Context: an optimization exercise on an open-source flow, tuned for small area and a short achievable clock period. The choices shown serve that exercise and are no tape-out recipe.
At most, simulation tests tie the RTL to the original design; equivalence was not proved.
The series may have gaps, and a smaller design here may also do less where the tests do not look.
For run 9, only the layout was checked, not whether the RTL still works.
Power and IR drop assume default switching activity.

<file path="flow/config.mk">
export PLATFORM = sky130hd
export DESIGN_NAME = top_mips
export DESIGN_NICKNAME = top_mips
export VERILOG_FILES = /design/flow/design.v
export SDC_FILE = /design/flow/constraint.sdc
export NUM_CORES = 4
export LEC_CHECK = 0
export ABC_CLOCK_PERIOD_IN_PS = 4000
export CAP_MARGIN = 20
export CORE_MARGIN = 2
export CORE_UTILIZATION = 50
export SETUP_SLACK_MARGIN = 5
export SLEW_MARGIN = 20
</file>
<file path="flow/constraint.sdc">
create_clock -name core_clock -period 10.0 [get_ports {clk}]
set_input_delay 2.0000 -clock core_clock [delete_from_list [all_inputs] [get_ports {clk}]]
set_output_delay 2.0000 -clock core_clock [all_outputs]
set_load 0.01 [all_outputs]
</file>
<file path="flow/design.v">
module top_mips (
    input wire clk,
    input wire reset,
    output wire [31:0] imem_addr,
    input wire [31:0] imem_rdata,
    output wire [31:0] dmem_addr,
    output wire [31:0] dmem_wdata,
    output wire dmem_we,
    input wire [31:0] dmem_rdata,
    output wire [31:0] aluresout,
    output wire [31:0] shift_resultout,
    output wire [31:0] GP_DATA_INout
);
    reg [31:0] PC;
    reg [31:0] IR;
    reg [31:0] A_r;       
    reg [31:0] B_r;       
    reg [31:0] X_r;       
    reg        cin_r;     
    reg [31:0] data_out;
    reg [31:0] regs [1:31];
    reg [31:1] valid;
    wire [5:0] op    = IR[31:26];
    wire [5:0] funct = IR[5:0];
    wire [4:0] rt    = IR[20:16];
    wire [4:0] rd    = IR[15:11];
    wire [4:0] shamt = IR[10:6];
    wire [15:0] imm  = IR[15:0];
    wire op_r    = (op == 6'b000000);
    wire op_lw   = (op == 6'b100011);
    wire op_sw   = (op == 6'b101011);
    wire op_addi = (op == 6'b001000);
    wire op_andi = (op == 6'b001100);
    wire op_ori  = (op == 6'b001101);
    wire op_j    = (op == 6'b000010);
    wire op_jal  = (op == 6'b000011);
    wire op_br1  = (op == 6'b000001);
    wire op_beq  = (op == 6'b000100);
    wire op_bne  = (op == 6'b000101);
    wire op_blez = (op == 6'b000110);
    wire op_bgtz = (op == 6'b000111);
    wire op_br   = op_br1 | op_beq | op_bne | op_blez | op_bgtz;
    wire f_sub  = (funct == 6'b100010);
    wire f_and  = (funct == 6'b100100);
    wire f_or   = (funct == 6'b100101);
    wire f_xor  = (funct == 6'b100110);
    wire f_nor  = (funct == 6'b100111);
    wire f_slt  = (funct == 6'b101010) | (funct == 6'b101011);
    wire f_sll  = (funct == 6'b000000);
    wire f_srl  = (funct == 6'b000010);
    wire f_jr   = (funct == 6'b001000);
    wire f_jalr = (funct == 6'b001001);
    wire alu_and = (op_r & f_and) | op_andi;
    wire alu_or  = (op_r & f_or) | op_ori;
    wire alu_xor = op_r & f_xor;
    wire alu_nor = op_r & f_nor;
    wire alu_slt = op_r & f_slt;
    wire alu_sum = ~(alu_and | alu_or | alu_xor | alu_nor | alu_slt);
    wire [32:0] sum = {1'b0, A_r} + {1'b0, X_r} + {32'b0, cin_r};
    reg [31:0] alu;
    always @(*) begin
        alu = ({32{alu_sum}} & sum[31:0])
            | ({32{alu_and}} & (A_r & X_r))
            | ({32{alu_or}}  & (A_r | X_r))
            | ({32{alu_xor}} & (A_r ^ X_r))
            | ({32{alu_nor}} & ~(A_r | X_r));
        alu[0] = alu[0] | (alu_slt & ~sum[32]);
    end
    wire [31:0] shift = (op_r & f_srl) ? (B_r >> shamt) : (B_r << shamt);
    wire [31:0] PC4 = PC + 32'd4;
    wire [31:0] sext = {{16{imm[15]}}, imm};
    wire [31:0] btarget = PC4 + {sext[29:0], 2'b00};
    wire a_zero = (A_r == 32'b0);
    wire a_neg  = A_r[31];
    wire ab_eq  = (A_r == B_r);
    wire taken = (op_br1 & (rt[0] ^ a_neg))
               | (op_beq & ab_eq)
               | (op_bne & ~ab_eq)
               | (op_blez & (a_neg | a_zero))
               | (op_bgtz & ~a_neg & ~a_zero);
    wire jr = op_r & (f_jr | f_jalr);
    reg [31:0] next_PC;
    always @(*) begin
        if (jr)
            next_PC = A_r;
        else if (op_j | op_jal)
            next_PC = {PC4[31:28], IR[25:0], 2'b00};
        else if (op_br & taken)
            next_PC = btarget;
        else
            next_PC = PC4;
    end
    wire gp_shift = op_r & (f_sll | f_srl);
    wire gp_pc    = op_jal | (op_r & f_jalr);
    wire [31:0] gp_data = op_lw    ? data_out :
                          gp_pc    ? PC4 :
                          gp_shift ? shift : alu;
    wire gp_we = (op_r & ~f_jr) | op_lw | op_addi | op_andi | op_ori | op_jal;
    wire [4:0] cad = (op_jal | (op_r & f_jalr)) ? 5'd31 :
                     op_r ? rd : rt;
    wire [5:0] n_op    = imem_rdata[31:26];
    wire [5:0] n_funct = imem_rdata[5:0];
    wire [4:0] n_rs    = imem_rdata[25:21];
    wire [4:0] n_rt    = imem_rdata[20:16];
    wire [15:0] n_imm  = imem_rdata[15:0];
    wire n_op_r   = (n_op == 6'b000000);
    wire n_zext   = (n_op == 6'b001100) | (n_op == 6'b001101);
    wire n_alusrc = (n_op == 6'b100011) | (n_op == 6'b101011) |
                    (n_op == 6'b001000) | n_zext;
    wire n_inv    = n_op_r & ((n_funct == 6'b100010) | (n_funct == 6'b101010) |
                              (n_funct == 6'b101011));
    reg [31:0] rA, rB;
    integer i;
    always @(*) begin
        rA = 32'b0;
        rB = 32'b0;
        for (i = 1; i < 32; i = i + 1) begin
            rA = rA | ({32{(n_rs == i) & valid[i]}} & regs[i]);
            rB = rB | ({32{(n_rt == i) & valid[i]}} & regs[i]);
        end
    end
    wire [31:0] n_ext = n_zext ? {16'b0, n_imm} : {{16{n_imm[15]}}, n_imm};
    wire [31:0] n_opb = n_alusrc ? n_ext : rB;
    wire [31:0] n_x   = n_inv ? ~n_opb : n_opb;
    always @(posedge clk or posedge reset) begin
        if (reset) begin
            PC    <= 32'b0;
            IR    <= 32'b0;
            A_r   <= 32'b0;
            B_r   <= 32'b0;
            X_r   <= 32'b0;
            cin_r <= 1'b0;
        end else begin
            PC    <= next_PC;
            IR    <= imem_rdata;
            A_r   <= rA;
            B_r   <= rB;
            X_r   <= n_x;
            cin_r <= n_inv;
        end
    end
    always @(posedge clk) begin
        if (!op_sw)
            data_out <= dmem_rdata;
    end
    integer k;
    always @(posedge clk or posedge reset) begin
        if (reset)
            valid <= 31'b0;
        else
            for (k = 1; k < 32; k = k + 1)
                if (gp_we && cad == k)
                    valid[k] <= 1'b1;
    end
    integer m;
    always @(posedge clk) begin
        for (m = 1; m < 32; m = m + 1)
            if (gp_we && cad == m)
                regs[m] <= gp_data;
    end
    assign imem_addr       = PC;
    assign dmem_addr       = alu;
    assign aluresout       = alu;
    assign dmem_wdata      = B_r;
    assign dmem_we         = op_sw;
    assign shift_resultout = shift;
    assign GP_DATA_INout   = gp_data;
endmodule
</file>
<file path="flow/run.sh">
#!/bin/bash
# synth_recipe.tcl (not shown) runs the flow's synth.tcl, then flattens the netlist and writes it again
# the make line also repeats each setting of config.mk as NAME=value (left out here)
make -C /OpenROAD-flow-scripts/flow DESIGN_CONFIG=/design/flow/config.mk WORK_HOME=/design/flow/orfs CLKGATE_MAP_FILE= SYNTH_SCRIPT=/design/flow/synth_recipe.tcl finish
</file>
==> run_results.csv, run 1 <==
group,metric,value,unit
route,dr.pass1.iters,13,
worst_setup_path,crit_arrival,4190,ps
route,drc,0,
floorplanning,tap_cells,1524,
worst_setup_path,r2r_cells,9,
sta,fin_crit_sh,61.9,%
sta,fin_worst_skew,63.8,ps
yosys,seq_area_frac_synth,60.4,%
yosys,synthTopCellsByArea,"edfxtp_1 (52%), dfrtp_1 (8.2%), a22oi_1 (7.5%), a221oi_1 (2.5%), a22o_1 (2.4%)",
floorplanning,fp.dieArea,120000,um2
place,io_buffers,258,
floorplanning,start_util,50.5,%
layout,layout_common_cells,"edfxtp_1 (1024), a22oi_1 (581), buf_4 (353), nand3_1 (256), buf_6 (212)",
route,vias_per_cell,8.03,
clock_tree,clkTransAtPathRegs,60,ps
layout,synthToLayoutAreaGrowth,26.9,%
worst_setup_path,cp.depth,13,
sta,setup_tns,0,ps
layout,final_common_cell,"edfxtp_1",
sta,setup_violations,0,
yosys,synth_top_family_by_area,"compound AO/OA/AOI/OAI gates",
worst_setup_path,crit_path_max_fanout,25,
layout,multiInputGateArea,24600,um2
place,hpwl,163,mm
clock_tree,h-tree-depth,4,
clock_tree,cts_tree,"built",
run,drv_cap,0,
yosys,synth_edf_count,1024,
worst_hold_path,hold_path_class,"flip-flop to flip-flop",
yosys,syn_area_per_cell,12.8,um2
power_and_ir_drop,power-top-group,"sequential cells",
power_and_ir_drop,p_switching,4.36,mW
power_and_ir_drop,internal_power,10.0,mW
worst_setup_path,cp_top_family,"compound AO/OA/AOI/OAI gates",
layout,multi_input_area_share,33.0,%
power_and_ir_drop,comb_power,3.29,mW
sta,final_max_slew_viol_count,0,
worst_setup_path,rrSetupSlack,5200,ps
sta,fin_crit,6190,ps
grt,grt_pass1_wl,421,mm
layout,seq_cells,1216,
yosys,synth-compound-area-share,19.0,%
yosys,ys_warn_count,2,
yosys,synth_mux_area_share,4.16,%
layout,diodes,27,
yosys,yosysMostFrequentCell,"edfxtp_1",
layout,nMultiInputCombCells,2927,
worst_setup_path,crit_chain,"buf_4, buf_12, nor2_1, nand2_1, nand2_1, o21ai_0, nor2_1, o21ai_4, a21oi_2, a21oi_2, a21boi_4, o21ai_4, buf_2",
worst_setup_path,worstPathRequired,8000,ps
route,routedWlPerCell,46.9,um
run_status,outcome,"timing/DRC/antenna clean",
route,vias,54800,
worst_setup_path,path_buf_inv,3,
power_and_ir_drop,clockPowerShare,34.8,%
grt,grt_pass1_vias,50000,
yosys,synth_cells,4608,
grt,antenna_found_initial,31,
clock_tree,cts_buffer_depth,3,
clock_tree,clockRootBuffer,"clkbuf_16",
sta,max_slew_margin,13.3,%
grt,grt-ovfl-total,0,
worst_hold_path,hold_end,"valid[19]",
yosys,synth-xor-area-share,1.98,%
layout,buffer_area_share,10.2,%
yosys,synth_top_area_share,52.3,%
floorplanning,core-area,116000,um2
==> run 1: what timing repair did <==
item                                    CTS  global route
cloned                                   41             0
gates resized for setup                1046           267
endpoints found under the hold margin     0             0
setup endpoints to repair               131           153
pin swaps                               158           107
hold buffers                              0             0
setup buffers                           289            90
==> run 1: flip-flops by register name, indices dropped and copies added, names as in the netlist <==
name	flops
A_r	32
X_r	32
B_r	32
cin_r	1
regs	992
IR	32
data_out	32
PC	32
valid	31
==> run 1: cells by family after synthesis <==
group,count (synthesis)
compound gates,1488
xor+xnor,133
fa+ha+maj,97
buf+inv,495
flops,1216
mux,185
simple gates,994
==> run 1: stage by stage <==
stage	area (um2)	total power [mW]	worst slack [ps]	hold WS, ps
2_1_floorplan	59200	7.54	4940	439
3_3_place_gp	63400	8.60	2760	454
3_5_place_dp	63400	8.62	2790	456
4_1_cts	73000	14.0	3860	472
5_1_grt	74600	14.7	3790	496
6_report	74700	14.4	3810	473
==> run 1: layer usage <==
layer  up-vias  global-route usage [%]  part of all wire [%]
li1      19900                       -                     -
met1     26500                    60.0                    32
met2      6480                    69.3                    39
met3      1913                    30.3                    19
met4        34                    36.7                   9.5
met5         -                    3.52                  0.23
Run 1, finished layout with every layer on:
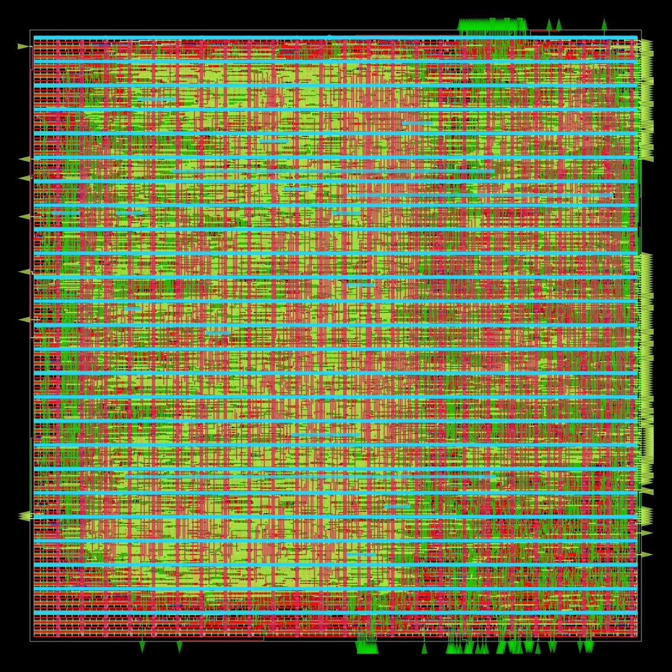
row count: 125
final cell count without fillers: 6821
chip height: 347 um
die width: 347 um
I/O pins: 259

Run 1, register map, names as in the netlist:
Other sequential cells in the stronger grey, the rest of the logic in the fainter grey.
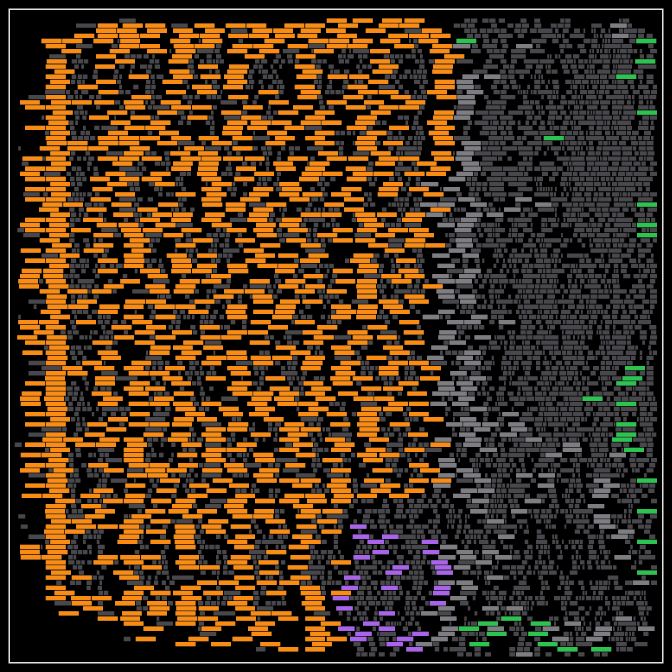
legend:
  `data_out`:
    colour: green
    placed_flops: 32
    where: a vertical strip on the right
  `regs`:
    colour: orange
    placed_flops: 992
  `valid`:
    colour: purple
    placed_flops: 31
    where: south
not coloured: 161
fin util: 64.2%
P_seq: 6.09 mW

Run 1, wiring by layer:
The bar under the picture is 100 um long. Two of the layers only.
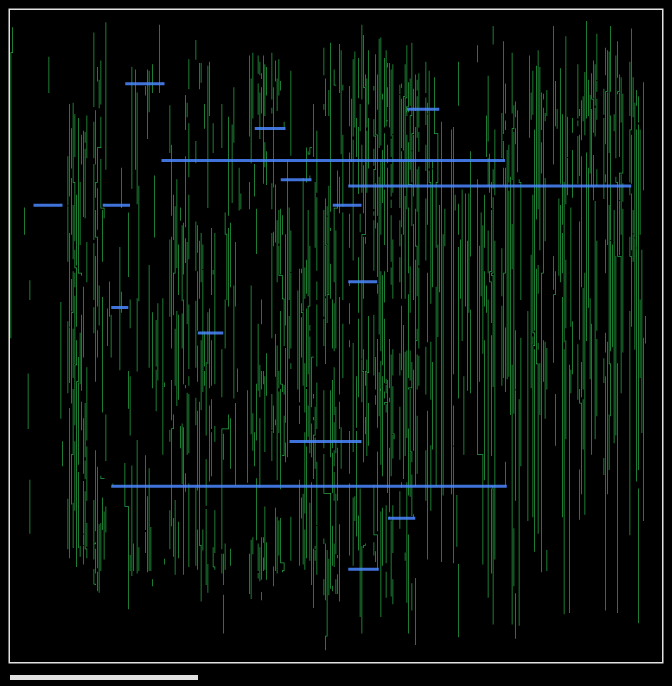
legend:
  M4:
    colour: green
    wire_length: 30.4 mm
  M5:
    colour: blue
    wire_length: 742 um

Run 1, routed clock nets over the placement:
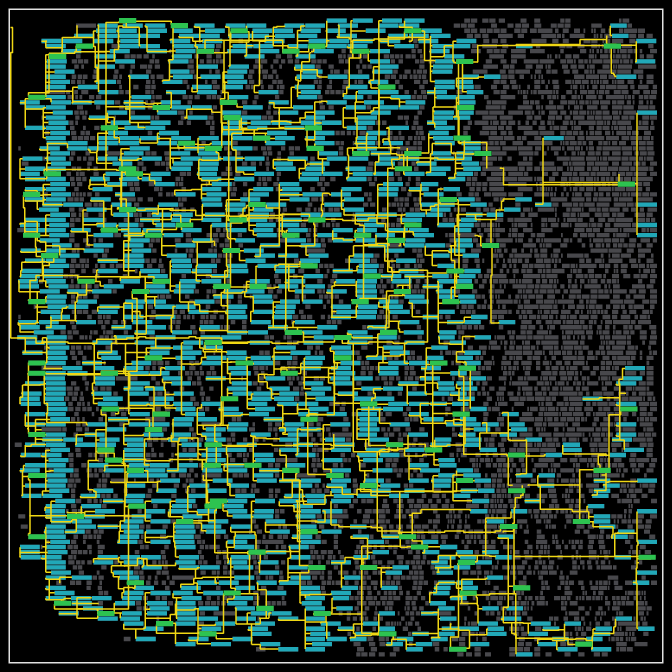
legend:
  clock wires:
    colour: yellow
    length: 14800 um
  flip-flops:
    colour: cyan
    count: 1216
  clock-net drivers:
    colour: green
    count: 130
routed clock nets: 131
flops lie: widely spread

Run 1, gate families picked out:
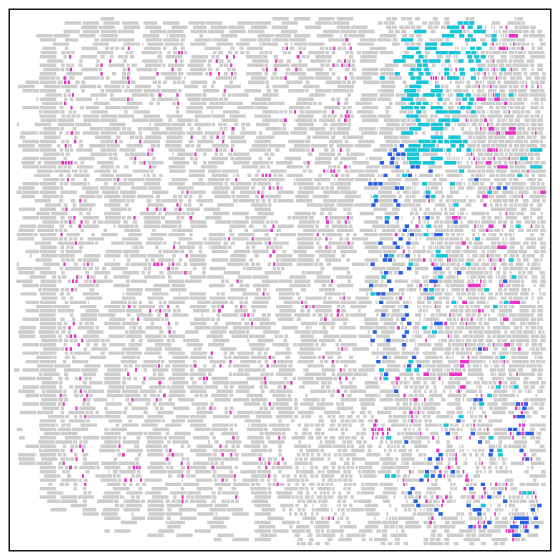

## Run 2: files that changed since run 1, shown whole
==> flow/design.v <==
module top_mips (
    input wire clk,
    input wire reset,
    output wire [31:0] imem_addr,
    input wire [31:0] imem_rdata,
    output wire [31:0] dmem_addr,
    output wire [31:0] dmem_wdata,
    output wire dmem_we,
    input wire [31:0] dmem_rdata,
    output wire [31:0] aluresout,
    output wire [31:0] shift_resultout,
    output wire [31:0] GP_DATA_INout
);
    reg [31:0] PC;        
    reg [25:0] ir_r;      
    reg [31:0] B_r;       
    reg [31:0] p_r;       
    reg [31:0] g2_r;      
    reg [31:0] t2_r;      
    reg        cin_r;     
    reg [31:0] lgc_r;     
    reg [31:0] shift_r;   
    reg [31:0] oth_r;     
    reg        issum_r;   
    reg        isslt_r;   
    reg        gsum_r;    
    reg        galu_r;    
    reg        gsh_r;     
    reg        jr_r, jmp_r, br1_r, rt0_r, beq_r, bne_r, blez_r, bgtz_r;
    reg        aneg_r;    
    reg        azero_r;   
    reg [4:0]  wa_r;      
    reg        we_r;      
    reg [31:0] data_out;  
    reg [31:0] regs [1:31];
    reg [31:1] valid;
    wire [31:0] sum;
    wire        cout;
    Adder_Tail tail (.p(p_r), .g2(g2_r), .t2(t2_r), .ci(cin_r), .s(sum), .co(cout));
    wire [31:0] lgc_s = {lgc_r[31:1], lgc_r[0] | (isslt_r & ~cout)};
    wire [31:0] alu = ({32{issum_r}} & sum) | lgc_s;
    wire [31:0] pc4 = PC + 32'd4;
    wire [31:0] gp, gp_w;
    GP_Sel gp_out (.sum(sum), .lgc(lgc_s), .shift(shift_r), .oth(oth_r),
                   .gsum(gsum_r), .galu(galu_r), .gsh(gsh_r), .q(gp));
    GP_Sel gp_reg (.sum(sum), .lgc(lgc_s), .shift(shift_r), .oth(oth_r),
                   .gsum(gsum_r), .galu(galu_r), .gsh(gsh_r), .q(gp_w));
    wire [31:0] a_val = p_r ^ B_r;        
    wire ab_eq = (p_r == 32'b0);          
    wire taken = (br1_r & (rt0_r ^ aneg_r))
               | (beq_r & ab_eq)
               | (bne_r & ~ab_eq)
               | (blez_r & (aneg_r | azero_r))
               | (bgtz_r & ~aneg_r & ~azero_r);
    wire [31:0] btarget = pc4 + {{14{ir_r[15]}}, ir_r[15:0], 2'b00};
    reg [31:0] npc;
    always @(*) begin
        if (jr_r)
            npc = a_val;
        else if (jmp_r)
            npc = {pc4[31:28], ir_r, 2'b00};
        else if (taken)
            npc = btarget;
        else
            npc = pc4;
    end
    wire [31:0] ins   = imem_rdata;
    wire [5:0] op     = ins[31:26];
    wire [5:0] funct  = ins[5:0];
    wire [4:0] rs     = ins[25:21];
    wire [4:0] rt     = ins[20:16];
    wire [4:0] rd     = ins[15:11];
    wire [4:0] shamt  = ins[10:6];
    wire [15:0] imm   = ins[15:0];
    wire op_r    = (op == 6'b000000);
    wire op_lw   = (op == 6'b100011);
    wire op_sw   = (op == 6'b101011);
    wire op_addi = (op == 6'b001000);
    wire op_andi = (op == 6'b001100);
    wire op_ori  = (op == 6'b001101);
    wire op_j    = (op == 6'b000010);
    wire op_jal  = (op == 6'b000011);
    wire f_sub  = (funct == 6'b100010);
    wire f_and  = (funct == 6'b100100);
    wire f_or   = (funct == 6'b100101);
    wire f_xor  = (funct == 6'b100110);
    wire f_nor  = (funct == 6'b100111);
    wire f_slt  = (funct == 6'b101010) | (funct == 6'b101011);
    wire f_sll  = (funct == 6'b000000);
    wire f_srl  = (funct == 6'b000010);
    wire f_jr   = (funct == 6'b001000);
    wire f_jalr = (funct == 6'b001001);
    wire alu_and = (op_r & f_and) | op_andi;
    wire alu_or  = (op_r & f_or) | op_ori;
    wire alu_xor = op_r & f_xor;
    wire alu_nor = op_r & f_nor & ~reset;
    wire alu_slt = op_r & f_slt;
    wire alu_sum = ~(alu_and | alu_or | alu_xor | alu_nor | alu_slt);
    wire zext   = op_andi | op_ori;
    wire alusrc = (op_lw | op_sw | op_addi | zext) & ~reset;
    wire inv    = op_r & (f_sub | f_slt) & ~reset;
    wire srl      = op_r & f_srl;
    wire gp_shift = op_r & (f_sll | f_srl);
    wire gp_pc    = op_jal | (op_r & f_jalr);
    wire gp_alu   = ~(op_lw | gp_pc | gp_shift);
    wire gp_we    = (op_r & ~f_jr) | op_lw | op_addi | op_andi | op_ori | op_jal;
    wire [4:0] cad = gp_pc ? 5'd31 : op_r ? rd : rt;
    wire [32*31-1:0] regsf;
    genvar gi;
    generate
        for (gi = 1; gi < 32; gi = gi + 1) begin : rf
            assign regsf[32*(gi-1) +: 32] = regs[gi];
        end
    endgenerate
    wire [31:0] rA, rB;
    Reg_Read rda (.a(rs), .valid(valid), .regsf(regsf), .q(rA));
    Reg_Read rdb (.a(rt), .valid(valid), .regsf(regsf), .q(rB));
    wire [31:0] ext = zext ? {16'b0, imm} : {{16{imm[15]}}, imm};
    wire [31:0] opb = alusrc ? ext : rB;
    wire [31:0] x   = inv ? ~opb : opb;
    wire [31:0] p, g2, t2;
    Adder_Head head (.a(rA), .b(x), .ci(inv), .p(p), .g2(g2), .t2(t2));
    wire [31:0] lgc = ({32{alu_and}} & (rA & opb))
                    | ({32{alu_or}}  & (rA | opb))
                    | ({32{alu_xor}} & (rA ^ opb))
                    | ({32{alu_nor}} & ~(rA | opb));
    function [31:0] rev32(input [31:0] v);
        integer q;
        for (q = 0; q < 32; q = q + 1)
            rev32[q] = v[31-q];
    endfunction
    wire [31:0] sh_in  = srl ? rev32(rB) : rB;
    wire [31:0] sh_out = sh_in << shamt;
    wire [31:0] shift  = srl ? rev32(sh_out) : sh_out;
    wire [31:0] dout = we_r ? data_out : dmem_rdata;
    wire [31:0] npc4 = npc + 32'd4;
    wire [31:0] oth = (op_lw & ~reset) ? dout : (gp_pc & ~reset) ? npc4 : 32'b0;
    always @(posedge clk or posedge reset) begin
        if (reset) begin
            PC      <= 32'd0;
            cin_r   <= 1'b0;
            issum_r <= 1'b0;
            isslt_r <= 1'b0;
            gsum_r  <= 1'b0;
            galu_r  <= 1'b0;
            gsh_r   <= 1'b0;
            jr_r    <= 1'b0;
            jmp_r   <= 1'b0;
            br1_r   <= 1'b0;
            rt0_r   <= 1'b0;
            beq_r   <= 1'b0;
            bne_r   <= 1'b0;
            blez_r  <= 1'b0;
            bgtz_r  <= 1'b0;
            aneg_r  <= 1'b0;
            azero_r <= 1'b0;
            wa_r    <= 5'b0;
            we_r    <= 1'b0;
        end else begin
            PC      <= npc;
            cin_r   <= inv;
            issum_r <= alu_sum;
            isslt_r <= alu_slt;
            gsum_r  <= alu_sum & gp_alu;
            galu_r  <= gp_alu;
            gsh_r   <= gp_shift;
            jr_r    <= op_r & (f_jr | f_jalr);
            jmp_r   <= op_j | op_jal;
            br1_r   <= (op == 6'b000001);
            rt0_r   <= rt[0];
            beq_r   <= (op == 6'b000100);
            bne_r   <= (op == 6'b000101);
            blez_r  <= (op == 6'b000110);
            bgtz_r  <= (op == 6'b000111);
            aneg_r  <= rA[31];
            azero_r <= (rA == 32'b0);
            wa_r    <= gp_we ? cad : 5'b0;
            we_r    <= op_sw;
        end
    end
    always @(posedge clk) begin
        ir_r    <= ins[25:0];
        B_r     <= rB;
        p_r     <= p;
        g2_r    <= g2;
        t2_r    <= t2;
        lgc_r   <= lgc;
        shift_r <= shift;
        oth_r   <= oth;
    end
    always @(posedge clk) begin
        if (!we_r)
            data_out <= dmem_rdata;
    end
    always @(posedge clk or posedge reset) begin
        if (reset)
            valid <= 31'b0;
        else if (wa_r != 5'd0)
            valid[wa_r] <= 1'b1;
    end
    always @(posedge clk) begin
        if (wa_r != 5'd0)
            regs[wa_r] <= gp_w;
    end
    assign imem_addr       = PC;
    assign dmem_addr       = alu;
    assign aluresout       = alu;
    assign dmem_wdata      = B_r;
    assign dmem_we         = we_r;
    assign shift_resultout = shift_r;
    assign GP_DATA_INout   = gp;
endmodule
module Reg_Read (
    input wire [4:0] a,
    input wire [31:1] valid,
    input wire [32*31-1:0] regsf,
    output reg [31:0] q
);
    wire [32*32-1:0] rf = {regsf, 32'b0};
    wire [31:0] v = {valid, 1'b0};
    reg [7:0] lo;
    reg [3:0] hi;
    reg [31:0] grp;
    integer h, l;
    always @(*) begin
        for (l = 0; l < 8; l = l + 1)
            lo[l] = (a[2:0] == l);
        for (h = 0; h < 4; h = h + 1)
            hi[h] = (a[4:3] == h);
        q = 32'b0;
        for (h = 0; h < 4; h = h + 1) begin
            grp = 32'b0;
            for (l = 0; l < 8; l = l + 1)
                grp = grp | ({32{lo[l] & v[8*h+l]}} & rf[32*(8*h+l) +: 32]);
            q = q | ({32{hi[h]}} & grp);
        end
    end
endmodule
module Adder_Head (
    input wire [31:0] a,
    input wire [31:0] b,
    input wire ci,
    output wire [31:0] p,
    output wire [31:0] g2,
    output wire [31:0] t2
);
    assign p = a ^ b;
    wire [31:0] g0 = (a & b) | {31'b0, p[0] & ci};
    wire [31:0] g1 = g0 | (p & {g0[30:0], 1'b0});
    wire [31:0] t1 = p & {p[30:0], 1'b1};
    assign g2 = g1 | (t1 & {g1[29:0], 2'b0});
    assign t2 = t1 & {t1[29:0], 2'b11};
endmodule
module Adder_Tail (
    input wire [31:0] p,
    input wire [31:0] g2,
    input wire [31:0] t2,
    input wire ci,
    output wire [31:0] s,
    output wire co
);
    wire [31:0] g3 = g2 | (t2 & {g2[27:0], 4'b0});
    wire [31:0] t3 = t2 & {t2[27:0], 4'hf};
    wire [31:0] g4 = g3 | (t3 & {g3[23:0], 8'b0});
    wire [31:0] t4 = t3 & {t3[23:0], 8'hff};
    wire [31:0] g5 = g4 | (t4 & {g4[15:0], 16'b0});
    assign s  = p ^ {g5[30:0], ci};
    assign co = g5[31];
endmodule
module GP_Sel (
    input wire [31:0] sum,
    input wire [31:0] lgc,
    input wire [31:0] shift,
    input wire [31:0] oth,
    input wire gsum,
    input wire galu,
    input wire gsh,
    output wire [31:0] q
);
    assign q = ({32{gsum}} & sum) | ({32{galu}} & lgc) | ({32{gsh}} & shift) | oth;
endmodule
==> flow/config.mk <==
export PLATFORM = sky130hd
export DESIGN_NAME = top_mips
export DESIGN_NICKNAME = top_mips
export VERILOG_FILES = /design/flow/design.v
export SDC_FILE = /design/flow/constraint.sdc
export NUM_CORES = 4
export LEC_CHECK = 0
export ABC_CLOCK_PERIOD_IN_PS = 4000
export CAP_MARGIN = 20
export CORE_MARGIN = 2
export CORE_UTILIZATION = 50
export SETUP_SLACK_MARGIN = 5
export SLEW_MARGIN = 20
export SYNTH_HIERARCHICAL = 1
export SYNTH_MINIMUM_KEEP_SIZE = 0
export TNS_END_PERCENT = 0
Run 2, gate families picked out:
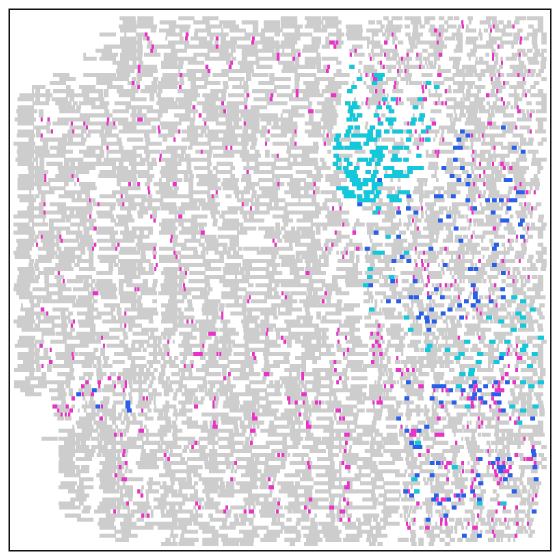
legend:
  mux cells:
    colour: cyan
    cells: 190
  xor and xnor cells:
    colour: blue
    cells: 160
  nand cells:
    colour: magenta
    cells: 605
    where: widely spread
most common cell after layout, fill and taps aside: edfxtp_1
fraction of area in multi-input gates: 34.4%
final cell count without fillers: 7139

Run 2, finished layout with every layer on:
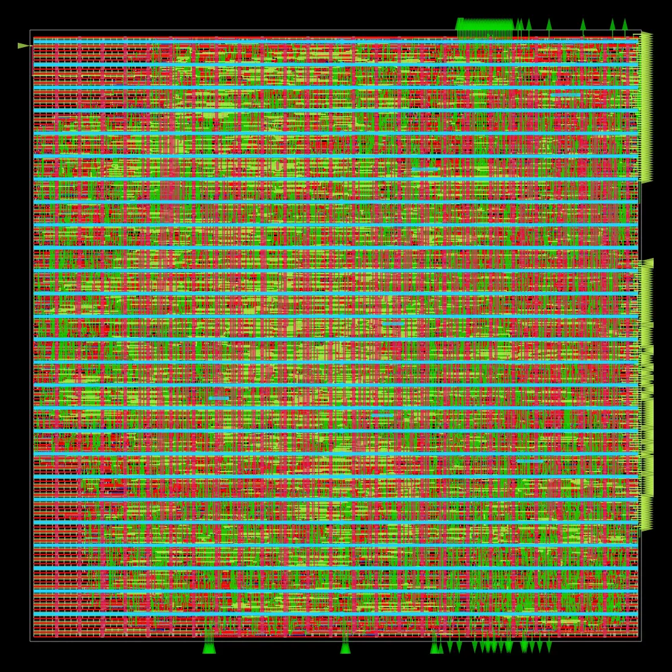
chip height: 363 um
Finished Cell Area: 74600 um2

==> run_results.csv, run 2 <==
group,metric,value,unit
run_status,outcome,"timing/DRC/antenna clean",
sta,worstMarginPinSlew,1190,ps
worst_hold_path,whs_path_depth,1,
sta,final_max_slew_viol_count,0,
worst_setup_path,path_class,"input pin to flip-flop",
grt,use_met2,58.7,%
floorplanning,dieWidth,363,um
sta,max_slew_margin,20.3,%
layout,largest_register_ffs,992,
route,antenna_left,0,
grt,grt-ovfl-total,0,
place,routabilityCongestion,0.993,
grt,grtUsageMet3,9.82,%
yosys,syn_area,64500,um2
floorplanning,start_util,50.5,%
yosys,syn_area_per_cell,12.5,um2
grt,antenna_found_initial,30,
floorplanning,core-area,128000,um2
worst_setup_path,critPathLaunchType,"input pin",
clock_tree,cts_tree,"built",
clock_tree,clockRootBuffer,"clkbuf_16",
power_and_ir_drop,p_switching,4.93,mW
yosys,synthesis.nets,5369,
route,dr.pass1.iters,10,
worst_setup_path,worstPathRequired,10670,ps
worst_setup_path,regToRegStartpoint,"PC[3]",
layout,fin_util,58.3,%
layout,num-fill-cells,10300,
layout,synthToLayoutAreaGrowth,15.5,%
clock_tree,h-tree-depth,4,
sta,fin_ws,4770,ps
worst_setup_path,path_buf_inv,4,
worst_setup_path,r2r_cells,17,
power_and_ir_drop,pg_clk,5.57,mW
power_and_ir_drop,combPwrFrac,22.0,%
worst_setup_path,crit_chain,"clkdlybuf4s50_1, buf_4, and4b_2, buf_4, a22o_1, a21oi_1, nand3_1, and4_1, inv_1, ha_1, nor2_1, a21oi_1, a221o_1",
power_and_ir_drop,leakage,26.6,nW
clock_tree,clk_latency,820,ps
clock_tree,cts_buffer_depth,3,
route,vias_per_cell,7.13,
place,io_buffers,258,
place,dpl_cell_area,68900,um2
floorplanning,ios,259,
place,dp_cells,6836,
power_and_ir_drop,power-top-group,"sequential cells",
sta,grt_setup_unrepaired,"yes",
power_and_ir_drop,internal_power,11.0,mW
worst_setup_path,cp.depth,13,
worst_setup_path,crit_path_max_fanout,27,
power_and_ir_drop,pwr_density_cell,214,nW/um2
worst_hold_path,hold_end,"data_out[29]",
sta,timing_hold_violations_final,0,
run,drv_cap,0,
sta,fin_crit,5230,ps
worst_setup_path,slowest_stage,"and4_1",
sta,fin_worst_skew,48.3,ps
clock_tree,clkTransAtPathRegs,60,ps
grt,grt_pass1_wl,366,mm
floorplanning,fp.dieArea,132000,um2
layout,layout_common_cells,"edfxtp_1 (992), nand2_1 (360), a22o_1 (341), a21oi_1 (333), dfxtp_1 (278)",
worst_setup_path,startpoint,"imem_rdata[23]",
power_and_ir_drop,clockPowerShare,35.0,%
grt,grt_pass1_vias,47400,
yosys,ys_warn_count,8,
layout,multiInputGateArea,25600,um2
route,drc,0,
worst_setup_path,cp_top_family,"simple AND/OR/NAND/NOR gates",
worst_setup_path,cp-endpoint,"lgc_r[26]",
layout,layout-drive-gt1-share,14.0,%
power_and_ir_drop,pg_seq,6.86,mW
place,dp_slack,3440,ps
sta,fin_crit_sh,52.3,%
worst_setup_path,slowest_delay,700,ps
worst_hold_path,hold_path_class,"flip-flop to flip-flop",
worst_hold_path,hold_start,"data_out[29]",
sta,setup_violations,0,
layout,final-seq-area,37500,um2
sta,setup_tns,0,ps
sta,timing.fmax,191,MHz
clock_tree,ctsHoldBuffers,0,
floorplanning,rows,131,
yosys,synth_cells,5163,
power_and_ir_drop,swShare,30.9,%
clock_tree,numCtsBuffers,146,
worst_setup_path,r2r_end,"oth_r[28]",
grt,busiest_layer,"met2",
worst_setup_path,crit_arrival,5900,ps
route,drt-initial-drc-count,8224,
layout,top_register,"regs",
grt,grtUsageMet1,49.8,%
power_and_ir_drop,comb_power,3.50,mW
sta,hold_ws,470,ps
power_and_ir_drop,ir_drop,214,uV
place,hpwl,178,mm
worst_setup_path,rrSetupSlack,4870,ps
clock_tree,cts_num_sinks,1355,
power_and_ir_drop,total_power,15.9,mW
Run 2, wiring by layer:
The bar under the picture is 100 um long. Two of the layers only.
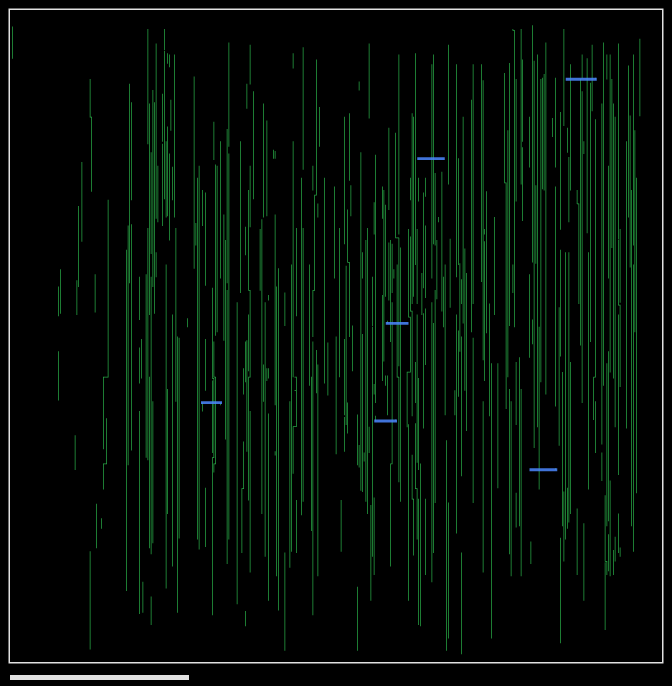
legend:
  M5:
    colour: blue
    wire_length: 75.4 um
  M4:
    colour: green
    wire_length: 24.7 mm
via count: 50.9k
final wirelength: 267 mm
GR Util All Layers: 39.5%
DR WL/cell: 37.4 um

[run 2: changes by cell type in the layout (fill, tap and decap cells not counted), sizes merged, moves of 96 or more]
cell / previous run / this run
a22oi: 586 / 132
a221oi: 167 / 263
a22o: 162 / 341
nand2: 135 / 371
dfrtp: 192 / 85
clkdlybuf4s50: 130 / 244
a21oi: 128 / 342
dfxtp: 0 / 278
buf: 628 / 193
[run 2: repair_timing]
action	in CTS	in global routing
gates resized for setup	83	67
pin swaps	18	7
gates cloned	2	0
setup endpoints to repair	199	169
setup buffers	17	5
[run 2: per-layer routing]
| metal | vias up | wire [um] |
|---|---|---|
| li1 | 21200 | - |
| met1 | 25300 | 95700 |
| met2 | 3592 | 115000 |
| met3 | 754 | 31400 |
| met4 | 12 | 24700 |
| met5 | - | 75 |
[run 2: layout make-up]
cell class                      instances  area share (%)
Antenna cell                            8          0.0269
Sequential cell                      1355            50.3
Timing Repair Buffer                  443            5.38
Tap cell                             1662            2.79
Inverter                              117           0.594
Clock buffer                          194            5.37
Multi-Input combinational cell       3283            34.4
Clock inverter                         77            1.20
Run 2, routed clock nets over the placement:
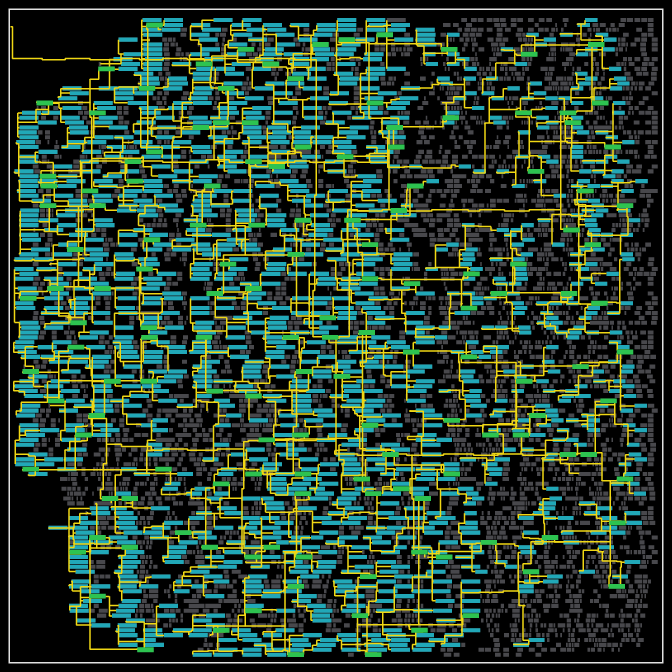

==> inputs of run 3 (changes only) <==
--- a/flow/design.v
+++ b/flow/design.v
@@ -12,6 +12,7 @@
     output wire [31:0] GP_DATA_INout
 );
     reg [31:0] PC;        
+    reg [31:0] PC4_r;     
     reg [25:0] ir_r;      
     reg [31:0] B_r;       
     reg [31:0] p_r;       
@@ -26,6 +27,7 @@
     reg        gsum_r;    
     reg        galu_r;    
     reg        gsh_r;     
+    reg        gpc_r;     
     reg        jr_r, jmp_r, br1_r, rt0_r, beq_r, bne_r, blez_r, bgtz_r;
     reg        aneg_r;    
     reg        azero_r;   
@@ -39,12 +41,12 @@
     Adder_Tail tail (.p(p_r), .g2(g2_r), .t2(t2_r), .ci(cin_r), .s(sum), .co(cout));
     wire [31:0] lgc_s = {lgc_r[31:1], lgc_r[0] | (isslt_r & ~cout)};
     wire [31:0] alu = ({32{issum_r}} & sum) | lgc_s;
-    wire [31:0] pc4 = PC + 32'd4;
+    wire [31:0] pc4 = PC4_r;
     wire [31:0] gp, gp_w;
-    GP_Sel gp_out (.sum(sum), .lgc(lgc_s), .shift(shift_r), .oth(oth_r),
-                   .gsum(gsum_r), .galu(galu_r), .gsh(gsh_r), .q(gp));
-    GP_Sel gp_reg (.sum(sum), .lgc(lgc_s), .shift(shift_r), .oth(oth_r),
-                   .gsum(gsum_r), .galu(galu_r), .gsh(gsh_r), .q(gp_w));
+    GP_Sel gp_out (.sum(sum), .lgc(lgc_s), .shift(shift_r), .pc4(pc4), .oth(oth_r),
+                   .gsum(gsum_r), .galu(galu_r), .gsh(gsh_r), .gpc(gpc_r), .q(gp));
+    GP_Sel gp_reg (.sum(sum), .lgc(lgc_s), .shift(shift_r), .pc4(pc4), .oth(oth_r),
+                   .gsum(gsum_r), .galu(galu_r), .gsh(gsh_r), .gpc(gpc_r), .q(gp_w));
     wire [31:0] a_val = p_r ^ B_r;        
     wire ab_eq = (p_r == 32'b0);          
     wire taken = (br1_r & (rt0_r ^ aneg_r))
@@ -133,17 +135,18 @@
     wire [31:0] sh_out = sh_in << shamt;
     wire [31:0] shift  = srl ? rev32(sh_out) : sh_out;
     wire [31:0] dout = we_r ? data_out : dmem_rdata;
-    wire [31:0] npc4 = npc + 32'd4;
-    wire [31:0] oth = (op_lw & ~reset) ? dout : (gp_pc & ~reset) ? npc4 : 32'b0;
+    wire [31:0] oth = (op_lw & ~reset) ? dout : 32'b0;
     always @(posedge clk or posedge reset) begin
         if (reset) begin
             PC      <= 32'd0;
+            PC4_r   <= 32'd4;
             cin_r   <= 1'b0;
             issum_r <= 1'b0;
             isslt_r <= 1'b0;
             gsum_r  <= 1'b0;
             galu_r  <= 1'b0;
             gsh_r   <= 1'b0;
+            gpc_r   <= 1'b0;
             jr_r    <= 1'b0;
             jmp_r   <= 1'b0;
             br1_r   <= 1'b0;
@@ -158,12 +161,14 @@
             we_r    <= 1'b0;
         end else begin
             PC      <= npc;
+            PC4_r   <= npc + 32'd4;
             cin_r   <= inv;
             issum_r <= alu_sum;
             isslt_r <= alu_slt;
             gsum_r  <= alu_sum & gp_alu;
             galu_r  <= gp_alu;
             gsh_r   <= gp_shift;
+            gpc_r   <= gp_pc;
             jr_r    <= op_r & (f_jr | f_jalr);
             jmp_r   <= op_j | op_jal;
             br1_r   <= (op == 6'b000001);
@@ -271,11 +276,14 @@
     input wire [31:0] sum,
     input wire [31:0] lgc,
     input wire [31:0] shift,
+    input wire [31:0] pc4,
     input wire [31:0] oth,
     input wire gsum,
     input wire galu,
     input wire gsh,
+    input wire gpc,
     output wire [31:0] q
 );
-    assign q = ({32{gsum}} & sum) | ({32{galu}} & lgc) | ({32{gsh}} & shift) | oth;
-endmodule
+    assign q = ({32{gsum}} & sum) | ({32{galu}} & lgc) | ({32{gsh}} & shift) |
+               ({32{gpc}} & pc4) | oth;
+endmodule
==> flow/flow/run.sh (new file) <==
#!/bin/bash
set -euo pipefail
bash standard.sh synth > synth.log 2>&1
bash standard.sh SETUP_SLACK_MARGIN=6.5 \
    "BUFFER_PORTS_ARGS=-buffer_cell sky130_fd_sc_hd__buf_2" \
    finish > layout.log 2>&1
test -s out/final.def
==> flow/standard.sh (new file) <==
#!/bin/bash
# synth_recipe.tcl (not shown) runs the flow's synth.tcl, then flattens the netlist and writes it again
# the make line also repeats each setting of config.mk as NAME=value (left out here)
make -C /OpenROAD-flow-scripts/flow DESIGN_CONFIG=/design/flow/config.mk WORK_HOME=/design/flow/orfs CLKGATE_MAP_FILE= SYNTH_SCRIPT=/design/flow/synth_recipe.tcl "${@:-finish}"
removed: flow/run.sh
Run 3, routed clock nets over the placement:
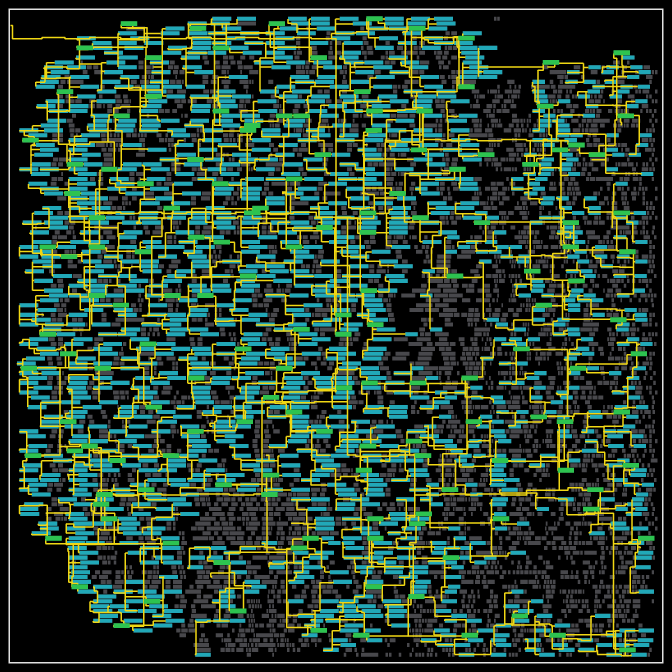
clock share of power: 35.6%
clk_skew: 26.4 ps
clock group total power: 5.63 mW
Clock Latency Late Sink: 800 ps

Run 3, register map, names as in the netlist:
Other sequential cells in the stronger grey, the rest of the logic in the fainter grey.
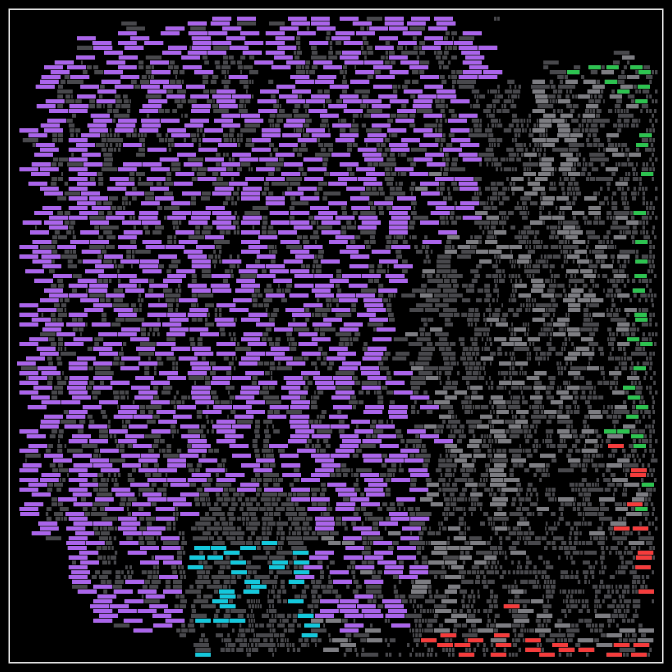
legend:
  `regs`:
    colour: purple
    placed_flops: 992
  `valid`:
    colour: cyan
    placed_flops: 31
  `PC`:
    colour: red
    placed_flops: 30
  `data_out`:
    colour: green
    placed_flops: 32
not coloured: 301

Run 3, finished layout with every layer on:
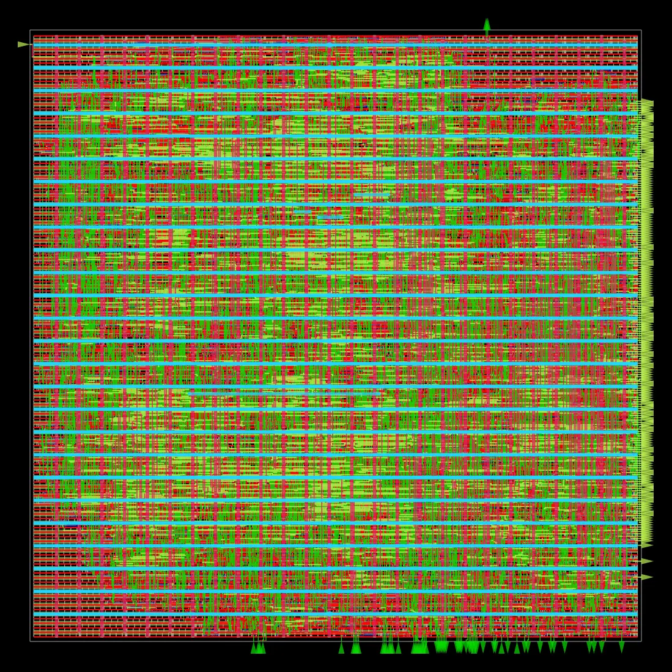
row count: 132
final cell count without fillers: 7180

==> run_results.csv, run 3 <==
group,metric,value,unit
run_status,outcome,"timing/DRC/antenna clean",
power_and_ir_drop,total_power,15.8,mW
power_and_ir_drop,ir_drop,160,uV
yosys,syn_area,65300,um2
route,top_layer,"met5",
worst_setup_path,cp_common_cell,"mux2i_1",
grt,grt-ovfl-total,0,
worst_setup_path,slowest_delay,590,ps
route,wl_met3,32.5,mm
layout,num-fill-cells,10500,
worst_setup_path,path_class,"input pin to flip-flop",
power_and_ir_drop,pwr_density_cell,209,nW/um2
clock_tree,post_cts_buffers,13,
worst_hold_path,hold_start,"data_out[3]",
route,antenna_left,0,
worst_setup_path,critPathCaptureType,"flip-flop",
layout,fin_util,58.4,%
floorplanning,start_util,50.4,%
clock_tree,cts_tree,"built",
layout,layout_common_cells,"edfxtp_1 (992), nand2_1 (348), a21oi_1 (341), a22o_1 (324), dfxtp_1 (271)",
worst_setup_path,regToRegStartpoint,"p_r[27]",
clock_tree,clkTransAtPathRegs,60,ps
run,drv_cap,0,
power_and_ir_drop,combPwrFrac,19.1,%
power_and_ir_drop,swShare,30.4,%
clock_tree,ctsHoldBuffers,0,
place,routabilityCongestion,0.988,
layout,synthToLayoutAreaGrowth,15.9,%
sta,worstMarginPinSlew,1040,ps
clock_tree,cts_num_sinks,1386,
layout,top_register,"regs",
route,wl_met2,116,mm
grt,grt_usage,38.1,%
floorplanning,ios,259,
sta,final_max_slew_viol_count,0,
grt,grt_pass1_vias,47200,
layout,final_area,75600,um2
floorplanning,die_h,365,um
route,drc,0,
power_and_ir_drop,p_switching,4.81,mW
clock_tree,cts_buffer_depth,3,
layout,largest_register_ffs,992,
route,wl,262,mm
yosys,syn_area_per_cell,12.8,um2
grt,busiest_layer,"met2",
sta,setup_violations,0,
sta,fin_ws,5330,ps
worst_setup_path,worstPathRequired,10660,ps
sta,hold_ws,468,ps
place,dp_cells,6833,
grt,antenna_found_initial,14,
worst_setup_path,critPathLaunchType,"input pin",
worst_setup_path,crit_path_max_fanout,32,
yosys,synthesis.nets,5300,
clock_tree,numCtsBuffers,151,
yosys,synth_cells,5095,
yosys,ys_warn_count,8,
place,dp_slack,3590,ps
worst_setup_path,slowest_stage,"a222oi_1",
layout,layout-drive-gt1-share,22.6,%
worst_setup_path,crit_arrival,5330,ps
sta,fin_crit_sh,46.7,%
sta,grt_setup_unrepaired,"yes",
place,io_buffers,258,
power_and_ir_drop,power_frac_seq,45.2,%
route,met1_length,96.9,mm
grt,use_met2,57.8,%
clock_tree,cts_resized,119,
floorplanning,fp.dieArea,133000,um2
floorplanning,dieWidth,365,um
grt,grtUsageMet1,49.1,%
route,drt-initial-drc-count,9303,
sta,timing.fmax,214,MHz
worst_setup_path,cp_top_family,"multiplexers",
sta,fin_crit,4670,ps
route,routedWlPerCell,36.6,um
worst_setup_path,path_buf_inv,3,
grt,grt_max_degree,89,
floorplanning,core-area,129000,um2
place,hpwl,171,mm
sta,setup_tns,0,ps
route,vias_per_cell,7.18,
grt,grt_pass1_wl,359,mm
clock_tree,clockRootBuffer,"clkbuf_16",
worst_hold_path,hold_path_class,"flip-flop to flip-flop",
layout,final_common_cell,"edfxtp_1",
route,vias,51600,
sta,timing_hold_violations_final,0,
layout,nets,5513,
worst_setup_path,crit_chain,"clkbuf_16, and4b_1, buf_8, a222oi_1, nand3_4, and4_4, buf_4, mux4_2, mux2i_2, mux2i_1, mux2i_1, mux2i_1, nand2_1, o21ai_0",
clock_tree,h-tree-depth,4,
sta,max_slew_margin,30.9,%
power_and_ir_drop,internal_power,11.0,mW
place,dpl_cell_area,68600,um2
route,dr.pass1.iters,12,
grt,grtUsageMet3,10.6,%
worst_setup_path,startpoint,"imem_rdata[16]",
power_and_ir_drop,leakage,27.5,nW
==> run 3: power by group through the flow <==
stage	Combinational, mW	Clock (mW)	Sequential, mW
after floorplan	1.72	0	7.07
after global placement	2.81	0	7.25
after detailed placement	2.85	0	7.24
after CTS	2.90	5.66	7.13
after global routing	3.23	5.91	7.14
final	3.03	5.63	7.15
==> run 3: path summary, 6_finish.rpt <==
| path | to | slack, ps | depth (start not counted) |
|---|---|---|---|
| hold reg to reg | data_out[3] | 470 | 1 |
| setup / recovery | shift_r[2] | 5330 | 14 |
| max in group asynchronous | jr_r | 7180 | 3 |
| setup reg to reg | PC4_r[27] | 5590 | 10 |
| hold / removal | data_out[3] | 470 | 1 |
| min in group asynchronous | PC4_r[7] | 1420 | 2 |
==> run 3: layout make-up <==
| cell class | count | area, um2 | share of cell area, % |
|---|---|---|---|
| Inverter | 102 | 388 | 0.513 |
| Sequential cell | 1386 | 38300 | 50.6 |
| Tap cell | 1742 | 2180 | 2.88 |
| Antenna cell | 9 | 22.5 | 0.0298 |
| Clock inverter | 81 | 825 | 1.09 |
| Timing Repair Buffer | 485 | 3630 | 4.80 |
| Clock buffer | 193 | 4080 | 5.39 |
| Multi-Input combinational cell | 3182 | 26200 | 34.7 |
Run 3, gate families picked out:
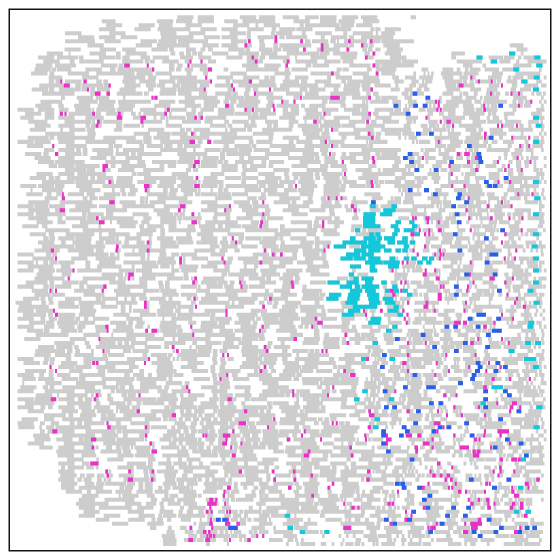

==> inputs of run 4 (changes only) <==
--- a/flow/design.v
+++ b/flow/design.v
@@ -21,13 +21,13 @@
     reg        cin_r;     
     reg [31:0] lgc_r;     
     reg [31:0] shift_r;   
-    reg [31:0] oth_r;     
     reg        issum_r;   
     reg        isslt_r;   
     reg        gsum_r;    
     reg        galu_r;    
     reg        gsh_r;     
     reg        gpc_r;     
+    reg        glw_r;     
     reg        jr_r, jmp_r, br1_r, rt0_r, beq_r, bne_r, blez_r, bgtz_r;
     reg        aneg_r;    
     reg        azero_r;   
@@ -43,10 +43,12 @@
     wire [31:0] alu = ({32{issum_r}} & sum) | lgc_s;
     wire [31:0] pc4 = PC4_r;
     wire [31:0] gp, gp_w;
-    GP_Sel gp_out (.sum(sum), .lgc(lgc_s), .shift(shift_r), .pc4(pc4), .oth(oth_r),
-                   .gsum(gsum_r), .galu(galu_r), .gsh(gsh_r), .gpc(gpc_r), .q(gp));
-    GP_Sel gp_reg (.sum(sum), .lgc(lgc_s), .shift(shift_r), .pc4(pc4), .oth(oth_r),
-                   .gsum(gsum_r), .galu(galu_r), .gsh(gsh_r), .gpc(gpc_r), .q(gp_w));
+    GP_Sel gp_out (.sum(sum), .lgc(lgc_s), .shift(shift_r), .pc4(pc4), .dout(data_out),
+                   .gsum(gsum_r), .galu(galu_r), .gsh(gsh_r), .gpc(gpc_r), .glw(glw_r),
+                   .q(gp));
+    GP_Sel gp_reg (.sum(sum), .lgc(lgc_s), .shift(shift_r), .pc4(pc4), .dout(data_out),
+                   .gsum(gsum_r), .galu(galu_r), .gsh(gsh_r), .gpc(gpc_r), .glw(glw_r),
+                   .q(gp_w));
     wire [31:0] a_val = p_r ^ B_r;        
     wire ab_eq = (p_r == 32'b0);          
     wire taken = (br1_r & (rt0_r ^ aneg_r))
@@ -134,8 +136,6 @@
     wire [31:0] sh_in  = srl ? rev32(rB) : rB;
     wire [31:0] sh_out = sh_in << shamt;
     wire [31:0] shift  = srl ? rev32(sh_out) : sh_out;
-    wire [31:0] dout = we_r ? data_out : dmem_rdata;
-    wire [31:0] oth = (op_lw & ~reset) ? dout : 32'b0;
     always @(posedge clk or posedge reset) begin
         if (reset) begin
             PC      <= 32'd0;
@@ -147,6 +147,7 @@
             galu_r  <= 1'b0;
             gsh_r   <= 1'b0;
             gpc_r   <= 1'b0;
+            glw_r   <= 1'b0;
             jr_r    <= 1'b0;
             jmp_r   <= 1'b0;
             br1_r   <= 1'b0;
@@ -169,6 +170,7 @@
             galu_r  <= gp_alu;
             gsh_r   <= gp_shift;
             gpc_r   <= gp_pc;
+            glw_r   <= op_lw;
             jr_r    <= op_r & (f_jr | f_jalr);
             jmp_r   <= op_j | op_jal;
             br1_r   <= (op == 6'b000001);
@@ -191,7 +193,6 @@
         t2_r    <= t2;
         lgc_r   <= lgc;
         shift_r <= shift;
-        oth_r   <= oth;
     end
     always @(posedge clk) begin
         if (!we_r)
@@ -277,13 +278,14 @@
     input wire [31:0] lgc,
     input wire [31:0] shift,
     input wire [31:0] pc4,
-    input wire [31:0] oth,
+    input wire [31:0] dout,
     input wire gsum,
     input wire galu,
     input wire gsh,
     input wire gpc,
+    input wire glw,
     output wire [31:0] q
 );
     assign q = ({32{gsum}} & sum) | ({32{galu}} & lgc) | ({32{gsh}} & shift) |
-               ({32{gpc}} & pc4) | oth;
-endmodule
+               ({32{gpc}} & pc4) | ({32{glw}} & dout);
+endmodule
Run 4, gate families picked out:
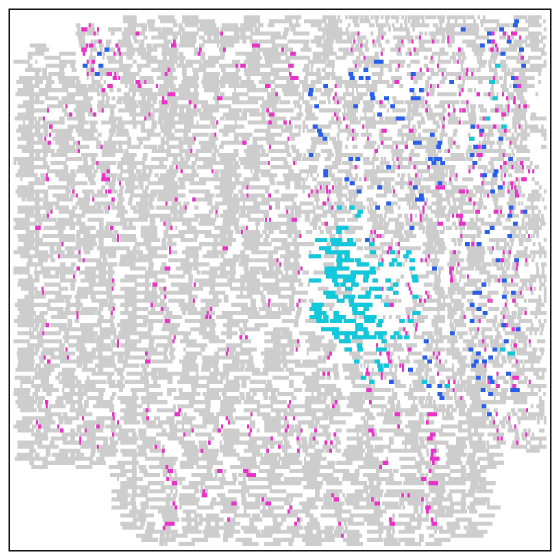
legend:
  nand cells:
    colour: magenta
    cells: 607
    where: widely spread
  xor and xnor cells:
    colour: blue
    cells: 138
  mux cells:
    colour: cyan
    cells: 137

Run 4, finished layout with every layer on:
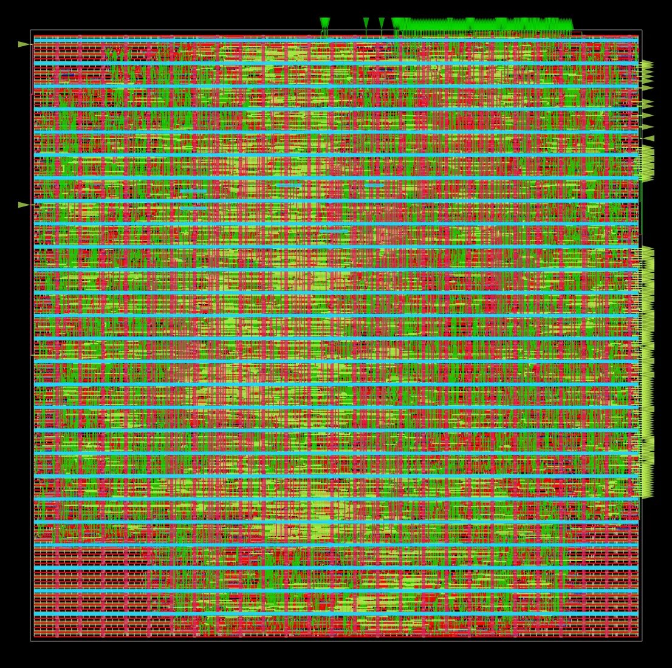
final cell count without fillers: 7008
Finished Cell Area: 74300 um2

Run 4, wiring by layer:
The bar under the picture is 100 um long. Two of the layers only.
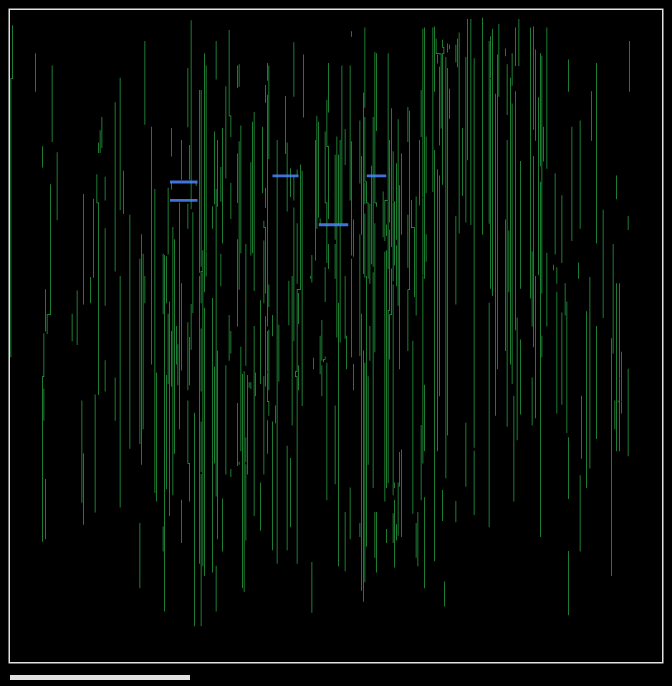
legend:
  M4:
    colour: green
    wire_length: 21.6 mm
  M5:
    colour: blue
    wire_length: 64.4 um

==> run_results.csv, run 4 <==
group,metric,value,unit
clock_tree,h-tree-depth,4,
power_and_ir_drop,leakage,26.5,nW
sta,fin_crit,4810,ps
worst_setup_path,worstPathRequired,10740,ps
layout,num-clock-buffers,181,
sta,max_slew_margin,33.9,%
layout,nMultiInputCombCells,3130,
place,hpwl,179,mm
worst_setup_path,crit_chain,"buf_4, and4b_1, buf_4, buf_4, a22o_1, a221oi_2, nand3_1, and4_1, ha_1, nand2_1, nor2_1",
sta,setup_tns,0,ps
worst_setup_path,regToRegStartpoint,"p_r[16]",
grt,grt_max_degree,62,
clock_tree,cts_tree,"built",
floorplanning,rows,131,
power_and_ir_drop,combPwrFrac,20.1,%
route,drt-initial-drc-count,9387,
layout,multi_input_area_share,34.5,%
route,wl,271,mm
floorplanning,fp.dieArea,131000,um2
worst_setup_path,crit_path_max_fanout,27,
worst_setup_path,cp_top_family,"simple AND/OR/NAND/NOR gates",
grt,grt_pass1_vias,48000,
worst_setup_path,path_buf_inv,3,
place,routabilityCongestion,0.998,
sta,timing_hold_violations_final,0,
floorplanning,core-area,128000,um2
run_status,outcome,"timing/DRC/antenna clean",
layout,top_register,"regs",
yosys,synthesis.nets,5213,
layout,nets,5428,
yosys,syn_area_per_cell,12.8,um2
layout,buffer_area_share,4.79,%
place,io_buffers,258,
sta,setup_violations,0,
sta,timing.fmax,208,MHz
grt,grt_usage,40.2,%
worst_hold_path,hold_end,"valid[14]",
power_and_ir_drop,p_switching,4.80,mW
layout,final-clk-cell-share,6.19,%
layout,largest_register_ffs,992,
grt,grt_pass1_wl,371,mm
layout,area_dominant_class,"registers",
clock_tree,cts_buffer_depth,3,
worst_setup_path,slowest_delay,590,ps
floorplanning,ios,259,
yosys,syn_area,64300,um2
worst_setup_path,rrSetupSlack,5510,ps
sta,fin_crit_sh,48.1,%
worst_setup_path,path_class,"input pin to flip-flop",
layout,diodes,9,
worst_hold_path,whs_path_depth,1,
route,antenna_left,0,
route,routedWlPerCell,38.6,um
floorplanning,die_h,363,um
worst_setup_path,crit_arrival,5540,ps
run,drv_cap,0,
route,drc,0,
layout,final-seq-area,38000,um2
power_and_ir_drop,pg_clk,5.31,mW
worst_setup_path,critPathCaptureType,"flip-flop",
floorplanning,dieWidth,363,um
power_and_ir_drop,power_frac_seq,45.4,%
layout,inverters_excl_clock,109,
worst_hold_path,hold_start,"valid[14]",
clock_tree,clockRootBuffer,"clkbuf_16",
route,vias_per_cell,7.31,
sta,fin_worst_skew,55.1,ps
layout,layout-drive-gt1-share,21.1,%
run 4: through the flow:
stage	area (um2)	hold WS [ps]	worst slack [ps]	util (%)	std cells
4_1_cts	74100	491	5380	58.1	6994
2_1_floorplan	64300	444	5080	-	5008
3_3_place_gp	67400	467	3550	52.8	6677
3_5_place_dp	67400	475	3550	52.8	6677
6_report	74300	502	5190	58.2	7008
5_1_grt	74300	515	5230	58.2	7000
run 4: layer usage:
| layer | track usage (%) | share of wire (%) | wire (um) |
|---|---|---|---|
| met2 | 59.6 | 43 | 117000 |
| met1 | 51.2 | 36 | 98100 |
| met4 | 27.6 | 8.0 | 21600 |
| met3 | 11.3 | 12 | 33300 |
| met5 | 0 | 0.024 | 64 |
run 4: how the worst max path moves through the flow:
| stage | endpoint | slack (ps) | cells past startpoint | from |
|---|---|---|---|---|
| floorplan | shift_r[13] | 5080 | 14 | imem_rdata[17] |
| global placement | shift_r[3] | 3550 | 15 | imem_rdata[17] |
| detailed placement | shift_r[3] | 3550 | 15 | imem_rdata[17] |
| CTS | shift_r[5] | 5380 | 16 | imem_rdata[18] |
| global route | shift_r[31] | 5230 | 14 | imem_rdata[17] |
| finish | t2_r[16] | 5190 | 11 | imem_rdata[21] |
Run 4, register map, names as in the netlist:
Other sequential cells in the stronger grey, the rest of the logic in the fainter grey.
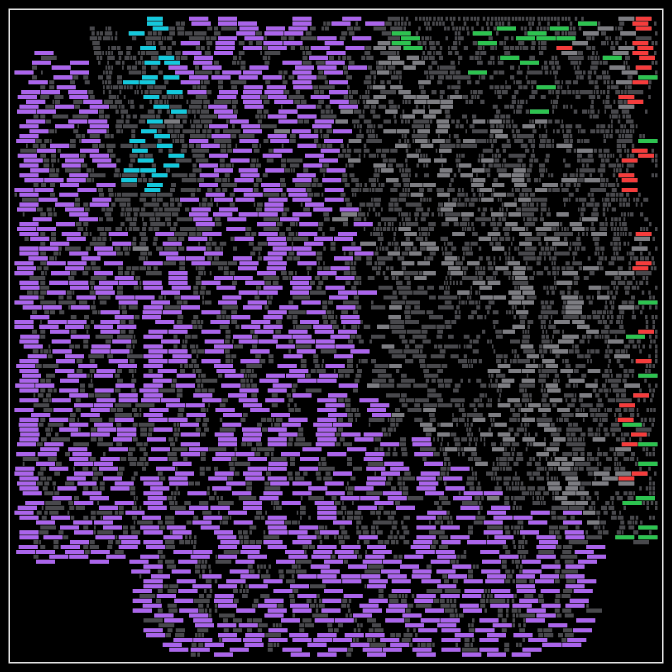

==> inputs of run 5 (changes only) <==
--- a/flow/config.mk
+++ b/flow/config.mk
@@ -9,6 +9,8 @@
 export CAP_MARGIN = 20
 export CORE_MARGIN = 2
 export CORE_UTILIZATION = 50
+export CTS_CLUSTER_DIAMETER = 60
+export CTS_CLUSTER_SIZE = 24
 export SETUP_SLACK_MARGIN = 5
 export SLEW_MARGIN = 20
 export SYNTH_HIERARCHICAL = 1
Run 5, register map, names as in the netlist:
Other sequential cells in the stronger grey, the rest of the logic in the fainter grey.
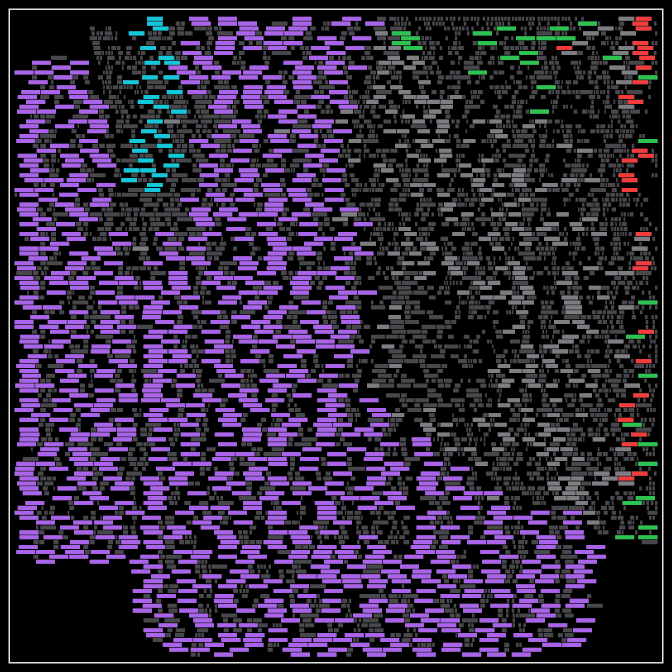
legend:
  `regs`:
    colour: purple
    placed_flops: 992
  `PC`:
    colour: red
    placed_flops: 30
    where: a vertical strip on the right
  `data_out`:
    colour: green
    placed_flops: 32
  `valid`:
    colour: cyan
    placed_flops: 31
    where: north-west
not coloured: 270
P_seq: 6.97 mW
sequential standard cell area: 38000 um2

Run 5, wiring by layer:
The bar under the picture is 100 um long. Two of the layers only.
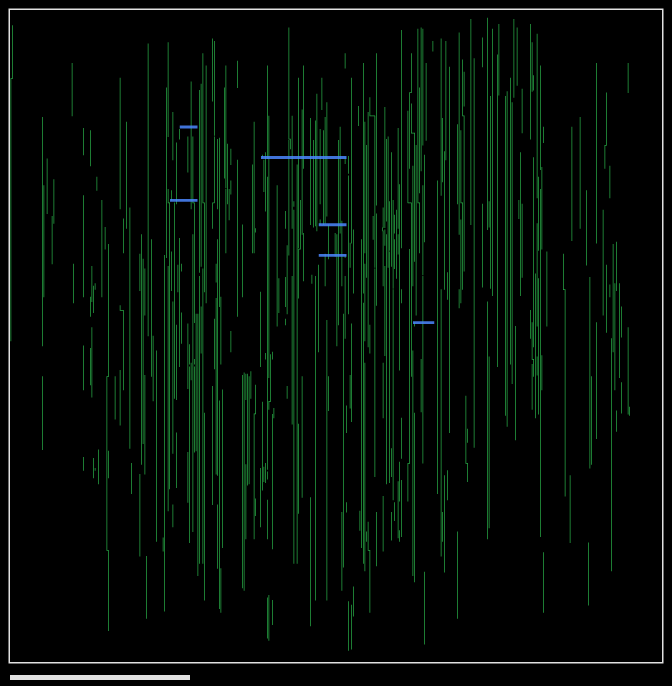
DR WL/cell: 38.7 um
final wirelength: 270 mm
GR Util All Layers: 40.1%
via count: 51.2k

Run 5, gate families picked out:
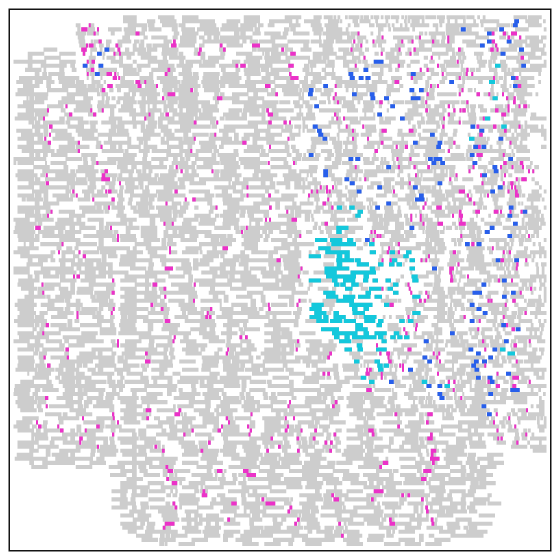
legend:
  nand cells:
    colour: magenta
    cells: 607
    where: widely spread
  mux cells:
    colour: cyan
    cells: 137
  xor and xnor cells:
    colour: blue
    cells: 138

==> run_results.csv, run 5 <==
group,metric,value,unit
worst_setup_path,worstPathRequired,10640,ps
worst_hold_path,hold_end,"valid[6]",
worst_setup_path,startpoint,"imem_rdata[21]",
place,hpwl,179,mm
route,dr.pass1.iters,14,
place,io_buffers,258,
clock_tree,clkTransAtPathRegs,80,ps
run,drv_cap,0,
floorplanning,start_util,50.4,%
yosys,ys_warn_count,8,
power_and_ir_drop,internal_power,10.1,mW
worst_setup_path,rrSetupSlack,5280,ps
power_and_ir_drop,power_frac_seq,46.8,%
clock_tree,cts_num_sinks,1355,
clock_tree,cts_tree,"built",
grt,grt_pass1_vias,47600,
route,vias_per_cell,7.34,
grt,grt_pass1_wl,371,mm
place,dp_cells,6677,
worst_setup_path,crit_path_max_fanout,27,
grt,grt-ovfl-total,0,
power_and_ir_drop,combPwrFrac,20.6,%
sta,grt_setup_unrepaired,"yes",
sta,worstMarginPinSlew,985,ps
sta,setup_tns,0,ps
grt,antenna_found_initial,18,
route,drc,0,
worst_hold_path,whs_path_depth,1,
power_and_ir_drop,pg_clk,4.85,mW
clock_tree,clk_latency,800,ps
place,routabilityCongestion,0.998,
grt,grt_max_degree,62,
worst_setup_path,cp-endpoint,"g2_r[19]",
power_and_ir_drop,total_power,14.9,mW
place,dpl_cell_area,67400,um2
yosys,syn_area,64300,um2
sta,max_slew_margin,34.4,%
worst_hold_path,hold_start,"valid[6]",
layout,nets,5408,
sta,hold_ws,502,ps
worst_hold_path,hold_path_class,"flip-flop to flip-flop",
worst_setup_path,path_class,"input pin to flip-flop",
route,antenna_left,0,
layout,synthToLayoutAreaGrowth,14.9,%
clock_tree,h-tree-depth,3,
sta,timing.fmax,206,MHz
power_and_ir_drop,p_switching,4.82,mW
worst_setup_path,critPathCaptureType,"flip-flop",
floorplanning,core-area,128000,um2
layout,layout-drive-gt1-share,21.2,%
sta,fin_ws,5150,ps
layout,largest_register_ffs,992,
run_status,outcome,"timing/DRC/antenna clean",
sta,fin_crit_sh,48.5,%
power_and_ir_drop,clockPowerShare,32.6,%
power_and_ir_drop,pwr_density_cell,202,nW/um2
layout,final_area,73800,um2
layout,top_register,"regs",
layout,final_common_cell,"edfxtp_1",
clock_tree,numCtsBuffers,117,
floorplanning,fp.dieArea,131000,um2
yosys,synthesis.nets,5213,
yosys,syn_area_per_cell,12.8,um2
layout,fin_util,57.9,%
floorplanning,dieWidth,363,um
route,drt-initial-drc-count,9350,
sta,timing_hold_violations_final,0,
power_and_ir_drop,leakage,26.3,nW
place,dp_slack,3550,ps
worst_setup_path,regToRegStartpoint,"p_r[2]",
worst_setup_path,critPathLaunchType,"input pin",
layout,multiInputGateArea,25600,um2
clock_tree,cts_buffer_depth,3,
layout,num-fill-cells,10400,
sta,setup_violations,0,
yosys,synth_cells,5008,
layout,layout_common_cells,"edfxtp_1 (1024), nand2_1 (372), a22o_1 (322), a21oi_1 (265), buf_2 (253)",
power_and_ir_drop,swShare,32.3,%
power_and_ir_drop,comb_power,3.08,mW
## run 5: layer usage
layer  track usage (%)  vias to the layer above  wire length (um)  share of wire (%)
met5                 0                        -               105              0.039
met4              26.3                       12             21200                7.9
met3              11.1                      821             33900                 13
met2              59.9                     4018            118000                 44
met1              51.3                    25600             97200                 36
li1                  -                    20800                 -                  -
## run 5: timing repair
| item | CTS | global route |
|---|---|---|
| setup endpoints to repair | 408 | 366 |
| hold buffers | 0 | 0 |
| cloned | 16 | 1 |
| setup buffers | 41 | 11 |
| resized for setup | 348 | 38 |
| pin swaps | 84 | 21 |
## run 5: area by class of cell
| cell class | count | area share [%] |
|---|---|---|
| sequential | 1355 | 51.4 |
| inverter | 109 | 0.559 |
| timing repair buffer | 491 | 5.01 |
| clock buffer | 131 | 4.07 |
| clock inverter | 89 | 1.44 |
| tap | 1662 | 2.82 |
| multi-input combinational | 3129 | 34.6 |
| antenna | 12 | 0.0407 |
## run 5: critical path, stage by stage
cell      delay [ps]
buf_4            400
and4b_1          250
buf_4            200
buf_4            270
a22o_1           240
a221oi_2         220
nand3_1          490
and4_1           530
ha_1             430
a21oi_1          270
o21ai_1           80
Run 5, finished layout with every layer on:
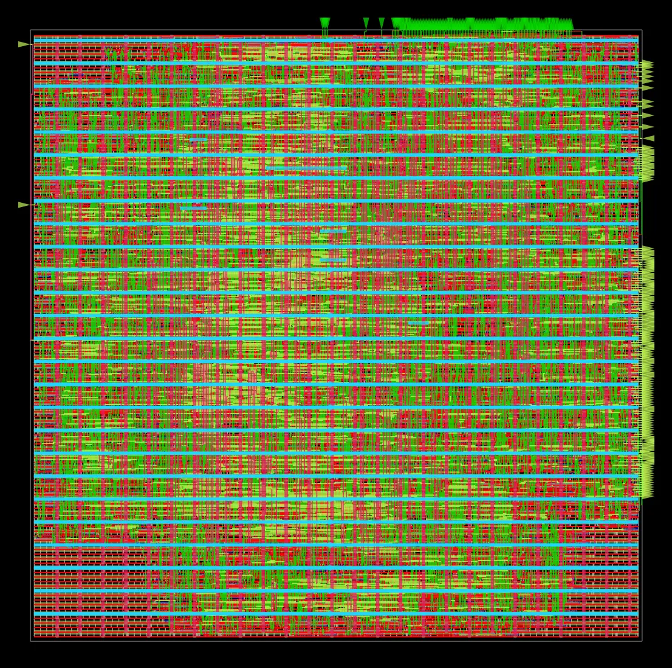

==> inputs of run 6 (changes only) <==
--- a/flow/design.v
+++ b/flow/design.v
@@ -16,8 +16,8 @@
     reg [25:0] ir_r;      
     reg [31:0] B_r;       
     reg [31:0] p_r;       
-    reg [31:0] g2_r;      
-    reg [31:0] t2_r;      
+    reg [31:0] g3_r;      
+    reg [31:0] t3_r;      
     reg        cin_r;     
     reg [31:0] lgc_r;     
     reg [31:0] shift_r;   
@@ -38,7 +38,7 @@
     reg [31:1] valid;
     wire [31:0] sum;
     wire        cout;
-    Adder_Tail tail (.p(p_r), .g2(g2_r), .t2(t2_r), .ci(cin_r), .s(sum), .co(cout));
+    Adder_Tail tail (.p(p_r), .g3(g3_r), .t3(t3_r), .ci(cin_r), .s(sum), .co(cout));
     wire [31:0] lgc_s = {lgc_r[31:1], lgc_r[0] | (isslt_r & ~cout)};
     wire [31:0] alu = ({32{issum_r}} & sum) | lgc_s;
     wire [31:0] pc4 = PC4_r;
@@ -122,8 +122,8 @@
     wire [31:0] ext = zext ? {16'b0, imm} : {{16{imm[15]}}, imm};
     wire [31:0] opb = alusrc ? ext : rB;
     wire [31:0] x   = inv ? ~opb : opb;
-    wire [31:0] p, g2, t2;
-    Adder_Head head (.a(rA), .b(x), .ci(inv), .p(p), .g2(g2), .t2(t2));
+    wire [31:0] p, g3, t3;
+    Adder_Head head (.a(rA), .b(x), .ci(inv), .p(p), .g3(g3), .t3(t3));
     wire [31:0] lgc = ({32{alu_and}} & (rA & opb))
                     | ({32{alu_or}}  & (rA | opb))
                     | ({32{alu_xor}} & (rA ^ opb))
@@ -189,8 +189,8 @@
         ir_r    <= ins[25:0];
         B_r     <= rB;
         p_r     <= p;
-        g2_r    <= g2;
-        t2_r    <= t2;
+        g3_r    <= g3;
+        t3_r    <= t3;
         lgc_r   <= lgc;
         shift_r <= shift;
     end
@@ -247,26 +247,26 @@
     input wire [31:0] b,
     input wire ci,
     output wire [31:0] p,
-    output wire [31:0] g2,
-    output wire [31:0] t2
+    output wire [31:0] g3,
+    output wire [31:0] t3
 );
     assign p = a ^ b;
     wire [31:0] g0 = (a & b) | {31'b0, p[0] & ci};
     wire [31:0] g1 = g0 | (p & {g0[30:0], 1'b0});
     wire [31:0] t1 = p & {p[30:0], 1'b1};
-    assign g2 = g1 | (t1 & {g1[29:0], 2'b0});
-    assign t2 = t1 & {t1[29:0], 2'b11};
+    wire [31:0] g2 = g1 | (t1 & {g1[29:0], 2'b0});
+    wire [31:0] t2 = t1 & {t1[29:0], 2'b11};
+    assign g3 = g2 | (t2 & {g2[27:0], 4'b0});
+    assign t3 = t2 & {t2[27:0], 4'hf};
 endmodule
 module Adder_Tail (
     input wire [31:0] p,
-    input wire [31:0] g2,
-    input wire [31:0] t2,
+    input wire [31:0] g3,
+    input wire [31:0] t3,
     input wire ci,
     output wire [31:0] s,
     output wire co
 );
-    wire [31:0] g3 = g2 | (t2 & {g2[27:0], 4'b0});
-    wire [31:0] t3 = t2 & {t2[27:0], 4'hf};
     wire [31:0] g4 = g3 | (t3 & {g3[23:0], 8'b0});
     wire [31:0] t4 = t3 & {t3[23:0], 8'hff};
     wire [31:0] g5 = g4 | (t4 & {g4[15:0], 16'b0});
--- a/flow/config.mk
+++ b/flow/config.mk
@@ -9,8 +9,6 @@
 export CAP_MARGIN = 20
 export CORE_MARGIN = 2
 export CORE_UTILIZATION = 50
-export CTS_CLUSTER_DIAMETER = 60
-export CTS_CLUSTER_SIZE = 24
 export SETUP_SLACK_MARGIN = 5
 export SLEW_MARGIN = 20
 export SYNTH_HIERARCHICAL = 1
Run 6, finished layout with every layer on:
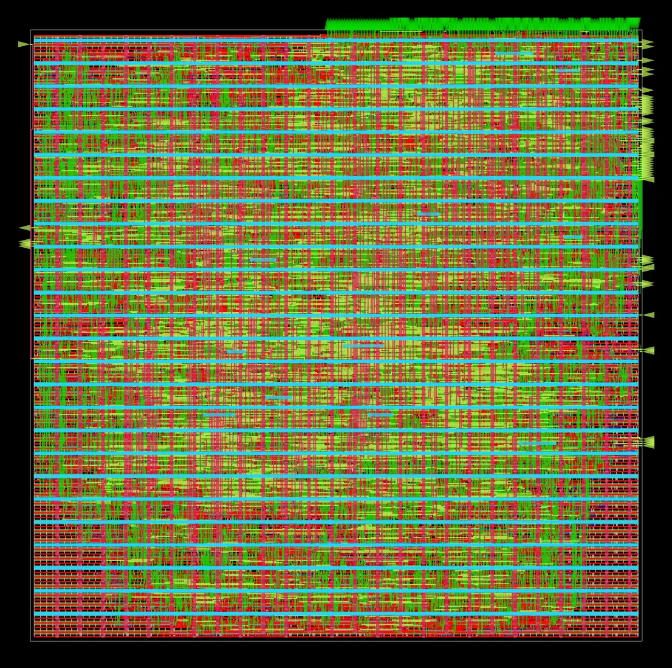
Die ar.: 131000 um2
chip height: 363 um
fin util: 58.2%

Run 6, wiring by layer:
The bar under the picture is 100 um long. Two of the layers only.
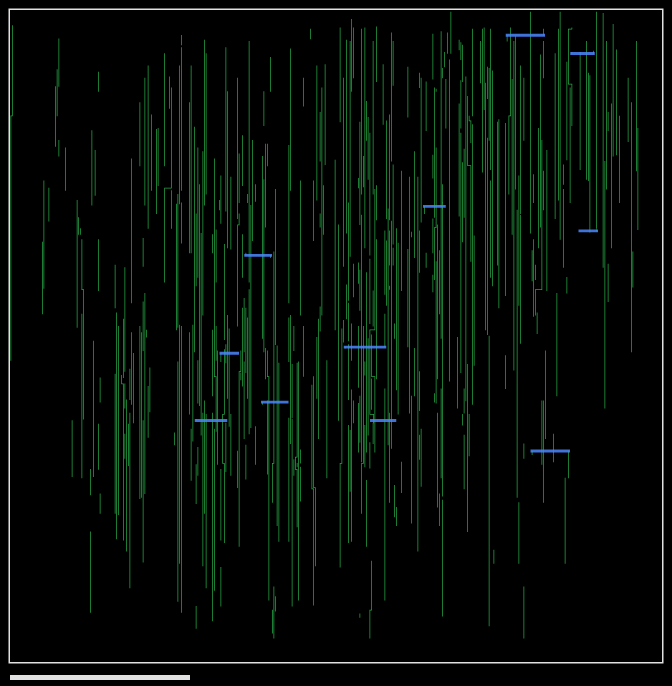
legend:
  M4:
    colour: green
    wire_length: 21.8 mm
  M5:
    colour: blue
    wire_length: 161 um

==> run_results.csv, run 6 <==
group,metric,value,unit
worst_setup_path,r2r_end,"PC4_r[30]",
floorplanning,tap_cells,1662,
layout,num-clock-buffers,194,
power_and_ir_drop,combPwrFrac,21.0,%
route,vias_per_cell,7.40,
place,dpl_cell_area,67300,um2
sta,worstMarginPinSlew,1230,ps
sta,timing.fmax,200,MHz
yosys,ys_warn_count,8,
clock_tree,clk_latency,790,ps
sta,hold_ws,496,ps
layout,final_common_cell,"edfxtp_1",
layout,area_dominant_class,"registers",
floorplanning,core-area,128000,um2
layout,layout-drive-gt1-share,20.6,%
floorplanning,dieWidth,363,um
sta,grt_setup_unrepaired,"yes",
clock_tree,ctsHoldBuffers,0,
floorplanning,rows,131,
worst_hold_path,hold_end,"valid[23]",
yosys,syn_area_per_cell,12.8,um2
sta,timing_hold_violations_final,0,
clock_tree,h-tree-depth,4,
clock_tree,clkTransAtPathRegs,60,ps
power_and_ir_drop,p_switching,5.00,mW
sta,max_slew_margin,18.1,%
route,wl,281,mm
grt,grtUsageMet1,54.6,%
grt,grtUsageMet3,13.1,%
power_and_ir_drop,pg_seq,7.03,mW
power_and_ir_drop,power-top-group,"sequential cells",
layout,num-fill-cells,10200,
layout,n_all_buffers,454,
run,drv_cap,0,
clock_tree,cts_buffer_depth,3,
clock_tree,cts_num_sinks,1351,
sta,setup_violations,0,
worst_setup_path,path_class,"input pin to flip-flop",
layout,largest_register_ffs,992,
route,wl_met3,39.7,mm
place,dp_slack,2790,ps
power_and_ir_drop,comb_power,3.28,mW
power_and_ir_drop,internal_power,10.7,mW
worst_setup_path,critPathCaptureType,"flip-flop",
layout,multiInputGateArea,25700,um2
sta,final_max_slew_viol_count,0,
sta,fin_ws,5010,ps
worst_setup_path,critPathLaunchType,"input pin",
floorplanning,start_util,50.4,%
route,top_layer,"met5",
place,dp_cells,6671,
sta,setup_tns,0,ps
grt,grt_pass1_vias,47100,
worst_setup_path,worstPathRequired,10620,ps
place,io_buffers,258,
layout,seq_cells,1351,
route,drt-initial-drc-count,10100,
grt,grt_usage,41.6,%
sta,fin_crit,4990,ps
run_status,outcome,"timing/DRC/antenna clean",
yosys,syn_area,64300,um2
grt,busiest_layer,"met2",
grt,use_met2,59.1,%
route,met1_length,101,mm
layout,buffer_area_share,4.57,%
grt,antenna_found_initial,56,
power_and_ir_drop,ir_drop,205,uV
layout,synthToLayoutAreaGrowth,15.4,%
yosys,synthesis.nets,5215,
worst_setup_path,r2r_cells,10,
power_and_ir_drop,pg_clk,5.35,mW
power_and_ir_drop,power_frac_seq,44.9,%
worst_hold_path,hold_start,"valid[23]",
worst_hold_path,hold_path_class,"flip-flop to flip-flop",
sta,fin_worst_skew,26.7,ps
power_and_ir_drop,total_power,15.7,mW
power_and_ir_drop,leakage,26.4,nW
clock_tree,cts_tree,"built",
worst_setup_path,regToRegStartpoint,"p_r[17]",
grt,grt_max_degree,75,
worst_hold_path,whs_path_depth,1,
layout,diodes,31,
route,drc,0,
clock_tree,numCtsBuffers,147,
route,vias,51800,
Run 6, gate families picked out:
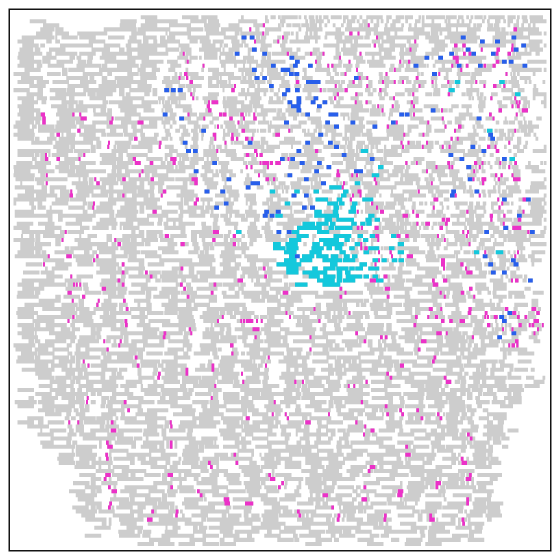
final cell count without fillers: 7006
fraction of area in multi-input gates: 34.6%

[run 6: cell types whose count changed in the layout (fill, tap and decap cells not counted), sizes merged, moves of 11 or more]
cell | previous run | this run
clkbuf | 132 | 196
diode | 12 | 31
buf | 488 | 450
inv | 143 | 110
clkinvlp | 13 | 2
clkinv | 36 | 60
a21oi | 286 | 275
nand4 | 26 | 46
[run 6: what timing repair did]
action	CTS	global route
resized for setup	367	49
pin swaps	55	19
cloned	6	1
setup buffers	24	3
setup endpoints to repair	378	360
[run 6: worst max path at each step]
stage                   startpoint    endpoint  slack, ps  depth (start not counted)
floorplan           imem_rdata[29]    g3_r[28]       4950                         14
global placement    imem_rdata[18]    g3_r[29]       2850                         14
detailed placement  imem_rdata[18]    g3_r[29]       2790                         14
CTS                 imem_rdata[16]  shift_r[7]       5280                         16
global route        imem_rdata[16]    g3_r[28]       5110                         15
finish              imem_rdata[21]     azero_r       5010                         11
[run 6: critical path, stage by stage]
cell	delay, ps
buf_2	100
buf_8	290
nor4bb_4	90
buf_4	290
a221o_1	430
a221oi_2	370
nand2_2	340
and4_2	420
nor4_1	580
nand4_1	150
nor2_1	430
Run 6, register map, names as in the netlist:
Other sequential cells in the stronger grey, the rest of the logic in the fainter grey.
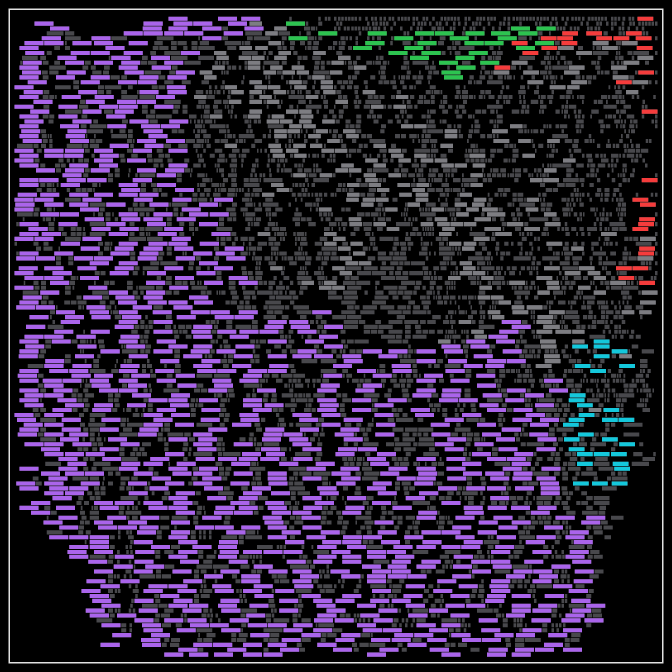

==> inputs of run 7 (changes only) <==
--- a/flow/design.v
+++ b/flow/design.v
@@ -16,12 +16,13 @@
     reg [25:0] ir_r;      
     reg [31:0] B_r;       
     reg [31:0] p_r;       
-    reg [31:0] g3_r;      
-    reg [31:0] t3_r;      
+    reg [31:0] g2_r;      
+    reg [31:0] t2_r;      
     reg        cin_r;     
-    reg [31:0] lgc_r;     
+    reg [31:0] g0_r;      
     reg [31:0] shift_r;   
     reg        issum_r;   
+    reg        isand_r, isor_r, isxor_r, isnor_r;   
     reg        isslt_r;   
     reg        gsum_r;    
     reg        galu_r;    
@@ -38,8 +39,12 @@
     reg [31:1] valid;
     wire [31:0] sum;
     wire        cout;
-    Adder_Tail tail (.p(p_r), .g3(g3_r), .t3(t3_r), .ci(cin_r), .s(sum), .co(cout));
-    wire [31:0] lgc_s = {lgc_r[31:1], lgc_r[0] | (isslt_r & ~cout)};
+    Adder_Tail tail (.p(p_r), .g2(g2_r), .t2(t2_r), .ci(cin_r), .s(sum), .co(cout));
+    wire [31:0] lgc = ({32{isand_r}} & g0_r)
+                    | ({32{isor_r}}  & (p_r | g0_r))
+                    | ({32{isxor_r}} & p_r)
+                    | ({32{isnor_r}} & ~(p_r | g0_r));
+    wire [31:0] lgc_s = {lgc[31:1], lgc[0] | (isslt_r & ~cout)};
     wire [31:0] alu = ({32{issum_r}} & sum) | lgc_s;
     wire [31:0] pc4 = PC4_r;
     wire [31:0] gp, gp_w;
@@ -122,26 +127,19 @@
     wire [31:0] ext = zext ? {16'b0, imm} : {{16{imm[15]}}, imm};
     wire [31:0] opb = alusrc ? ext : rB;
     wire [31:0] x   = inv ? ~opb : opb;
-    wire [31:0] p, g3, t3;
-    Adder_Head head (.a(rA), .b(x), .ci(inv), .p(p), .g3(g3), .t3(t3));
-    wire [31:0] lgc = ({32{alu_and}} & (rA & opb))
-                    | ({32{alu_or}}  & (rA | opb))
-                    | ({32{alu_xor}} & (rA ^ opb))
-                    | ({32{alu_nor}} & ~(rA | opb));
-    function [31:0] rev32(input [31:0] v);
-        integer q;
-        for (q = 0; q < 32; q = q + 1)
-            rev32[q] = v[31-q];
-    endfunction
-    wire [31:0] sh_in  = srl ? rev32(rB) : rB;
-    wire [31:0] sh_out = sh_in << shamt;
-    wire [31:0] shift  = srl ? rev32(sh_out) : sh_out;
+    wire [31:0] p, g2, t2;
+    Adder_Head head (.a(rA), .b(x), .ci(inv), .p(p), .g2(g2), .t2(t2));
+    wire [31:0] shift  = srl ? (rB >> shamt) : (rB << shamt);
     always @(posedge clk or posedge reset) begin
         if (reset) begin
             PC      <= 32'd0;
             PC4_r   <= 32'd4;
             cin_r   <= 1'b0;
             issum_r <= 1'b0;
+            isand_r <= 1'b0;
+            isor_r  <= 1'b0;
+            isxor_r <= 1'b0;
+            isnor_r <= 1'b0;
             isslt_r <= 1'b0;
             gsum_r  <= 1'b0;
             galu_r  <= 1'b0;
@@ -165,6 +163,10 @@
             PC4_r   <= npc + 32'd4;
             cin_r   <= inv;
             issum_r <= alu_sum;
+            isand_r <= alu_and;
+            isor_r  <= alu_or;
+            isxor_r <= alu_xor;
+            isnor_r <= alu_nor;
             isslt_r <= alu_slt;
             gsum_r  <= alu_sum & gp_alu;
             galu_r  <= gp_alu;
@@ -189,9 +191,9 @@
         ir_r    <= ins[25:0];
         B_r     <= rB;
         p_r     <= p;
-        g3_r    <= g3;
-        t3_r    <= t3;
-        lgc_r   <= lgc;
+        g2_r    <= g2;
+        t2_r    <= t2;
+        g0_r    <= rA & x;
         shift_r <= shift;
     end
     always @(posedge clk) begin
@@ -247,26 +249,26 @@
     input wire [31:0] b,
     input wire ci,
     output wire [31:0] p,
-    output wire [31:0] g3,
-    output wire [31:0] t3
+    output wire [31:0] g2,
+    output wire [31:0] t2
 );
     assign p = a ^ b;
     wire [31:0] g0 = (a & b) | {31'b0, p[0] & ci};
     wire [31:0] g1 = g0 | (p & {g0[30:0], 1'b0});
     wire [31:0] t1 = p & {p[30:0], 1'b1};
-    wire [31:0] g2 = g1 | (t1 & {g1[29:0], 2'b0});
-    wire [31:0] t2 = t1 & {t1[29:0], 2'b11};
-    assign g3 = g2 | (t2 & {g2[27:0], 4'b0});
-    assign t3 = t2 & {t2[27:0], 4'hf};
+    assign g2 = g1 | (t1 & {g1[29:0], 2'b0});
+    assign t2 = t1 & {t1[29:0], 2'b11};
 endmodule
 module Adder_Tail (
     input wire [31:0] p,
-    input wire [31:0] g3,
-    input wire [31:0] t3,
+    input wire [31:0] g2,
+    input wire [31:0] t2,
     input wire ci,
     output wire [31:0] s,
     output wire co
 );
+    wire [31:0] g3 = g2 | (t2 & {g2[27:0], 4'b0});
+    wire [31:0] t3 = t2 & {t2[27:0], 4'hf};
     wire [31:0] g4 = g3 | (t3 & {g3[23:0], 8'b0});
     wire [31:0] t4 = t3 & {t3[23:0], 8'hff};
     wire [31:0] g5 = g4 | (t4 & {g4[15:0], 16'b0});
Run 7, register map, names as in the netlist:
Other sequential cells in the stronger grey, the rest of the logic in the fainter grey.
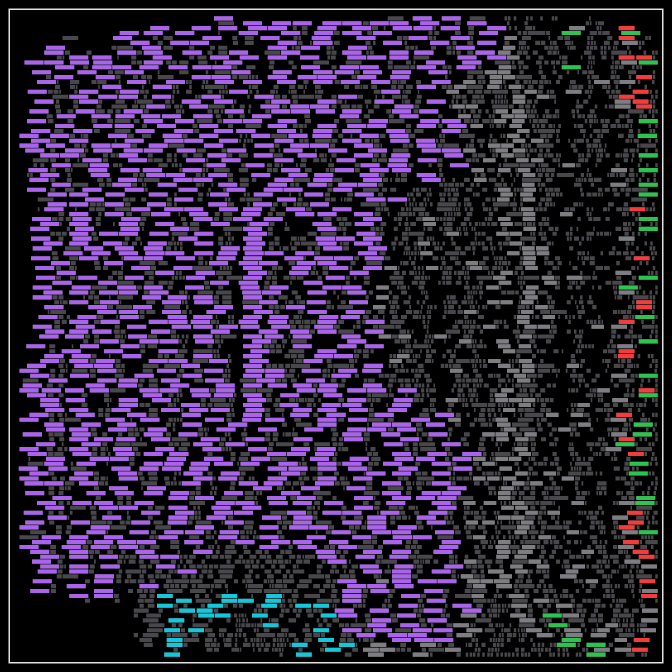
legend:
  `PC`:
    colour: red
    placed_flops: 30
    where: a vertical strip on the right
  `data_out`:
    colour: green
    placed_flops: 32
    where: a vertical strip on the right
  `valid`:
    colour: cyan
    placed_flops: 31
  `regs`:
    colour: purple
    placed_flops: 992
sequential share of cell area: 51.9%
sequential standard cell area: 38100 um2

Run 7, wiring by layer:
The bar under the picture is 100 um long. Two of the layers only.
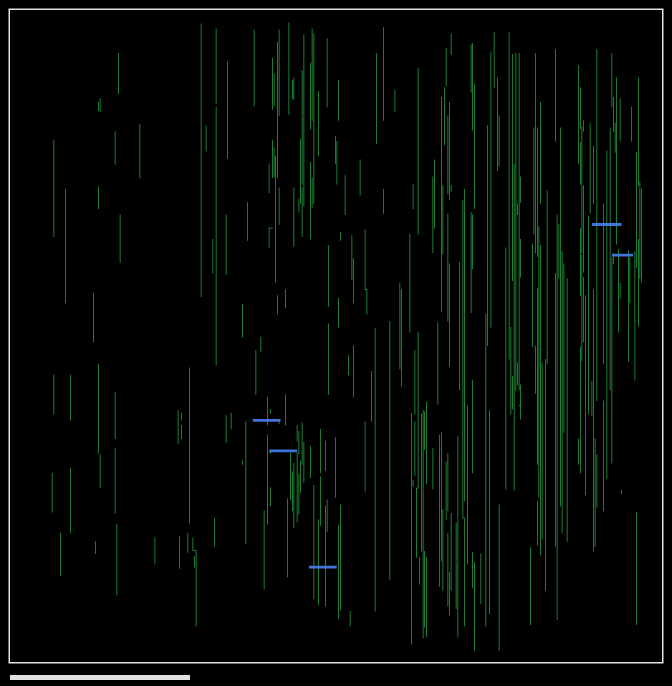
legend:
  M4:
    colour: green
    wire_length: 13800 um
  M5:
    colour: blue
    wire_length: 66.2 um

Run 7, gate families picked out:
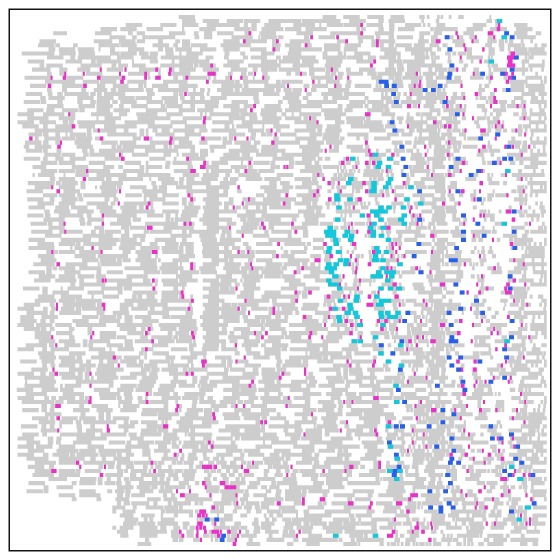
legend:
  nand cells:
    colour: magenta
    cells: 653
    where: widely spread
  xor and xnor cells:
    colour: blue
    cells: 133
    where: a vertical strip on the right
  mux cells:
    colour: cyan
    cells: 131

==> run_results.csv, run 7 <==
group,metric,value,unit
worst_setup_path,slowest_delay,450,ps
layout,synthToLayoutAreaGrowth,14.2,%
route,antenna_left,0,
clock_tree,cts_num_sinks,1359,
grt,grt_usage,37.3,%
sta,fin_worst_skew,31.4,ps
layout,layout_common_cells,"edfxtp_1 (1024), nand2_1 (366), a22o_1 (323), a21oi_1 (276), buf_2 (255)",
route,vias,50700,
run,drv_cap,0,
worst_setup_path,critPathCaptureType,"flip-flop",
worst_setup_path,crit_chain,"buf_4, nand2b_2, nor3b_4, buf_4, a221oi_1, nand2_1, and4_1, nor4_2, nand4_1, nor2_1",
clock_tree,ctsHoldBuffers,0,
floorplanning,rows,131,
sta,final_max_slew_viol_count,0,
place,hpwl,166,mm
yosys,ys_warn_count,8,
worst_setup_path,critPathLaunchType,"input pin",
floorplanning,die_h,362,um
grt,antenna_found_initial,15,
power_and_ir_drop,swShare,29.8,%
clock_tree,clockRootBuffer,"clkbuf_16",
floorplanning,fp.dieArea,131000,um2
power_and_ir_drop,p_switching,4.66,mW
power_and_ir_drop,power_frac_seq,44.8,%
route,dr.pass1.iters,10,
power_and_ir_drop,pg_seq,7.02,mW
power_and_ir_drop,power-top-group,"sequential cells",
worst_setup_path,slowest_stage,"nand4_1",
sta,worstMarginPinSlew,1090,ps
layout,layout-drive-gt1-share,18.8,%
power_and_ir_drop,combPwrFrac,19.4,%
grt,grt_pass1_wl,351,mm
sta,grt_setup_unrepaired,"yes",
place,routabilityCongestion,1.01,
layout,largest_register_ffs,992,
grt,grt-ovfl-total,0,
layout,fin_util,57.5,%
layout,nets,5428,
power_and_ir_drop,internal_power,11.0,mW
layout,final_area,73300,um2
route,drc,0,
sta,timing_hold_violations_final,0,
clock_tree,cts_buffer_depth,3,
clock_tree,cts_tree,"built",
run_status,outcome,"timing/DRC/antenna clean",
yosys,synthesis.nets,5275,
worst_setup_path,cp_common_cell,"buf_4",
worst_hold_path,hold_path_class,"flip-flop to flip-flop",
clock_tree,clk_latency,800,ps
layout,layout.cells.non_filler,7071,
power_and_ir_drop,leakage,25.6,nW
worst_setup_path,path_class,"input pin to flip-flop",
place,dp_slack,3530,ps
route,routedWlPerCell,35.5,um
route,vias_per_cell,7.18,
power_and_ir_drop,ir_drop,202,uV
sta,fin_ws,5120,ps
place,dp_cells,6779,
place,io_buffers,258,
sta,fin_crit_sh,48.8,%
route,drt-initial-drc-count,8446,
worst_setup_path,worstPathRequired,10680,ps
power_and_ir_drop,pg_clk,5.61,mW
worst_setup_path,crit_path_max_fanout,32,
sta,max_slew_margin,26.8,%
sta,hold_ws,502,ps
place,dpl_cell_area,67300,um2
layout,num-fill-cells,10400,
route,wl,251,mm
grt,grt_max_degree,98,
grt,grt_pass1_vias,47800,
clock_tree,numCtsBuffers,150,
sta,fin_crit,4880,ps
power_and_ir_drop,pwr_density_cell,214,nW/um2
layout,final_common_cell,"edfxtp_1",
sta,setup_tns,0,ps
yosys,syn_area_per_cell,12.5,um2
worst_setup_path,crit_arrival,5570,ps
layout,top_register,"regs",
clock_tree,clkTransAtPathRegs,60,ps
yosys,syn_area,64200,um2
power_and_ir_drop,comb_power,3.03,mW
floorplanning,dieWidth,362,um
floorplanning,start_util,50.3,%
floorplanning,core-area,128000,um2
power_and_ir_drop,total_power,15.7,mW
clock_tree,h-tree-depth,4,
floorplanning,ios,259,
sta,setup_violations,0,
-- run 7: area by class of cell --
class                           instances  area [um2]  area share [%]
Clock inverter                         71         712           0.971
Tap cell                             1662        2080            2.84
Clock buffer                          200        4210            5.75
Sequential cell                      1359       38100            51.9
Multi-Input combinational cell       3292       25100            34.3
Inverter                               51         195           0.266
Antenna cell                            3        7.51          0.0102
Timing Repair Buffer                  433        2910            3.97
-- run 7: worst paths after layout --
check	depth (start not counted)	slack (ps)	startpoint	end
worst max-delay path	10	5120	imem_rdata[23]	azero_r
worst min-delay path	1	500	valid[4]	valid[4]
worst max register to register	11	5220	p_r[26]	PC4_r[31]
worst min register to register	1	500	valid[4]	valid[4]
max in group asynchronous	3	7390	reset	PC[22]
min in group asynchronous	2	1390	reset	cin_r
-- run 7: critical path, delay by kind of cell --
kind / cells / cell delay, ps
compound gates: 1 / 380
simple gates: 7 / 2340
buf+inv: 2 / 700
-- run 7: layer usage --
metal  track usage, %  part of all wire (%)
met1             48.1                    38
met2             56.9                    44
met3             11.4                    12
met4             18.6                   5.5
met5                0                 0.026
-- run 7: timing repair --
action                     CTS  global route
setup buffers               14             4
setup endpoints to repair  395           391
resized for setup          132           172
pin swaps                   29            30
Run 7, routed clock nets over the placement:
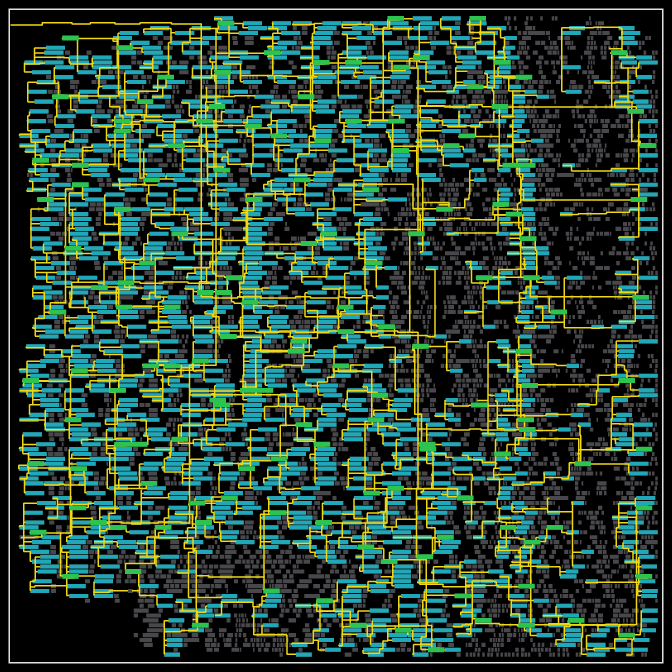

==> inputs of run 8 (changes only) <==
--- a/flow/design.v
+++ b/flow/design.v
@@ -21,6 +21,7 @@
     reg        cin_r;     
     reg [31:0] g0_r;      
     reg [31:0] shift_r;   
+    reg [31:0] oth_r;     
     reg        issum_r;   
     reg        isand_r, isor_r, isxor_r, isnor_r;   
     reg        isslt_r;   
@@ -28,7 +29,6 @@
     reg        galu_r;    
     reg        gsh_r;     
     reg        gpc_r;     
-    reg        glw_r;     
     reg        jr_r, jmp_r, br1_r, rt0_r, beq_r, bne_r, blez_r, bgtz_r;
     reg        aneg_r;    
     reg        azero_r;   
@@ -48,12 +48,10 @@
     wire [31:0] alu = ({32{issum_r}} & sum) | lgc_s;
     wire [31:0] pc4 = PC4_r;
     wire [31:0] gp, gp_w;
-    GP_Sel gp_out (.sum(sum), .lgc(lgc_s), .shift(shift_r), .pc4(pc4), .dout(data_out),
-                   .gsum(gsum_r), .galu(galu_r), .gsh(gsh_r), .gpc(gpc_r), .glw(glw_r),
-                   .q(gp));
-    GP_Sel gp_reg (.sum(sum), .lgc(lgc_s), .shift(shift_r), .pc4(pc4), .dout(data_out),
-                   .gsum(gsum_r), .galu(galu_r), .gsh(gsh_r), .gpc(gpc_r), .glw(glw_r),
-                   .q(gp_w));
+    GP_Sel gp_out (.sum(sum), .lgc(lgc_s), .shift(shift_r), .pc4(pc4), .oth(oth_r),
+                   .gsum(gsum_r), .galu(galu_r), .gsh(gsh_r), .gpc(gpc_r), .q(gp));
+    GP_Sel gp_reg (.sum(sum), .lgc(lgc_s), .shift(shift_r), .pc4(pc4), .oth(oth_r),
+                   .gsum(gsum_r), .galu(galu_r), .gsh(gsh_r), .gpc(gpc_r), .q(gp_w));
     wire [31:0] a_val = p_r ^ B_r;        
     wire ab_eq = (p_r == 32'b0);          
     wire taken = (br1_r & (rt0_r ^ aneg_r))
@@ -130,6 +128,8 @@
     wire [31:0] p, g2, t2;
     Adder_Head head (.a(rA), .b(x), .ci(inv), .p(p), .g2(g2), .t2(t2));
     wire [31:0] shift  = srl ? (rB >> shamt) : (rB << shamt);
+    wire [31:0] dout = we_r ? data_out : dmem_rdata;
+    wire [31:0] oth = (op_lw & ~reset) ? dout : 32'b0;
     always @(posedge clk or posedge reset) begin
         if (reset) begin
             PC      <= 32'd0;
@@ -145,7 +145,6 @@
             galu_r  <= 1'b0;
             gsh_r   <= 1'b0;
             gpc_r   <= 1'b0;
-            glw_r   <= 1'b0;
             jr_r    <= 1'b0;
             jmp_r   <= 1'b0;
             br1_r   <= 1'b0;
@@ -172,7 +171,6 @@
             galu_r  <= gp_alu;
             gsh_r   <= gp_shift;
             gpc_r   <= gp_pc;
-            glw_r   <= op_lw;
             jr_r    <= op_r & (f_jr | f_jalr);
             jmp_r   <= op_j | op_jal;
             br1_r   <= (op == 6'b000001);
@@ -195,6 +193,7 @@
         t2_r    <= t2;
         g0_r    <= rA & x;
         shift_r <= shift;
+        oth_r   <= oth;
     end
     always @(posedge clk) begin
         if (!we_r)
@@ -280,14 +279,13 @@
     input wire [31:0] lgc,
     input wire [31:0] shift,
     input wire [31:0] pc4,
-    input wire [31:0] dout,
+    input wire [31:0] oth,
     input wire gsum,
     input wire galu,
     input wire gsh,
     input wire gpc,
-    input wire glw,
     output wire [31:0] q
 );
     assign q = ({32{gsum}} & sum) | ({32{galu}} & lgc) | ({32{gsh}} & shift) |
-               ({32{gpc}} & pc4) | ({32{glw}} & dout);
-endmodule
+               ({32{gpc}} & pc4) | oth;
+endmodule
Run 8, routed clock nets over the placement:
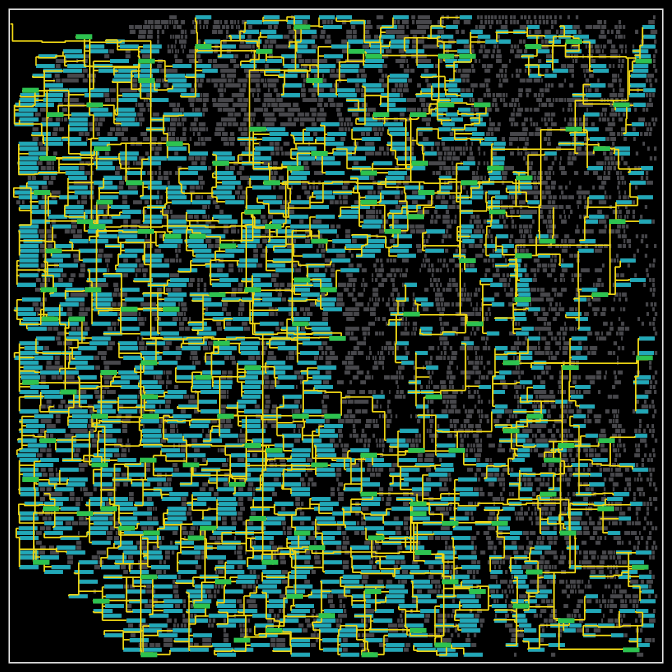
legend:
  clock-net drivers:
    colour: green
    count: 151
  flip-flops:
    colour: cyan
    count: 1390
  clock wires:
    colour: yellow
    length: 16900 um
flops lie: widely spread

Run 8, register map, names as in the netlist:
Other sequential cells in the stronger grey, the rest of the logic in the fainter grey.
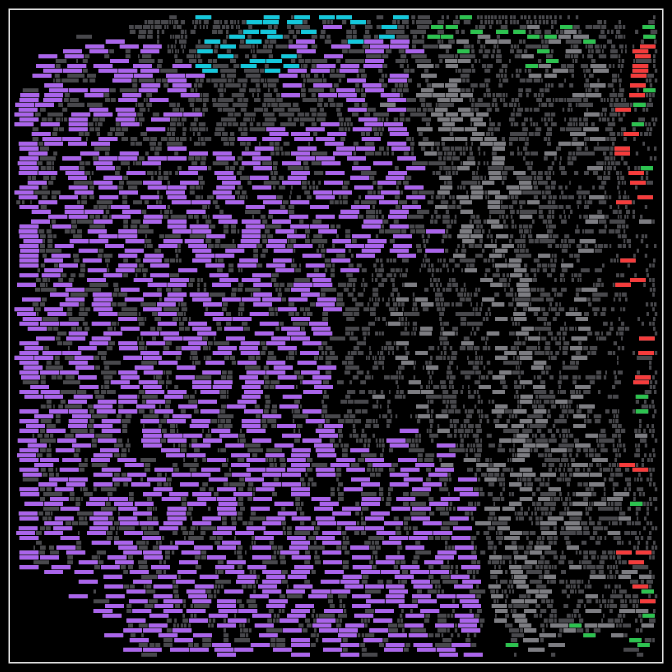
legend:
  `regs`:
    colour: purple
    placed_flops: 992
  `data_out`:
    colour: green
    placed_flops: 32
  `PC`:
    colour: red
    placed_flops: 30
    where: a vertical strip on the right
  `valid`:
    colour: cyan
    placed_flops: 31
    where: north
not coloured: 305

==> run_results.csv, run 8 <==
group,metric,value,unit
yosys,ys_warn_count,8,
sta,setup_violations,0,
route,antenna_left,0,
grt,grt_pass1_vias,48800,
clock_tree,clk_latency,810,ps
layout,layout-drive-gt1-share,20.3,%
worst_hold_path,hold_end,"data_out[27]",
worst_setup_path,regToRegStartpoint,"p_r[17]",
clock_tree,numCtsBuffers,151,
route,drt-initial-drc-count,9613,
route,wl_met2,122,mm
worst_setup_path,critPathLaunchType,"input pin",
grt,grt_pass1_wl,379,mm
place,routabilityCongestion,0.981,
clock_tree,cts_num_sinks,1390,
layout,layout_common_cells,"edfxtp_1 (992), nand2_1 (355), a21oi_1 (325), a22o_1 (325), dfxtp_1 (270)",
layout,top_register,"regs",
clock_tree,clockRootBuffer,"clkbuf_16",
layout,final_area,74900,um2
grt,antenna_found_initial,28,
place,dp_slack,3640,ps
worst_setup_path,r2r_end,"PC4_r[25]",
power_and_ir_drop,total_power,15.8,mW
layout,multiInputGateArea,26000,um2
place,dpl_cell_area,68400,um2
worst_hold_path,hold_start,"data_out[27]",
worst_setup_path,path_class,"input pin to flip-flop",
clock_tree,cts_buffer_depth,3,
worst_setup_path,cp-endpoint,"azero_r",
floorplanning,fp.dieArea,133000,um2
sta,fin_ws,5230,ps
route,dr.pass1.iters,10,
layout,final_common_cell,"edfxtp_1",
power_and_ir_drop,pwr_density_cell,211,nW/um2
grt,grt_max_degree,80,
sta,hold_ws,468,ps
yosys,synthesis.nets,5350,
worst_setup_path,critPathCaptureType,"flip-flop",
yosys,syn_area_per_cell,12.5,um2
route,vias_per_cell,7.25,
power_and_ir_drop,combPwrFrac,20.2,%
sta,final_max_slew_viol_count,0,
run,drv_cap,0,
power_and_ir_drop,power_frac_seq,44.9,%
floorplanning,die_h,364,um
route,wl_met3,37.0,mm
power_and_ir_drop,swShare,31.0,%
worst_setup_path,crit_arrival,5490,ps
sta,timing.fmax,210,MHz
worst_hold_path,hold_path_class,"flip-flop to flip-flop",
sta,grt_setup_unrepaired,"yes",
floorplanning,start_util,50.3,%
layout,largest_register_ffs,992,
sta,max_slew_margin,16.8,%
sta,fin_crit_sh,47.7,%
route,drc,0,
power_and_ir_drop,ir_drop,181,uV
sta,fin_crit,4770,ps
worst_setup_path,crit_path_max_fanout,32,
sta,timing_hold_violations_final,0,
yosys,syn_area,65000,um2
floorplanning,dieWidth,364,um
sta,fin_worst_skew,27.9,ps
run_status,outcome,"timing/DRC/antenna clean",
power_and_ir_drop,leakage,26.7,nW
floorplanning,core-area,129000,um2
layout,synthToLayoutAreaGrowth,15.3,%
worst_setup_path,startpoint,"imem_rdata[23]",
floorplanning,ios,259,
worst_setup_path,rrSetupSlack,5390,ps
sta,setup_tns,0,ps
worst_setup_path,worstPathRequired,10720,ps
route,top_layer,"met5",
layout,nets,5537,
worst_hold_path,whs_path_depth,1,
power_and_ir_drop,clockPowerShare,34.8,%
Run 8, wiring by layer:
The bar under the picture is 100 um long. Two of the layers only.
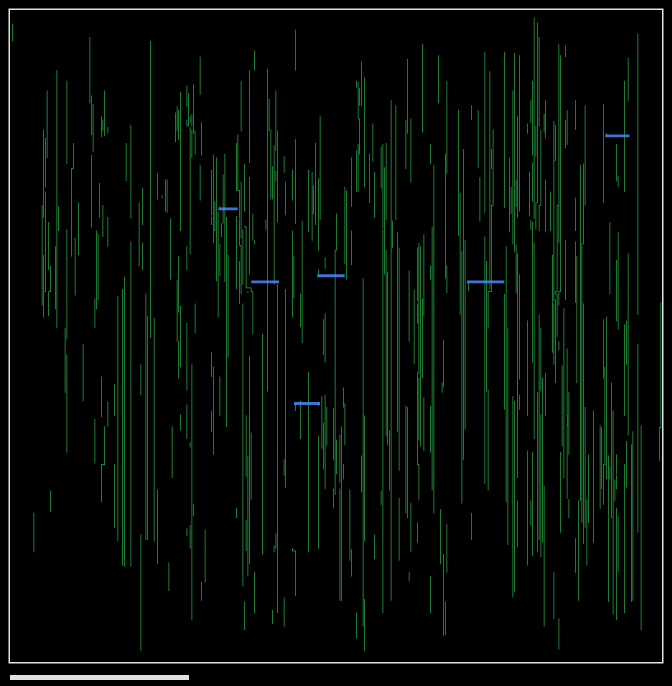
GR Util All Layers: 40.7%
via count: 52.7k
final wirelength: 279 mm
DR WL/cell: 38.3 um

[run 8: timing repair]
item / in CTS / in global routing
setup endpoints to repair: 404 / 380
setup buffers: 18 / 21
gates cloned: 0 / 6
endpoints found under the hold margin: 0 / 0
pin swaps: 27 / 31
resized for setup: 167 / 133
[run 8: critical path: stages]
cell	delay (ps)
buf_2	100
buf_6	200
nor4bb_4	190
buf_4	340
a221o_1	430
a221oi_1	750
nand2_1	190
and4_1	310
nor4_1	310
nand4_1	430
nor2_1	210
[run 8: routing by layer]
metal	vias to the layer above	global-route usage, %
met2	4136	61.8
met1	26200	51.5
met4	12	23.1
met5	-	0
met3	897	12.7
li1	21500	-
[run 8: power by group through the flow]
stage,sequential [mW],combinational (mW),clock [mW]
after CTS,7.10,3.07,5.54
after global placement,7.21,3.01,0
after detailed placement,7.21,3.01,0
final,7.12,3.20,5.52
after floorplan,7.13,1.75,0
after global routing,7.13,3.38,5.78
[run 8: layout make-up]
type | count | area share [%]
inverters | 50 | 0.257
clock inverters | 84 | 1.04
clock buffers | 189 | 5.39
repair buffers | 468 | 4.45
well taps | 1742 | 2.91
diodes | 14 | 0.0468
multi-input cells | 3335 | 34.7
flip-flops and latches | 1390 | 51.2
Run 8, finished layout with every layer on:
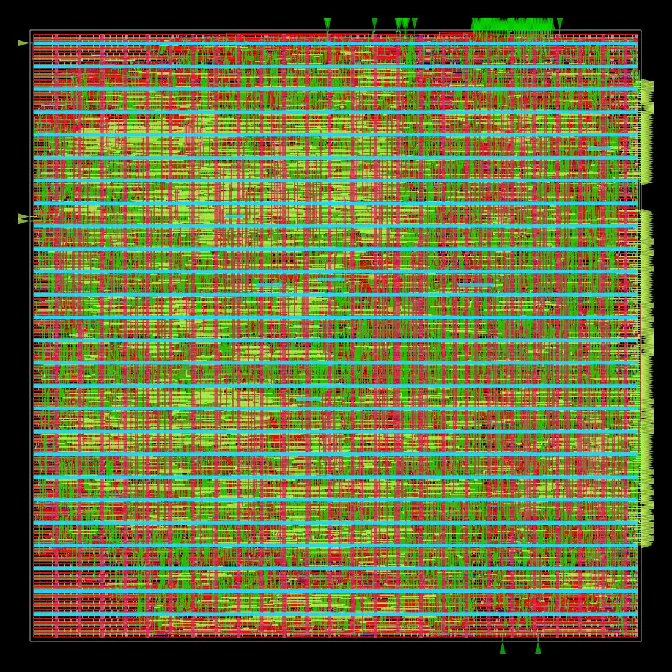

==> run 9: too many edits to list; what changed since run 8 <==
flow/design.v: 291 -> 391 lines; modules unchanged: 0
  top_mips: edited, 219 -> 162 lines
  Memory_Module: new, 27 lines
  GP_Registers: new, 24 lines
  ALU: new, 24 lines
  Shifter: new, 16 lines
  Immediate_Extension: new, 9 lines
  BCE: new, 24 lines
  Instruction_Decoder: new, 105 lines
  removed: Reg_Read, Adder_Head, Adder_Tail, GP_Sel
==> module BCE as of run 9 <==
module BCE (
    input wire [31:0] portA_data,
    input wire [31:0] portB_data,
    input wire [31:0] instruction,
    output reg branch_taken
);
    wire [5:0] opcode = instruction[31:26];
    wire [4:0] rt = instruction[20:16];
    always @(*) begin
        case (opcode)
            6'b000001:  
                branch_taken = rt[0] ? ($signed(portA_data) >= 0) : ($signed(portA_data) < 0);
            6'b000100:  
                branch_taken = (portA_data == portB_data);
            6'b000101:  
                branch_taken = (portA_data != portB_data);
            6'b000110:  
                branch_taken = ($signed(portA_data) <= 0);
            6'b000111:  
                branch_taken = ($signed(portA_data) > 0);
            default: branch_taken = 1'b0;
        endcase
    end
endmodule
==> module Memory_Module as of run 9 <==
module Memory_Module (
    input wire clk,
    input wire reset,
    input wire [31:0] address,
    input wire [31:0] write_data,
    input wire WE,
    input wire [31:0] instruction_address,
    input wire [31:0] mem_instruction,
    input wire [31:0] mem_data,
    output reg [31:0] instruction,
    output reg [31:0] data_out,
    output reg E
);
    always @(posedge clk or posedge reset) begin
        if (reset) begin
            E <= 1'b0;
            instruction <= 32'b0;
        end else begin
            instruction <= mem_instruction;
            E <= 1'b1;
        end
    end
    always @(posedge clk) begin
        if (!WE)
            data_out <= mem_data;
    end
endmodule
==> module Immediate_Extension as of run 9 <==
module Immediate_Extension (
    input wire [15:0] immediate,
    input wire extension_type,
    output wire [31:0] extended_immediate
);
    assign extended_immediate = extension_type ? 
                               {16'b0, immediate} :          
                               {{16{immediate[15]}}, immediate};  
endmodule
==> module ALU as of run 9 <==
module ALU (
    input wire [31:0] operand_A,
    input wire [31:0] operand_B,
    input wire [3:0] ALU_function,
    output reg [31:0] result,
    output wire zero_flag,
    output wire overflow_flag
);
    always @(*) begin
        case (ALU_function)
            4'b0000: result = operand_A + operand_B;      
            4'b0001: result = operand_A - operand_B;      
            4'b0010: result = operand_A & operand_B;      
            4'b0011: result = operand_A | operand_B;      
            4'b0100: result = operand_A ^ operand_B;      
            4'b0101: result = ~(operand_A | operand_B);   
            4'b0110: result = (operand_A < operand_B) ? 32'b1 : 32'b0;  
            4'b0111: result = ($unsigned(operand_A) < $unsigned(operand_B)) ? 32'b1 : 32'b0;  
            default: result = 32'b0;
        endcase
    end
    assign zero_flag = (result == 32'b0);
    assign overflow_flag = 1'b0;  
endmodule
==> module Shifter as of run 9 <==
module Shifter (
    input wire [31:0] data_in,
    input wire [4:0] shift_amount,
    input wire [4:0] shift_variable,
    input wire [1:0] shift_function,
    output reg [31:0] result
);
    wire [4:0] actual_shift = (shift_function[1]) ? shift_variable : shift_amount;
    always @(*) begin
        case (shift_function[0])
            1'b0: result = data_in << actual_shift;      
            1'b1: result = data_in >> actual_shift;      
            default: result = $signed(data_in) >>> actual_shift;  
        endcase
    end
endmodule
==> module GP_Registers as of run 9 <==
module GP_Registers (
    input wire clk,
    input wire reset,
    input wire [4:0] portA_addr,
    input wire [4:0] portB_addr,
    input wire [4:0] write_addr,
    input wire [31:0] write_data,
    input wire write_enable,
    output wire [31:0] portA_data,
    output wire [31:0] portB_data
);
    reg [31:0] registers [0:31];
    integer i;
    always @(posedge clk or posedge reset) begin
        if (reset) begin
            for (i = 0; i < 32; i = i + 1)
                registers[i] <= 32'b0;
        end else if (write_enable && write_addr != 5'b0) begin
            registers[write_addr] <= write_data;
        end
    end
    assign portA_data = (portA_addr == 5'b0) ? 32'b0 : registers[portA_addr];
    assign portB_data = (portB_addr == 5'b0) ? 32'b0 : registers[portB_addr];
endmodule
==> flow/run.sh (new file) <==
#!/bin/bash
# synth_recipe.tcl (not shown) runs the flow's synth.tcl, then flattens the netlist and writes it again
# the make line also repeats each setting of config.mk as NAME=value (left out here)
make -C /OpenROAD-flow-scripts/flow DESIGN_CONFIG=/design/flow/config.mk WORK_HOME=/design/flow/orfs CLKGATE_MAP_FILE= SYNTH_SCRIPT=/design/flow/synth_recipe.tcl finish
==> flow/config.mk (replaced) <==
export PLATFORM = sky130hd
export DESIGN_NAME = top_mips
export DESIGN_NICKNAME = top_mips
export VERILOG_FILES = /design/flow/design.v
export SDC_FILE = /design/flow/constraint.sdc
export NUM_CORES = 4
export LEC_CHECK = 0
export ABC_CLOCK_PERIOD_IN_PS = 8000
export CAP_MARGIN = 20
export CORE_MARGIN = 2
export CORE_UTILIZATION = 35
export SETUP_SLACK_MARGIN = 0.5
export SLEW_MARGIN = 20
removed: flow/flow/run.sh
removed: flow/standard.sh
Run 9, finished layout with every layer on:
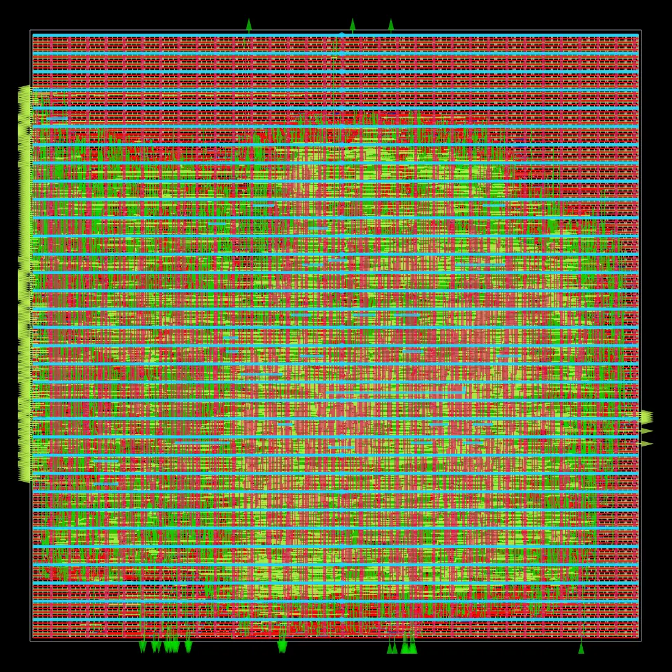
Finished Cell Area: 85100 um2
chip height: 455 um
final cell count without fillers: 10.3k

Run 9, register map, names as in the netlist:
Other sequential cells in the stronger grey, the rest of the logic in the fainter grey.
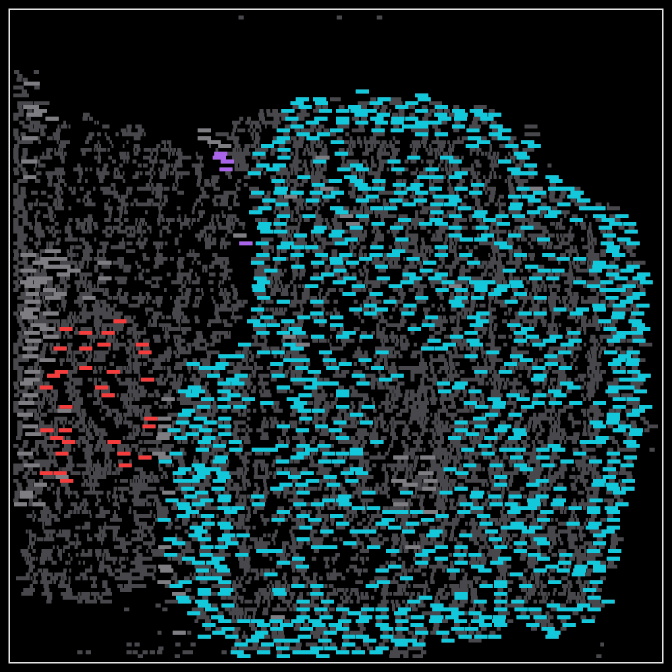
sequential standard cell area: 28400 um2
fin util: 42.1%
sequential share of cell area: 33.4%
P_seq: 4.91 mW

Run 9, hierarchy map of the flops:
The bar under the picture is 100 um long. Other sequential cells in the stronger grey, the rest of the logic in the fainter grey.
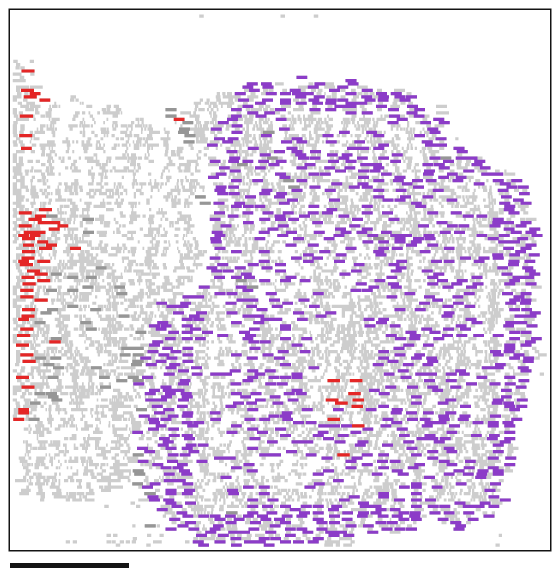
legend:
  `memory_inst`:
    colour: red
    placed_flops: 65
  `gp_inst`:
    colour: purple
    placed_flops: 992

==> run_results.csv, run 9 <==
group,metric,value,unit
run_status,outcome,"timing/DRC/antenna clean",
power_and_ir_drop,internal_power,8.33,mW
power_and_ir_drop,comb_power,2.22,mW
route,dr.pass1.iters,9,
yosys,yosysMostFrequentCell,"dfrtp_1",
layout,multiInputGateArea,40500,um2
yosys,synth_cells,7199,
layout,top_register,"gp_inst.registers",
grt,grt_pass1_wl,573,mm
worst_setup_path,slowest_stage,"a2111oi_0",
power_and_ir_drop,pwr_density_cell,143,nW/um2
sta,fin_crit_sh,95.6,%
power_and_ir_drop,ir_drop,195,uV
clock_tree,cts_num_sinks,1128,
power_and_ir_drop,leakage,40.4,nW
yosys,synth-compound-area-share,13.2,%
clock_tree,clockRootBuffer,"clkbuf_16",
power_and_ir_drop,combPwrFrac,18.2,%
yosys,synth_top_area_share,38.5,%
yosys,synth-xor-area-share,1.08,%
yosys,syn_area_per_cell,9.90,um2
grt,antenna_found_initial,51,
sta,timing_hold_violations_final,0,
floorplanning,fp.dieArea,207000,um2
layout,synthToLayoutAreaGrowth,19.4,%
power_and_ir_drop,total_power,12.2,mW
floorplanning,start_util,35.2,%
floorplanning,rows,165,
sta,fin_ws,442,ps
clock_tree,cts_resized,96,
sta,timing.fmax,105,MHz
route,vias,73100,
worst_setup_path,cp_top_family,"compound AO/OA/AOI/OAI gates",
place,hpwl,276,mm
power_and_ir_drop,p_switching,3.87,mW
floorplanning,core-area,202000,um2
sta,grt_setup_unrepaired,"yes",
yosys,seq_area_frac_synth,39.8,%
clock_tree,numCtsBuffers,130,
power_and_ir_drop,power-top-group,"clock",
worst_setup_path,crit_chain,"buf_4, nand3b_4, nor2_4, buf_4, buf_4, a2111oi_0, nand4_1, o21ai_4, inv_1, ha_1, inv_1, a21oi_1, a311oi_1, o21ai_0, buf_4, a211oi_1, o21ai_0, buf_4, nor2_4, nor2_1, buf_4, clkdlybuf4s50_1",
sta,fin_worst_skew,51.4,ps
sta,setup_tns,0,ps
power_and_ir_drop,swShare,31.7,%
clock_tree,post_cts_buffers,45,
yosys,synth_mux_area_share,18.5,%
route,antenna_left,0,
route,wl,424,mm
sta,final_max_slew_viol_count,0,
clock_tree,cts_tree,"built",
layout,largest_register_ffs,992,
worst_hold_path,hold_path_class,"flip-flop to flip-flop",
place,io_buffers,258,
grt,grt_max_degree,156,
worst_setup_path,critPathLaunchType,"flip-flop",
sta,fin_crit,9560,ps
route,drt-initial-drc-count,12800,
layout,num-fill-cells,19500,
run,drv_cap,0,
worst_setup_path,path_buf_inv,9,
worst_setup_path,path_class,"flip-flop to output pin",
floorplanning,ios,259,
route,drc,0,
yosys,ys_warn_count,8,
place,routabilityCongestion,1.04,
layout,nets,7663,
clock_tree,clk_latency,840,ps
worst_setup_path,slowest_delay,1010,ps
worst_setup_path,crit_arrival,7560,ps
clock_tree,clkTransAtPathRegs,60,ps
power_and_ir_drop,pg_clk,5.07,mW
yosys,synth_top_family_by_area,"simple AND/OR/NAND/NOR gates",
worst_setup_path,worstPathRequired,8000,ps
place,dp_slack,446,ps
clock_tree,h-tree-depth,4,
yosys,syn_area,71300,um2
grt,grt_pass1_vias,68000,
worst_setup_path,critPathCaptureType,"output pin",
power_and_ir_drop,power_frac_seq,40.3,%
layout,final_common_cell,"dfrtp_1",
worst_setup_path,cp_common_cell,"buf_4",
sta,worstMarginPinSlew,1330,ps
grt,grt-ovfl-total,0,
-- run 9: metal layers --
metal / global-route usage (%) / vias up / share of wire [%]
met5: 0.368 / - / 0.12
met2: 54.2 / 6871 / 39
met3: 18.3 / 2067 / 15
met4: 30.3 / 54 / 9.7
li1: - / 27800 / -
met1: 47.5 / 36300 / 36
-- run 9: worst paths after layout --
check	cells after the start	start	slack (ps)	end
min in group asynchronous	2	reset	1710	gp_inst.registers[10][12]
max	22	memory_inst.instruction[22]	440	GP_DATA_INout[28]
min reg2reg	0	memory_inst.E	340	E_delayed
max reg2reg	17	memory_inst.instruction[22]	3090	PC[29]
min	0	memory_inst.E	340	E_delayed
max in group asynchronous	4	reset	6160	data_in_delayed[31]
-- run 9: layout make-up --
type	count	share of cell area (%)
Multi-Input combinational cell	5205	47.6
Sequential cell	1128	33.4
Timing Repair Buffer	850	9.17
Clock buffer	184	4.44
Tap cell	2672	3.93
Clock inverter	47	0.739
Inverter	144	0.644
Antenna cell	42	0.123
-- run 9: stage by stage --
step                      hold WS, ps  instance area (um2)
after floorplan                   331                71300
after CTS                         349                83900
after global routing              354                85000
after detailed placement          336                78500
after global placement            332                78500
final                             345                85100

==> port drivers added, routing unchanged <==
Ports are ideal in the flow. The routed layouts listed here were re-timed in OpenROAD. Step 1 sets driving cells, clkbuf_16 on the clock port and buf_2 on the other inputs (assumed; they add their load-dependent delay and slew). Step 2 times the ports against the registers' clock, not the clock port: input delays grow and output delays shrink by t, the midpoint of the rising clock arrivals with the driver on. a / b / c = ideal ports / drivers / drivers and shift; a / b = the first two.
run | t (ns) | setup slack, ns | cell pins on the clock port's net
run 1 | 0.833 | 3.808 / 3.732 / 4.111 | 1
run 2 | 0.883 | 4.771 / 4.809 / 3.946 | 1
run 3 | 0.872 | 5.330 / 5.220 / 4.348 | 1
run 4 | 0.880 | 5.192 / 5.238 / 4.359 | 1
run 5 | 0.855 | 5.147 / 5.184 / 4.342 | 1
run 6 | 0.859 | 5.010 / 5.051 / 4.192 | 1
run 7 | 0.869 | 5.115 / 5.172 / 4.304 | 1
run 8 | 0.881 | 5.227 / 5.227 / 4.406 | 1
run 9 | 0.907 | 0.442 / 0.351 / 1.257 | 1
After both steps every run listed still meets setup and hold. For run 3, which loses most, drivers alone change the setup slack by -0.110 ns; drivers and shift together by -0.982 ns.
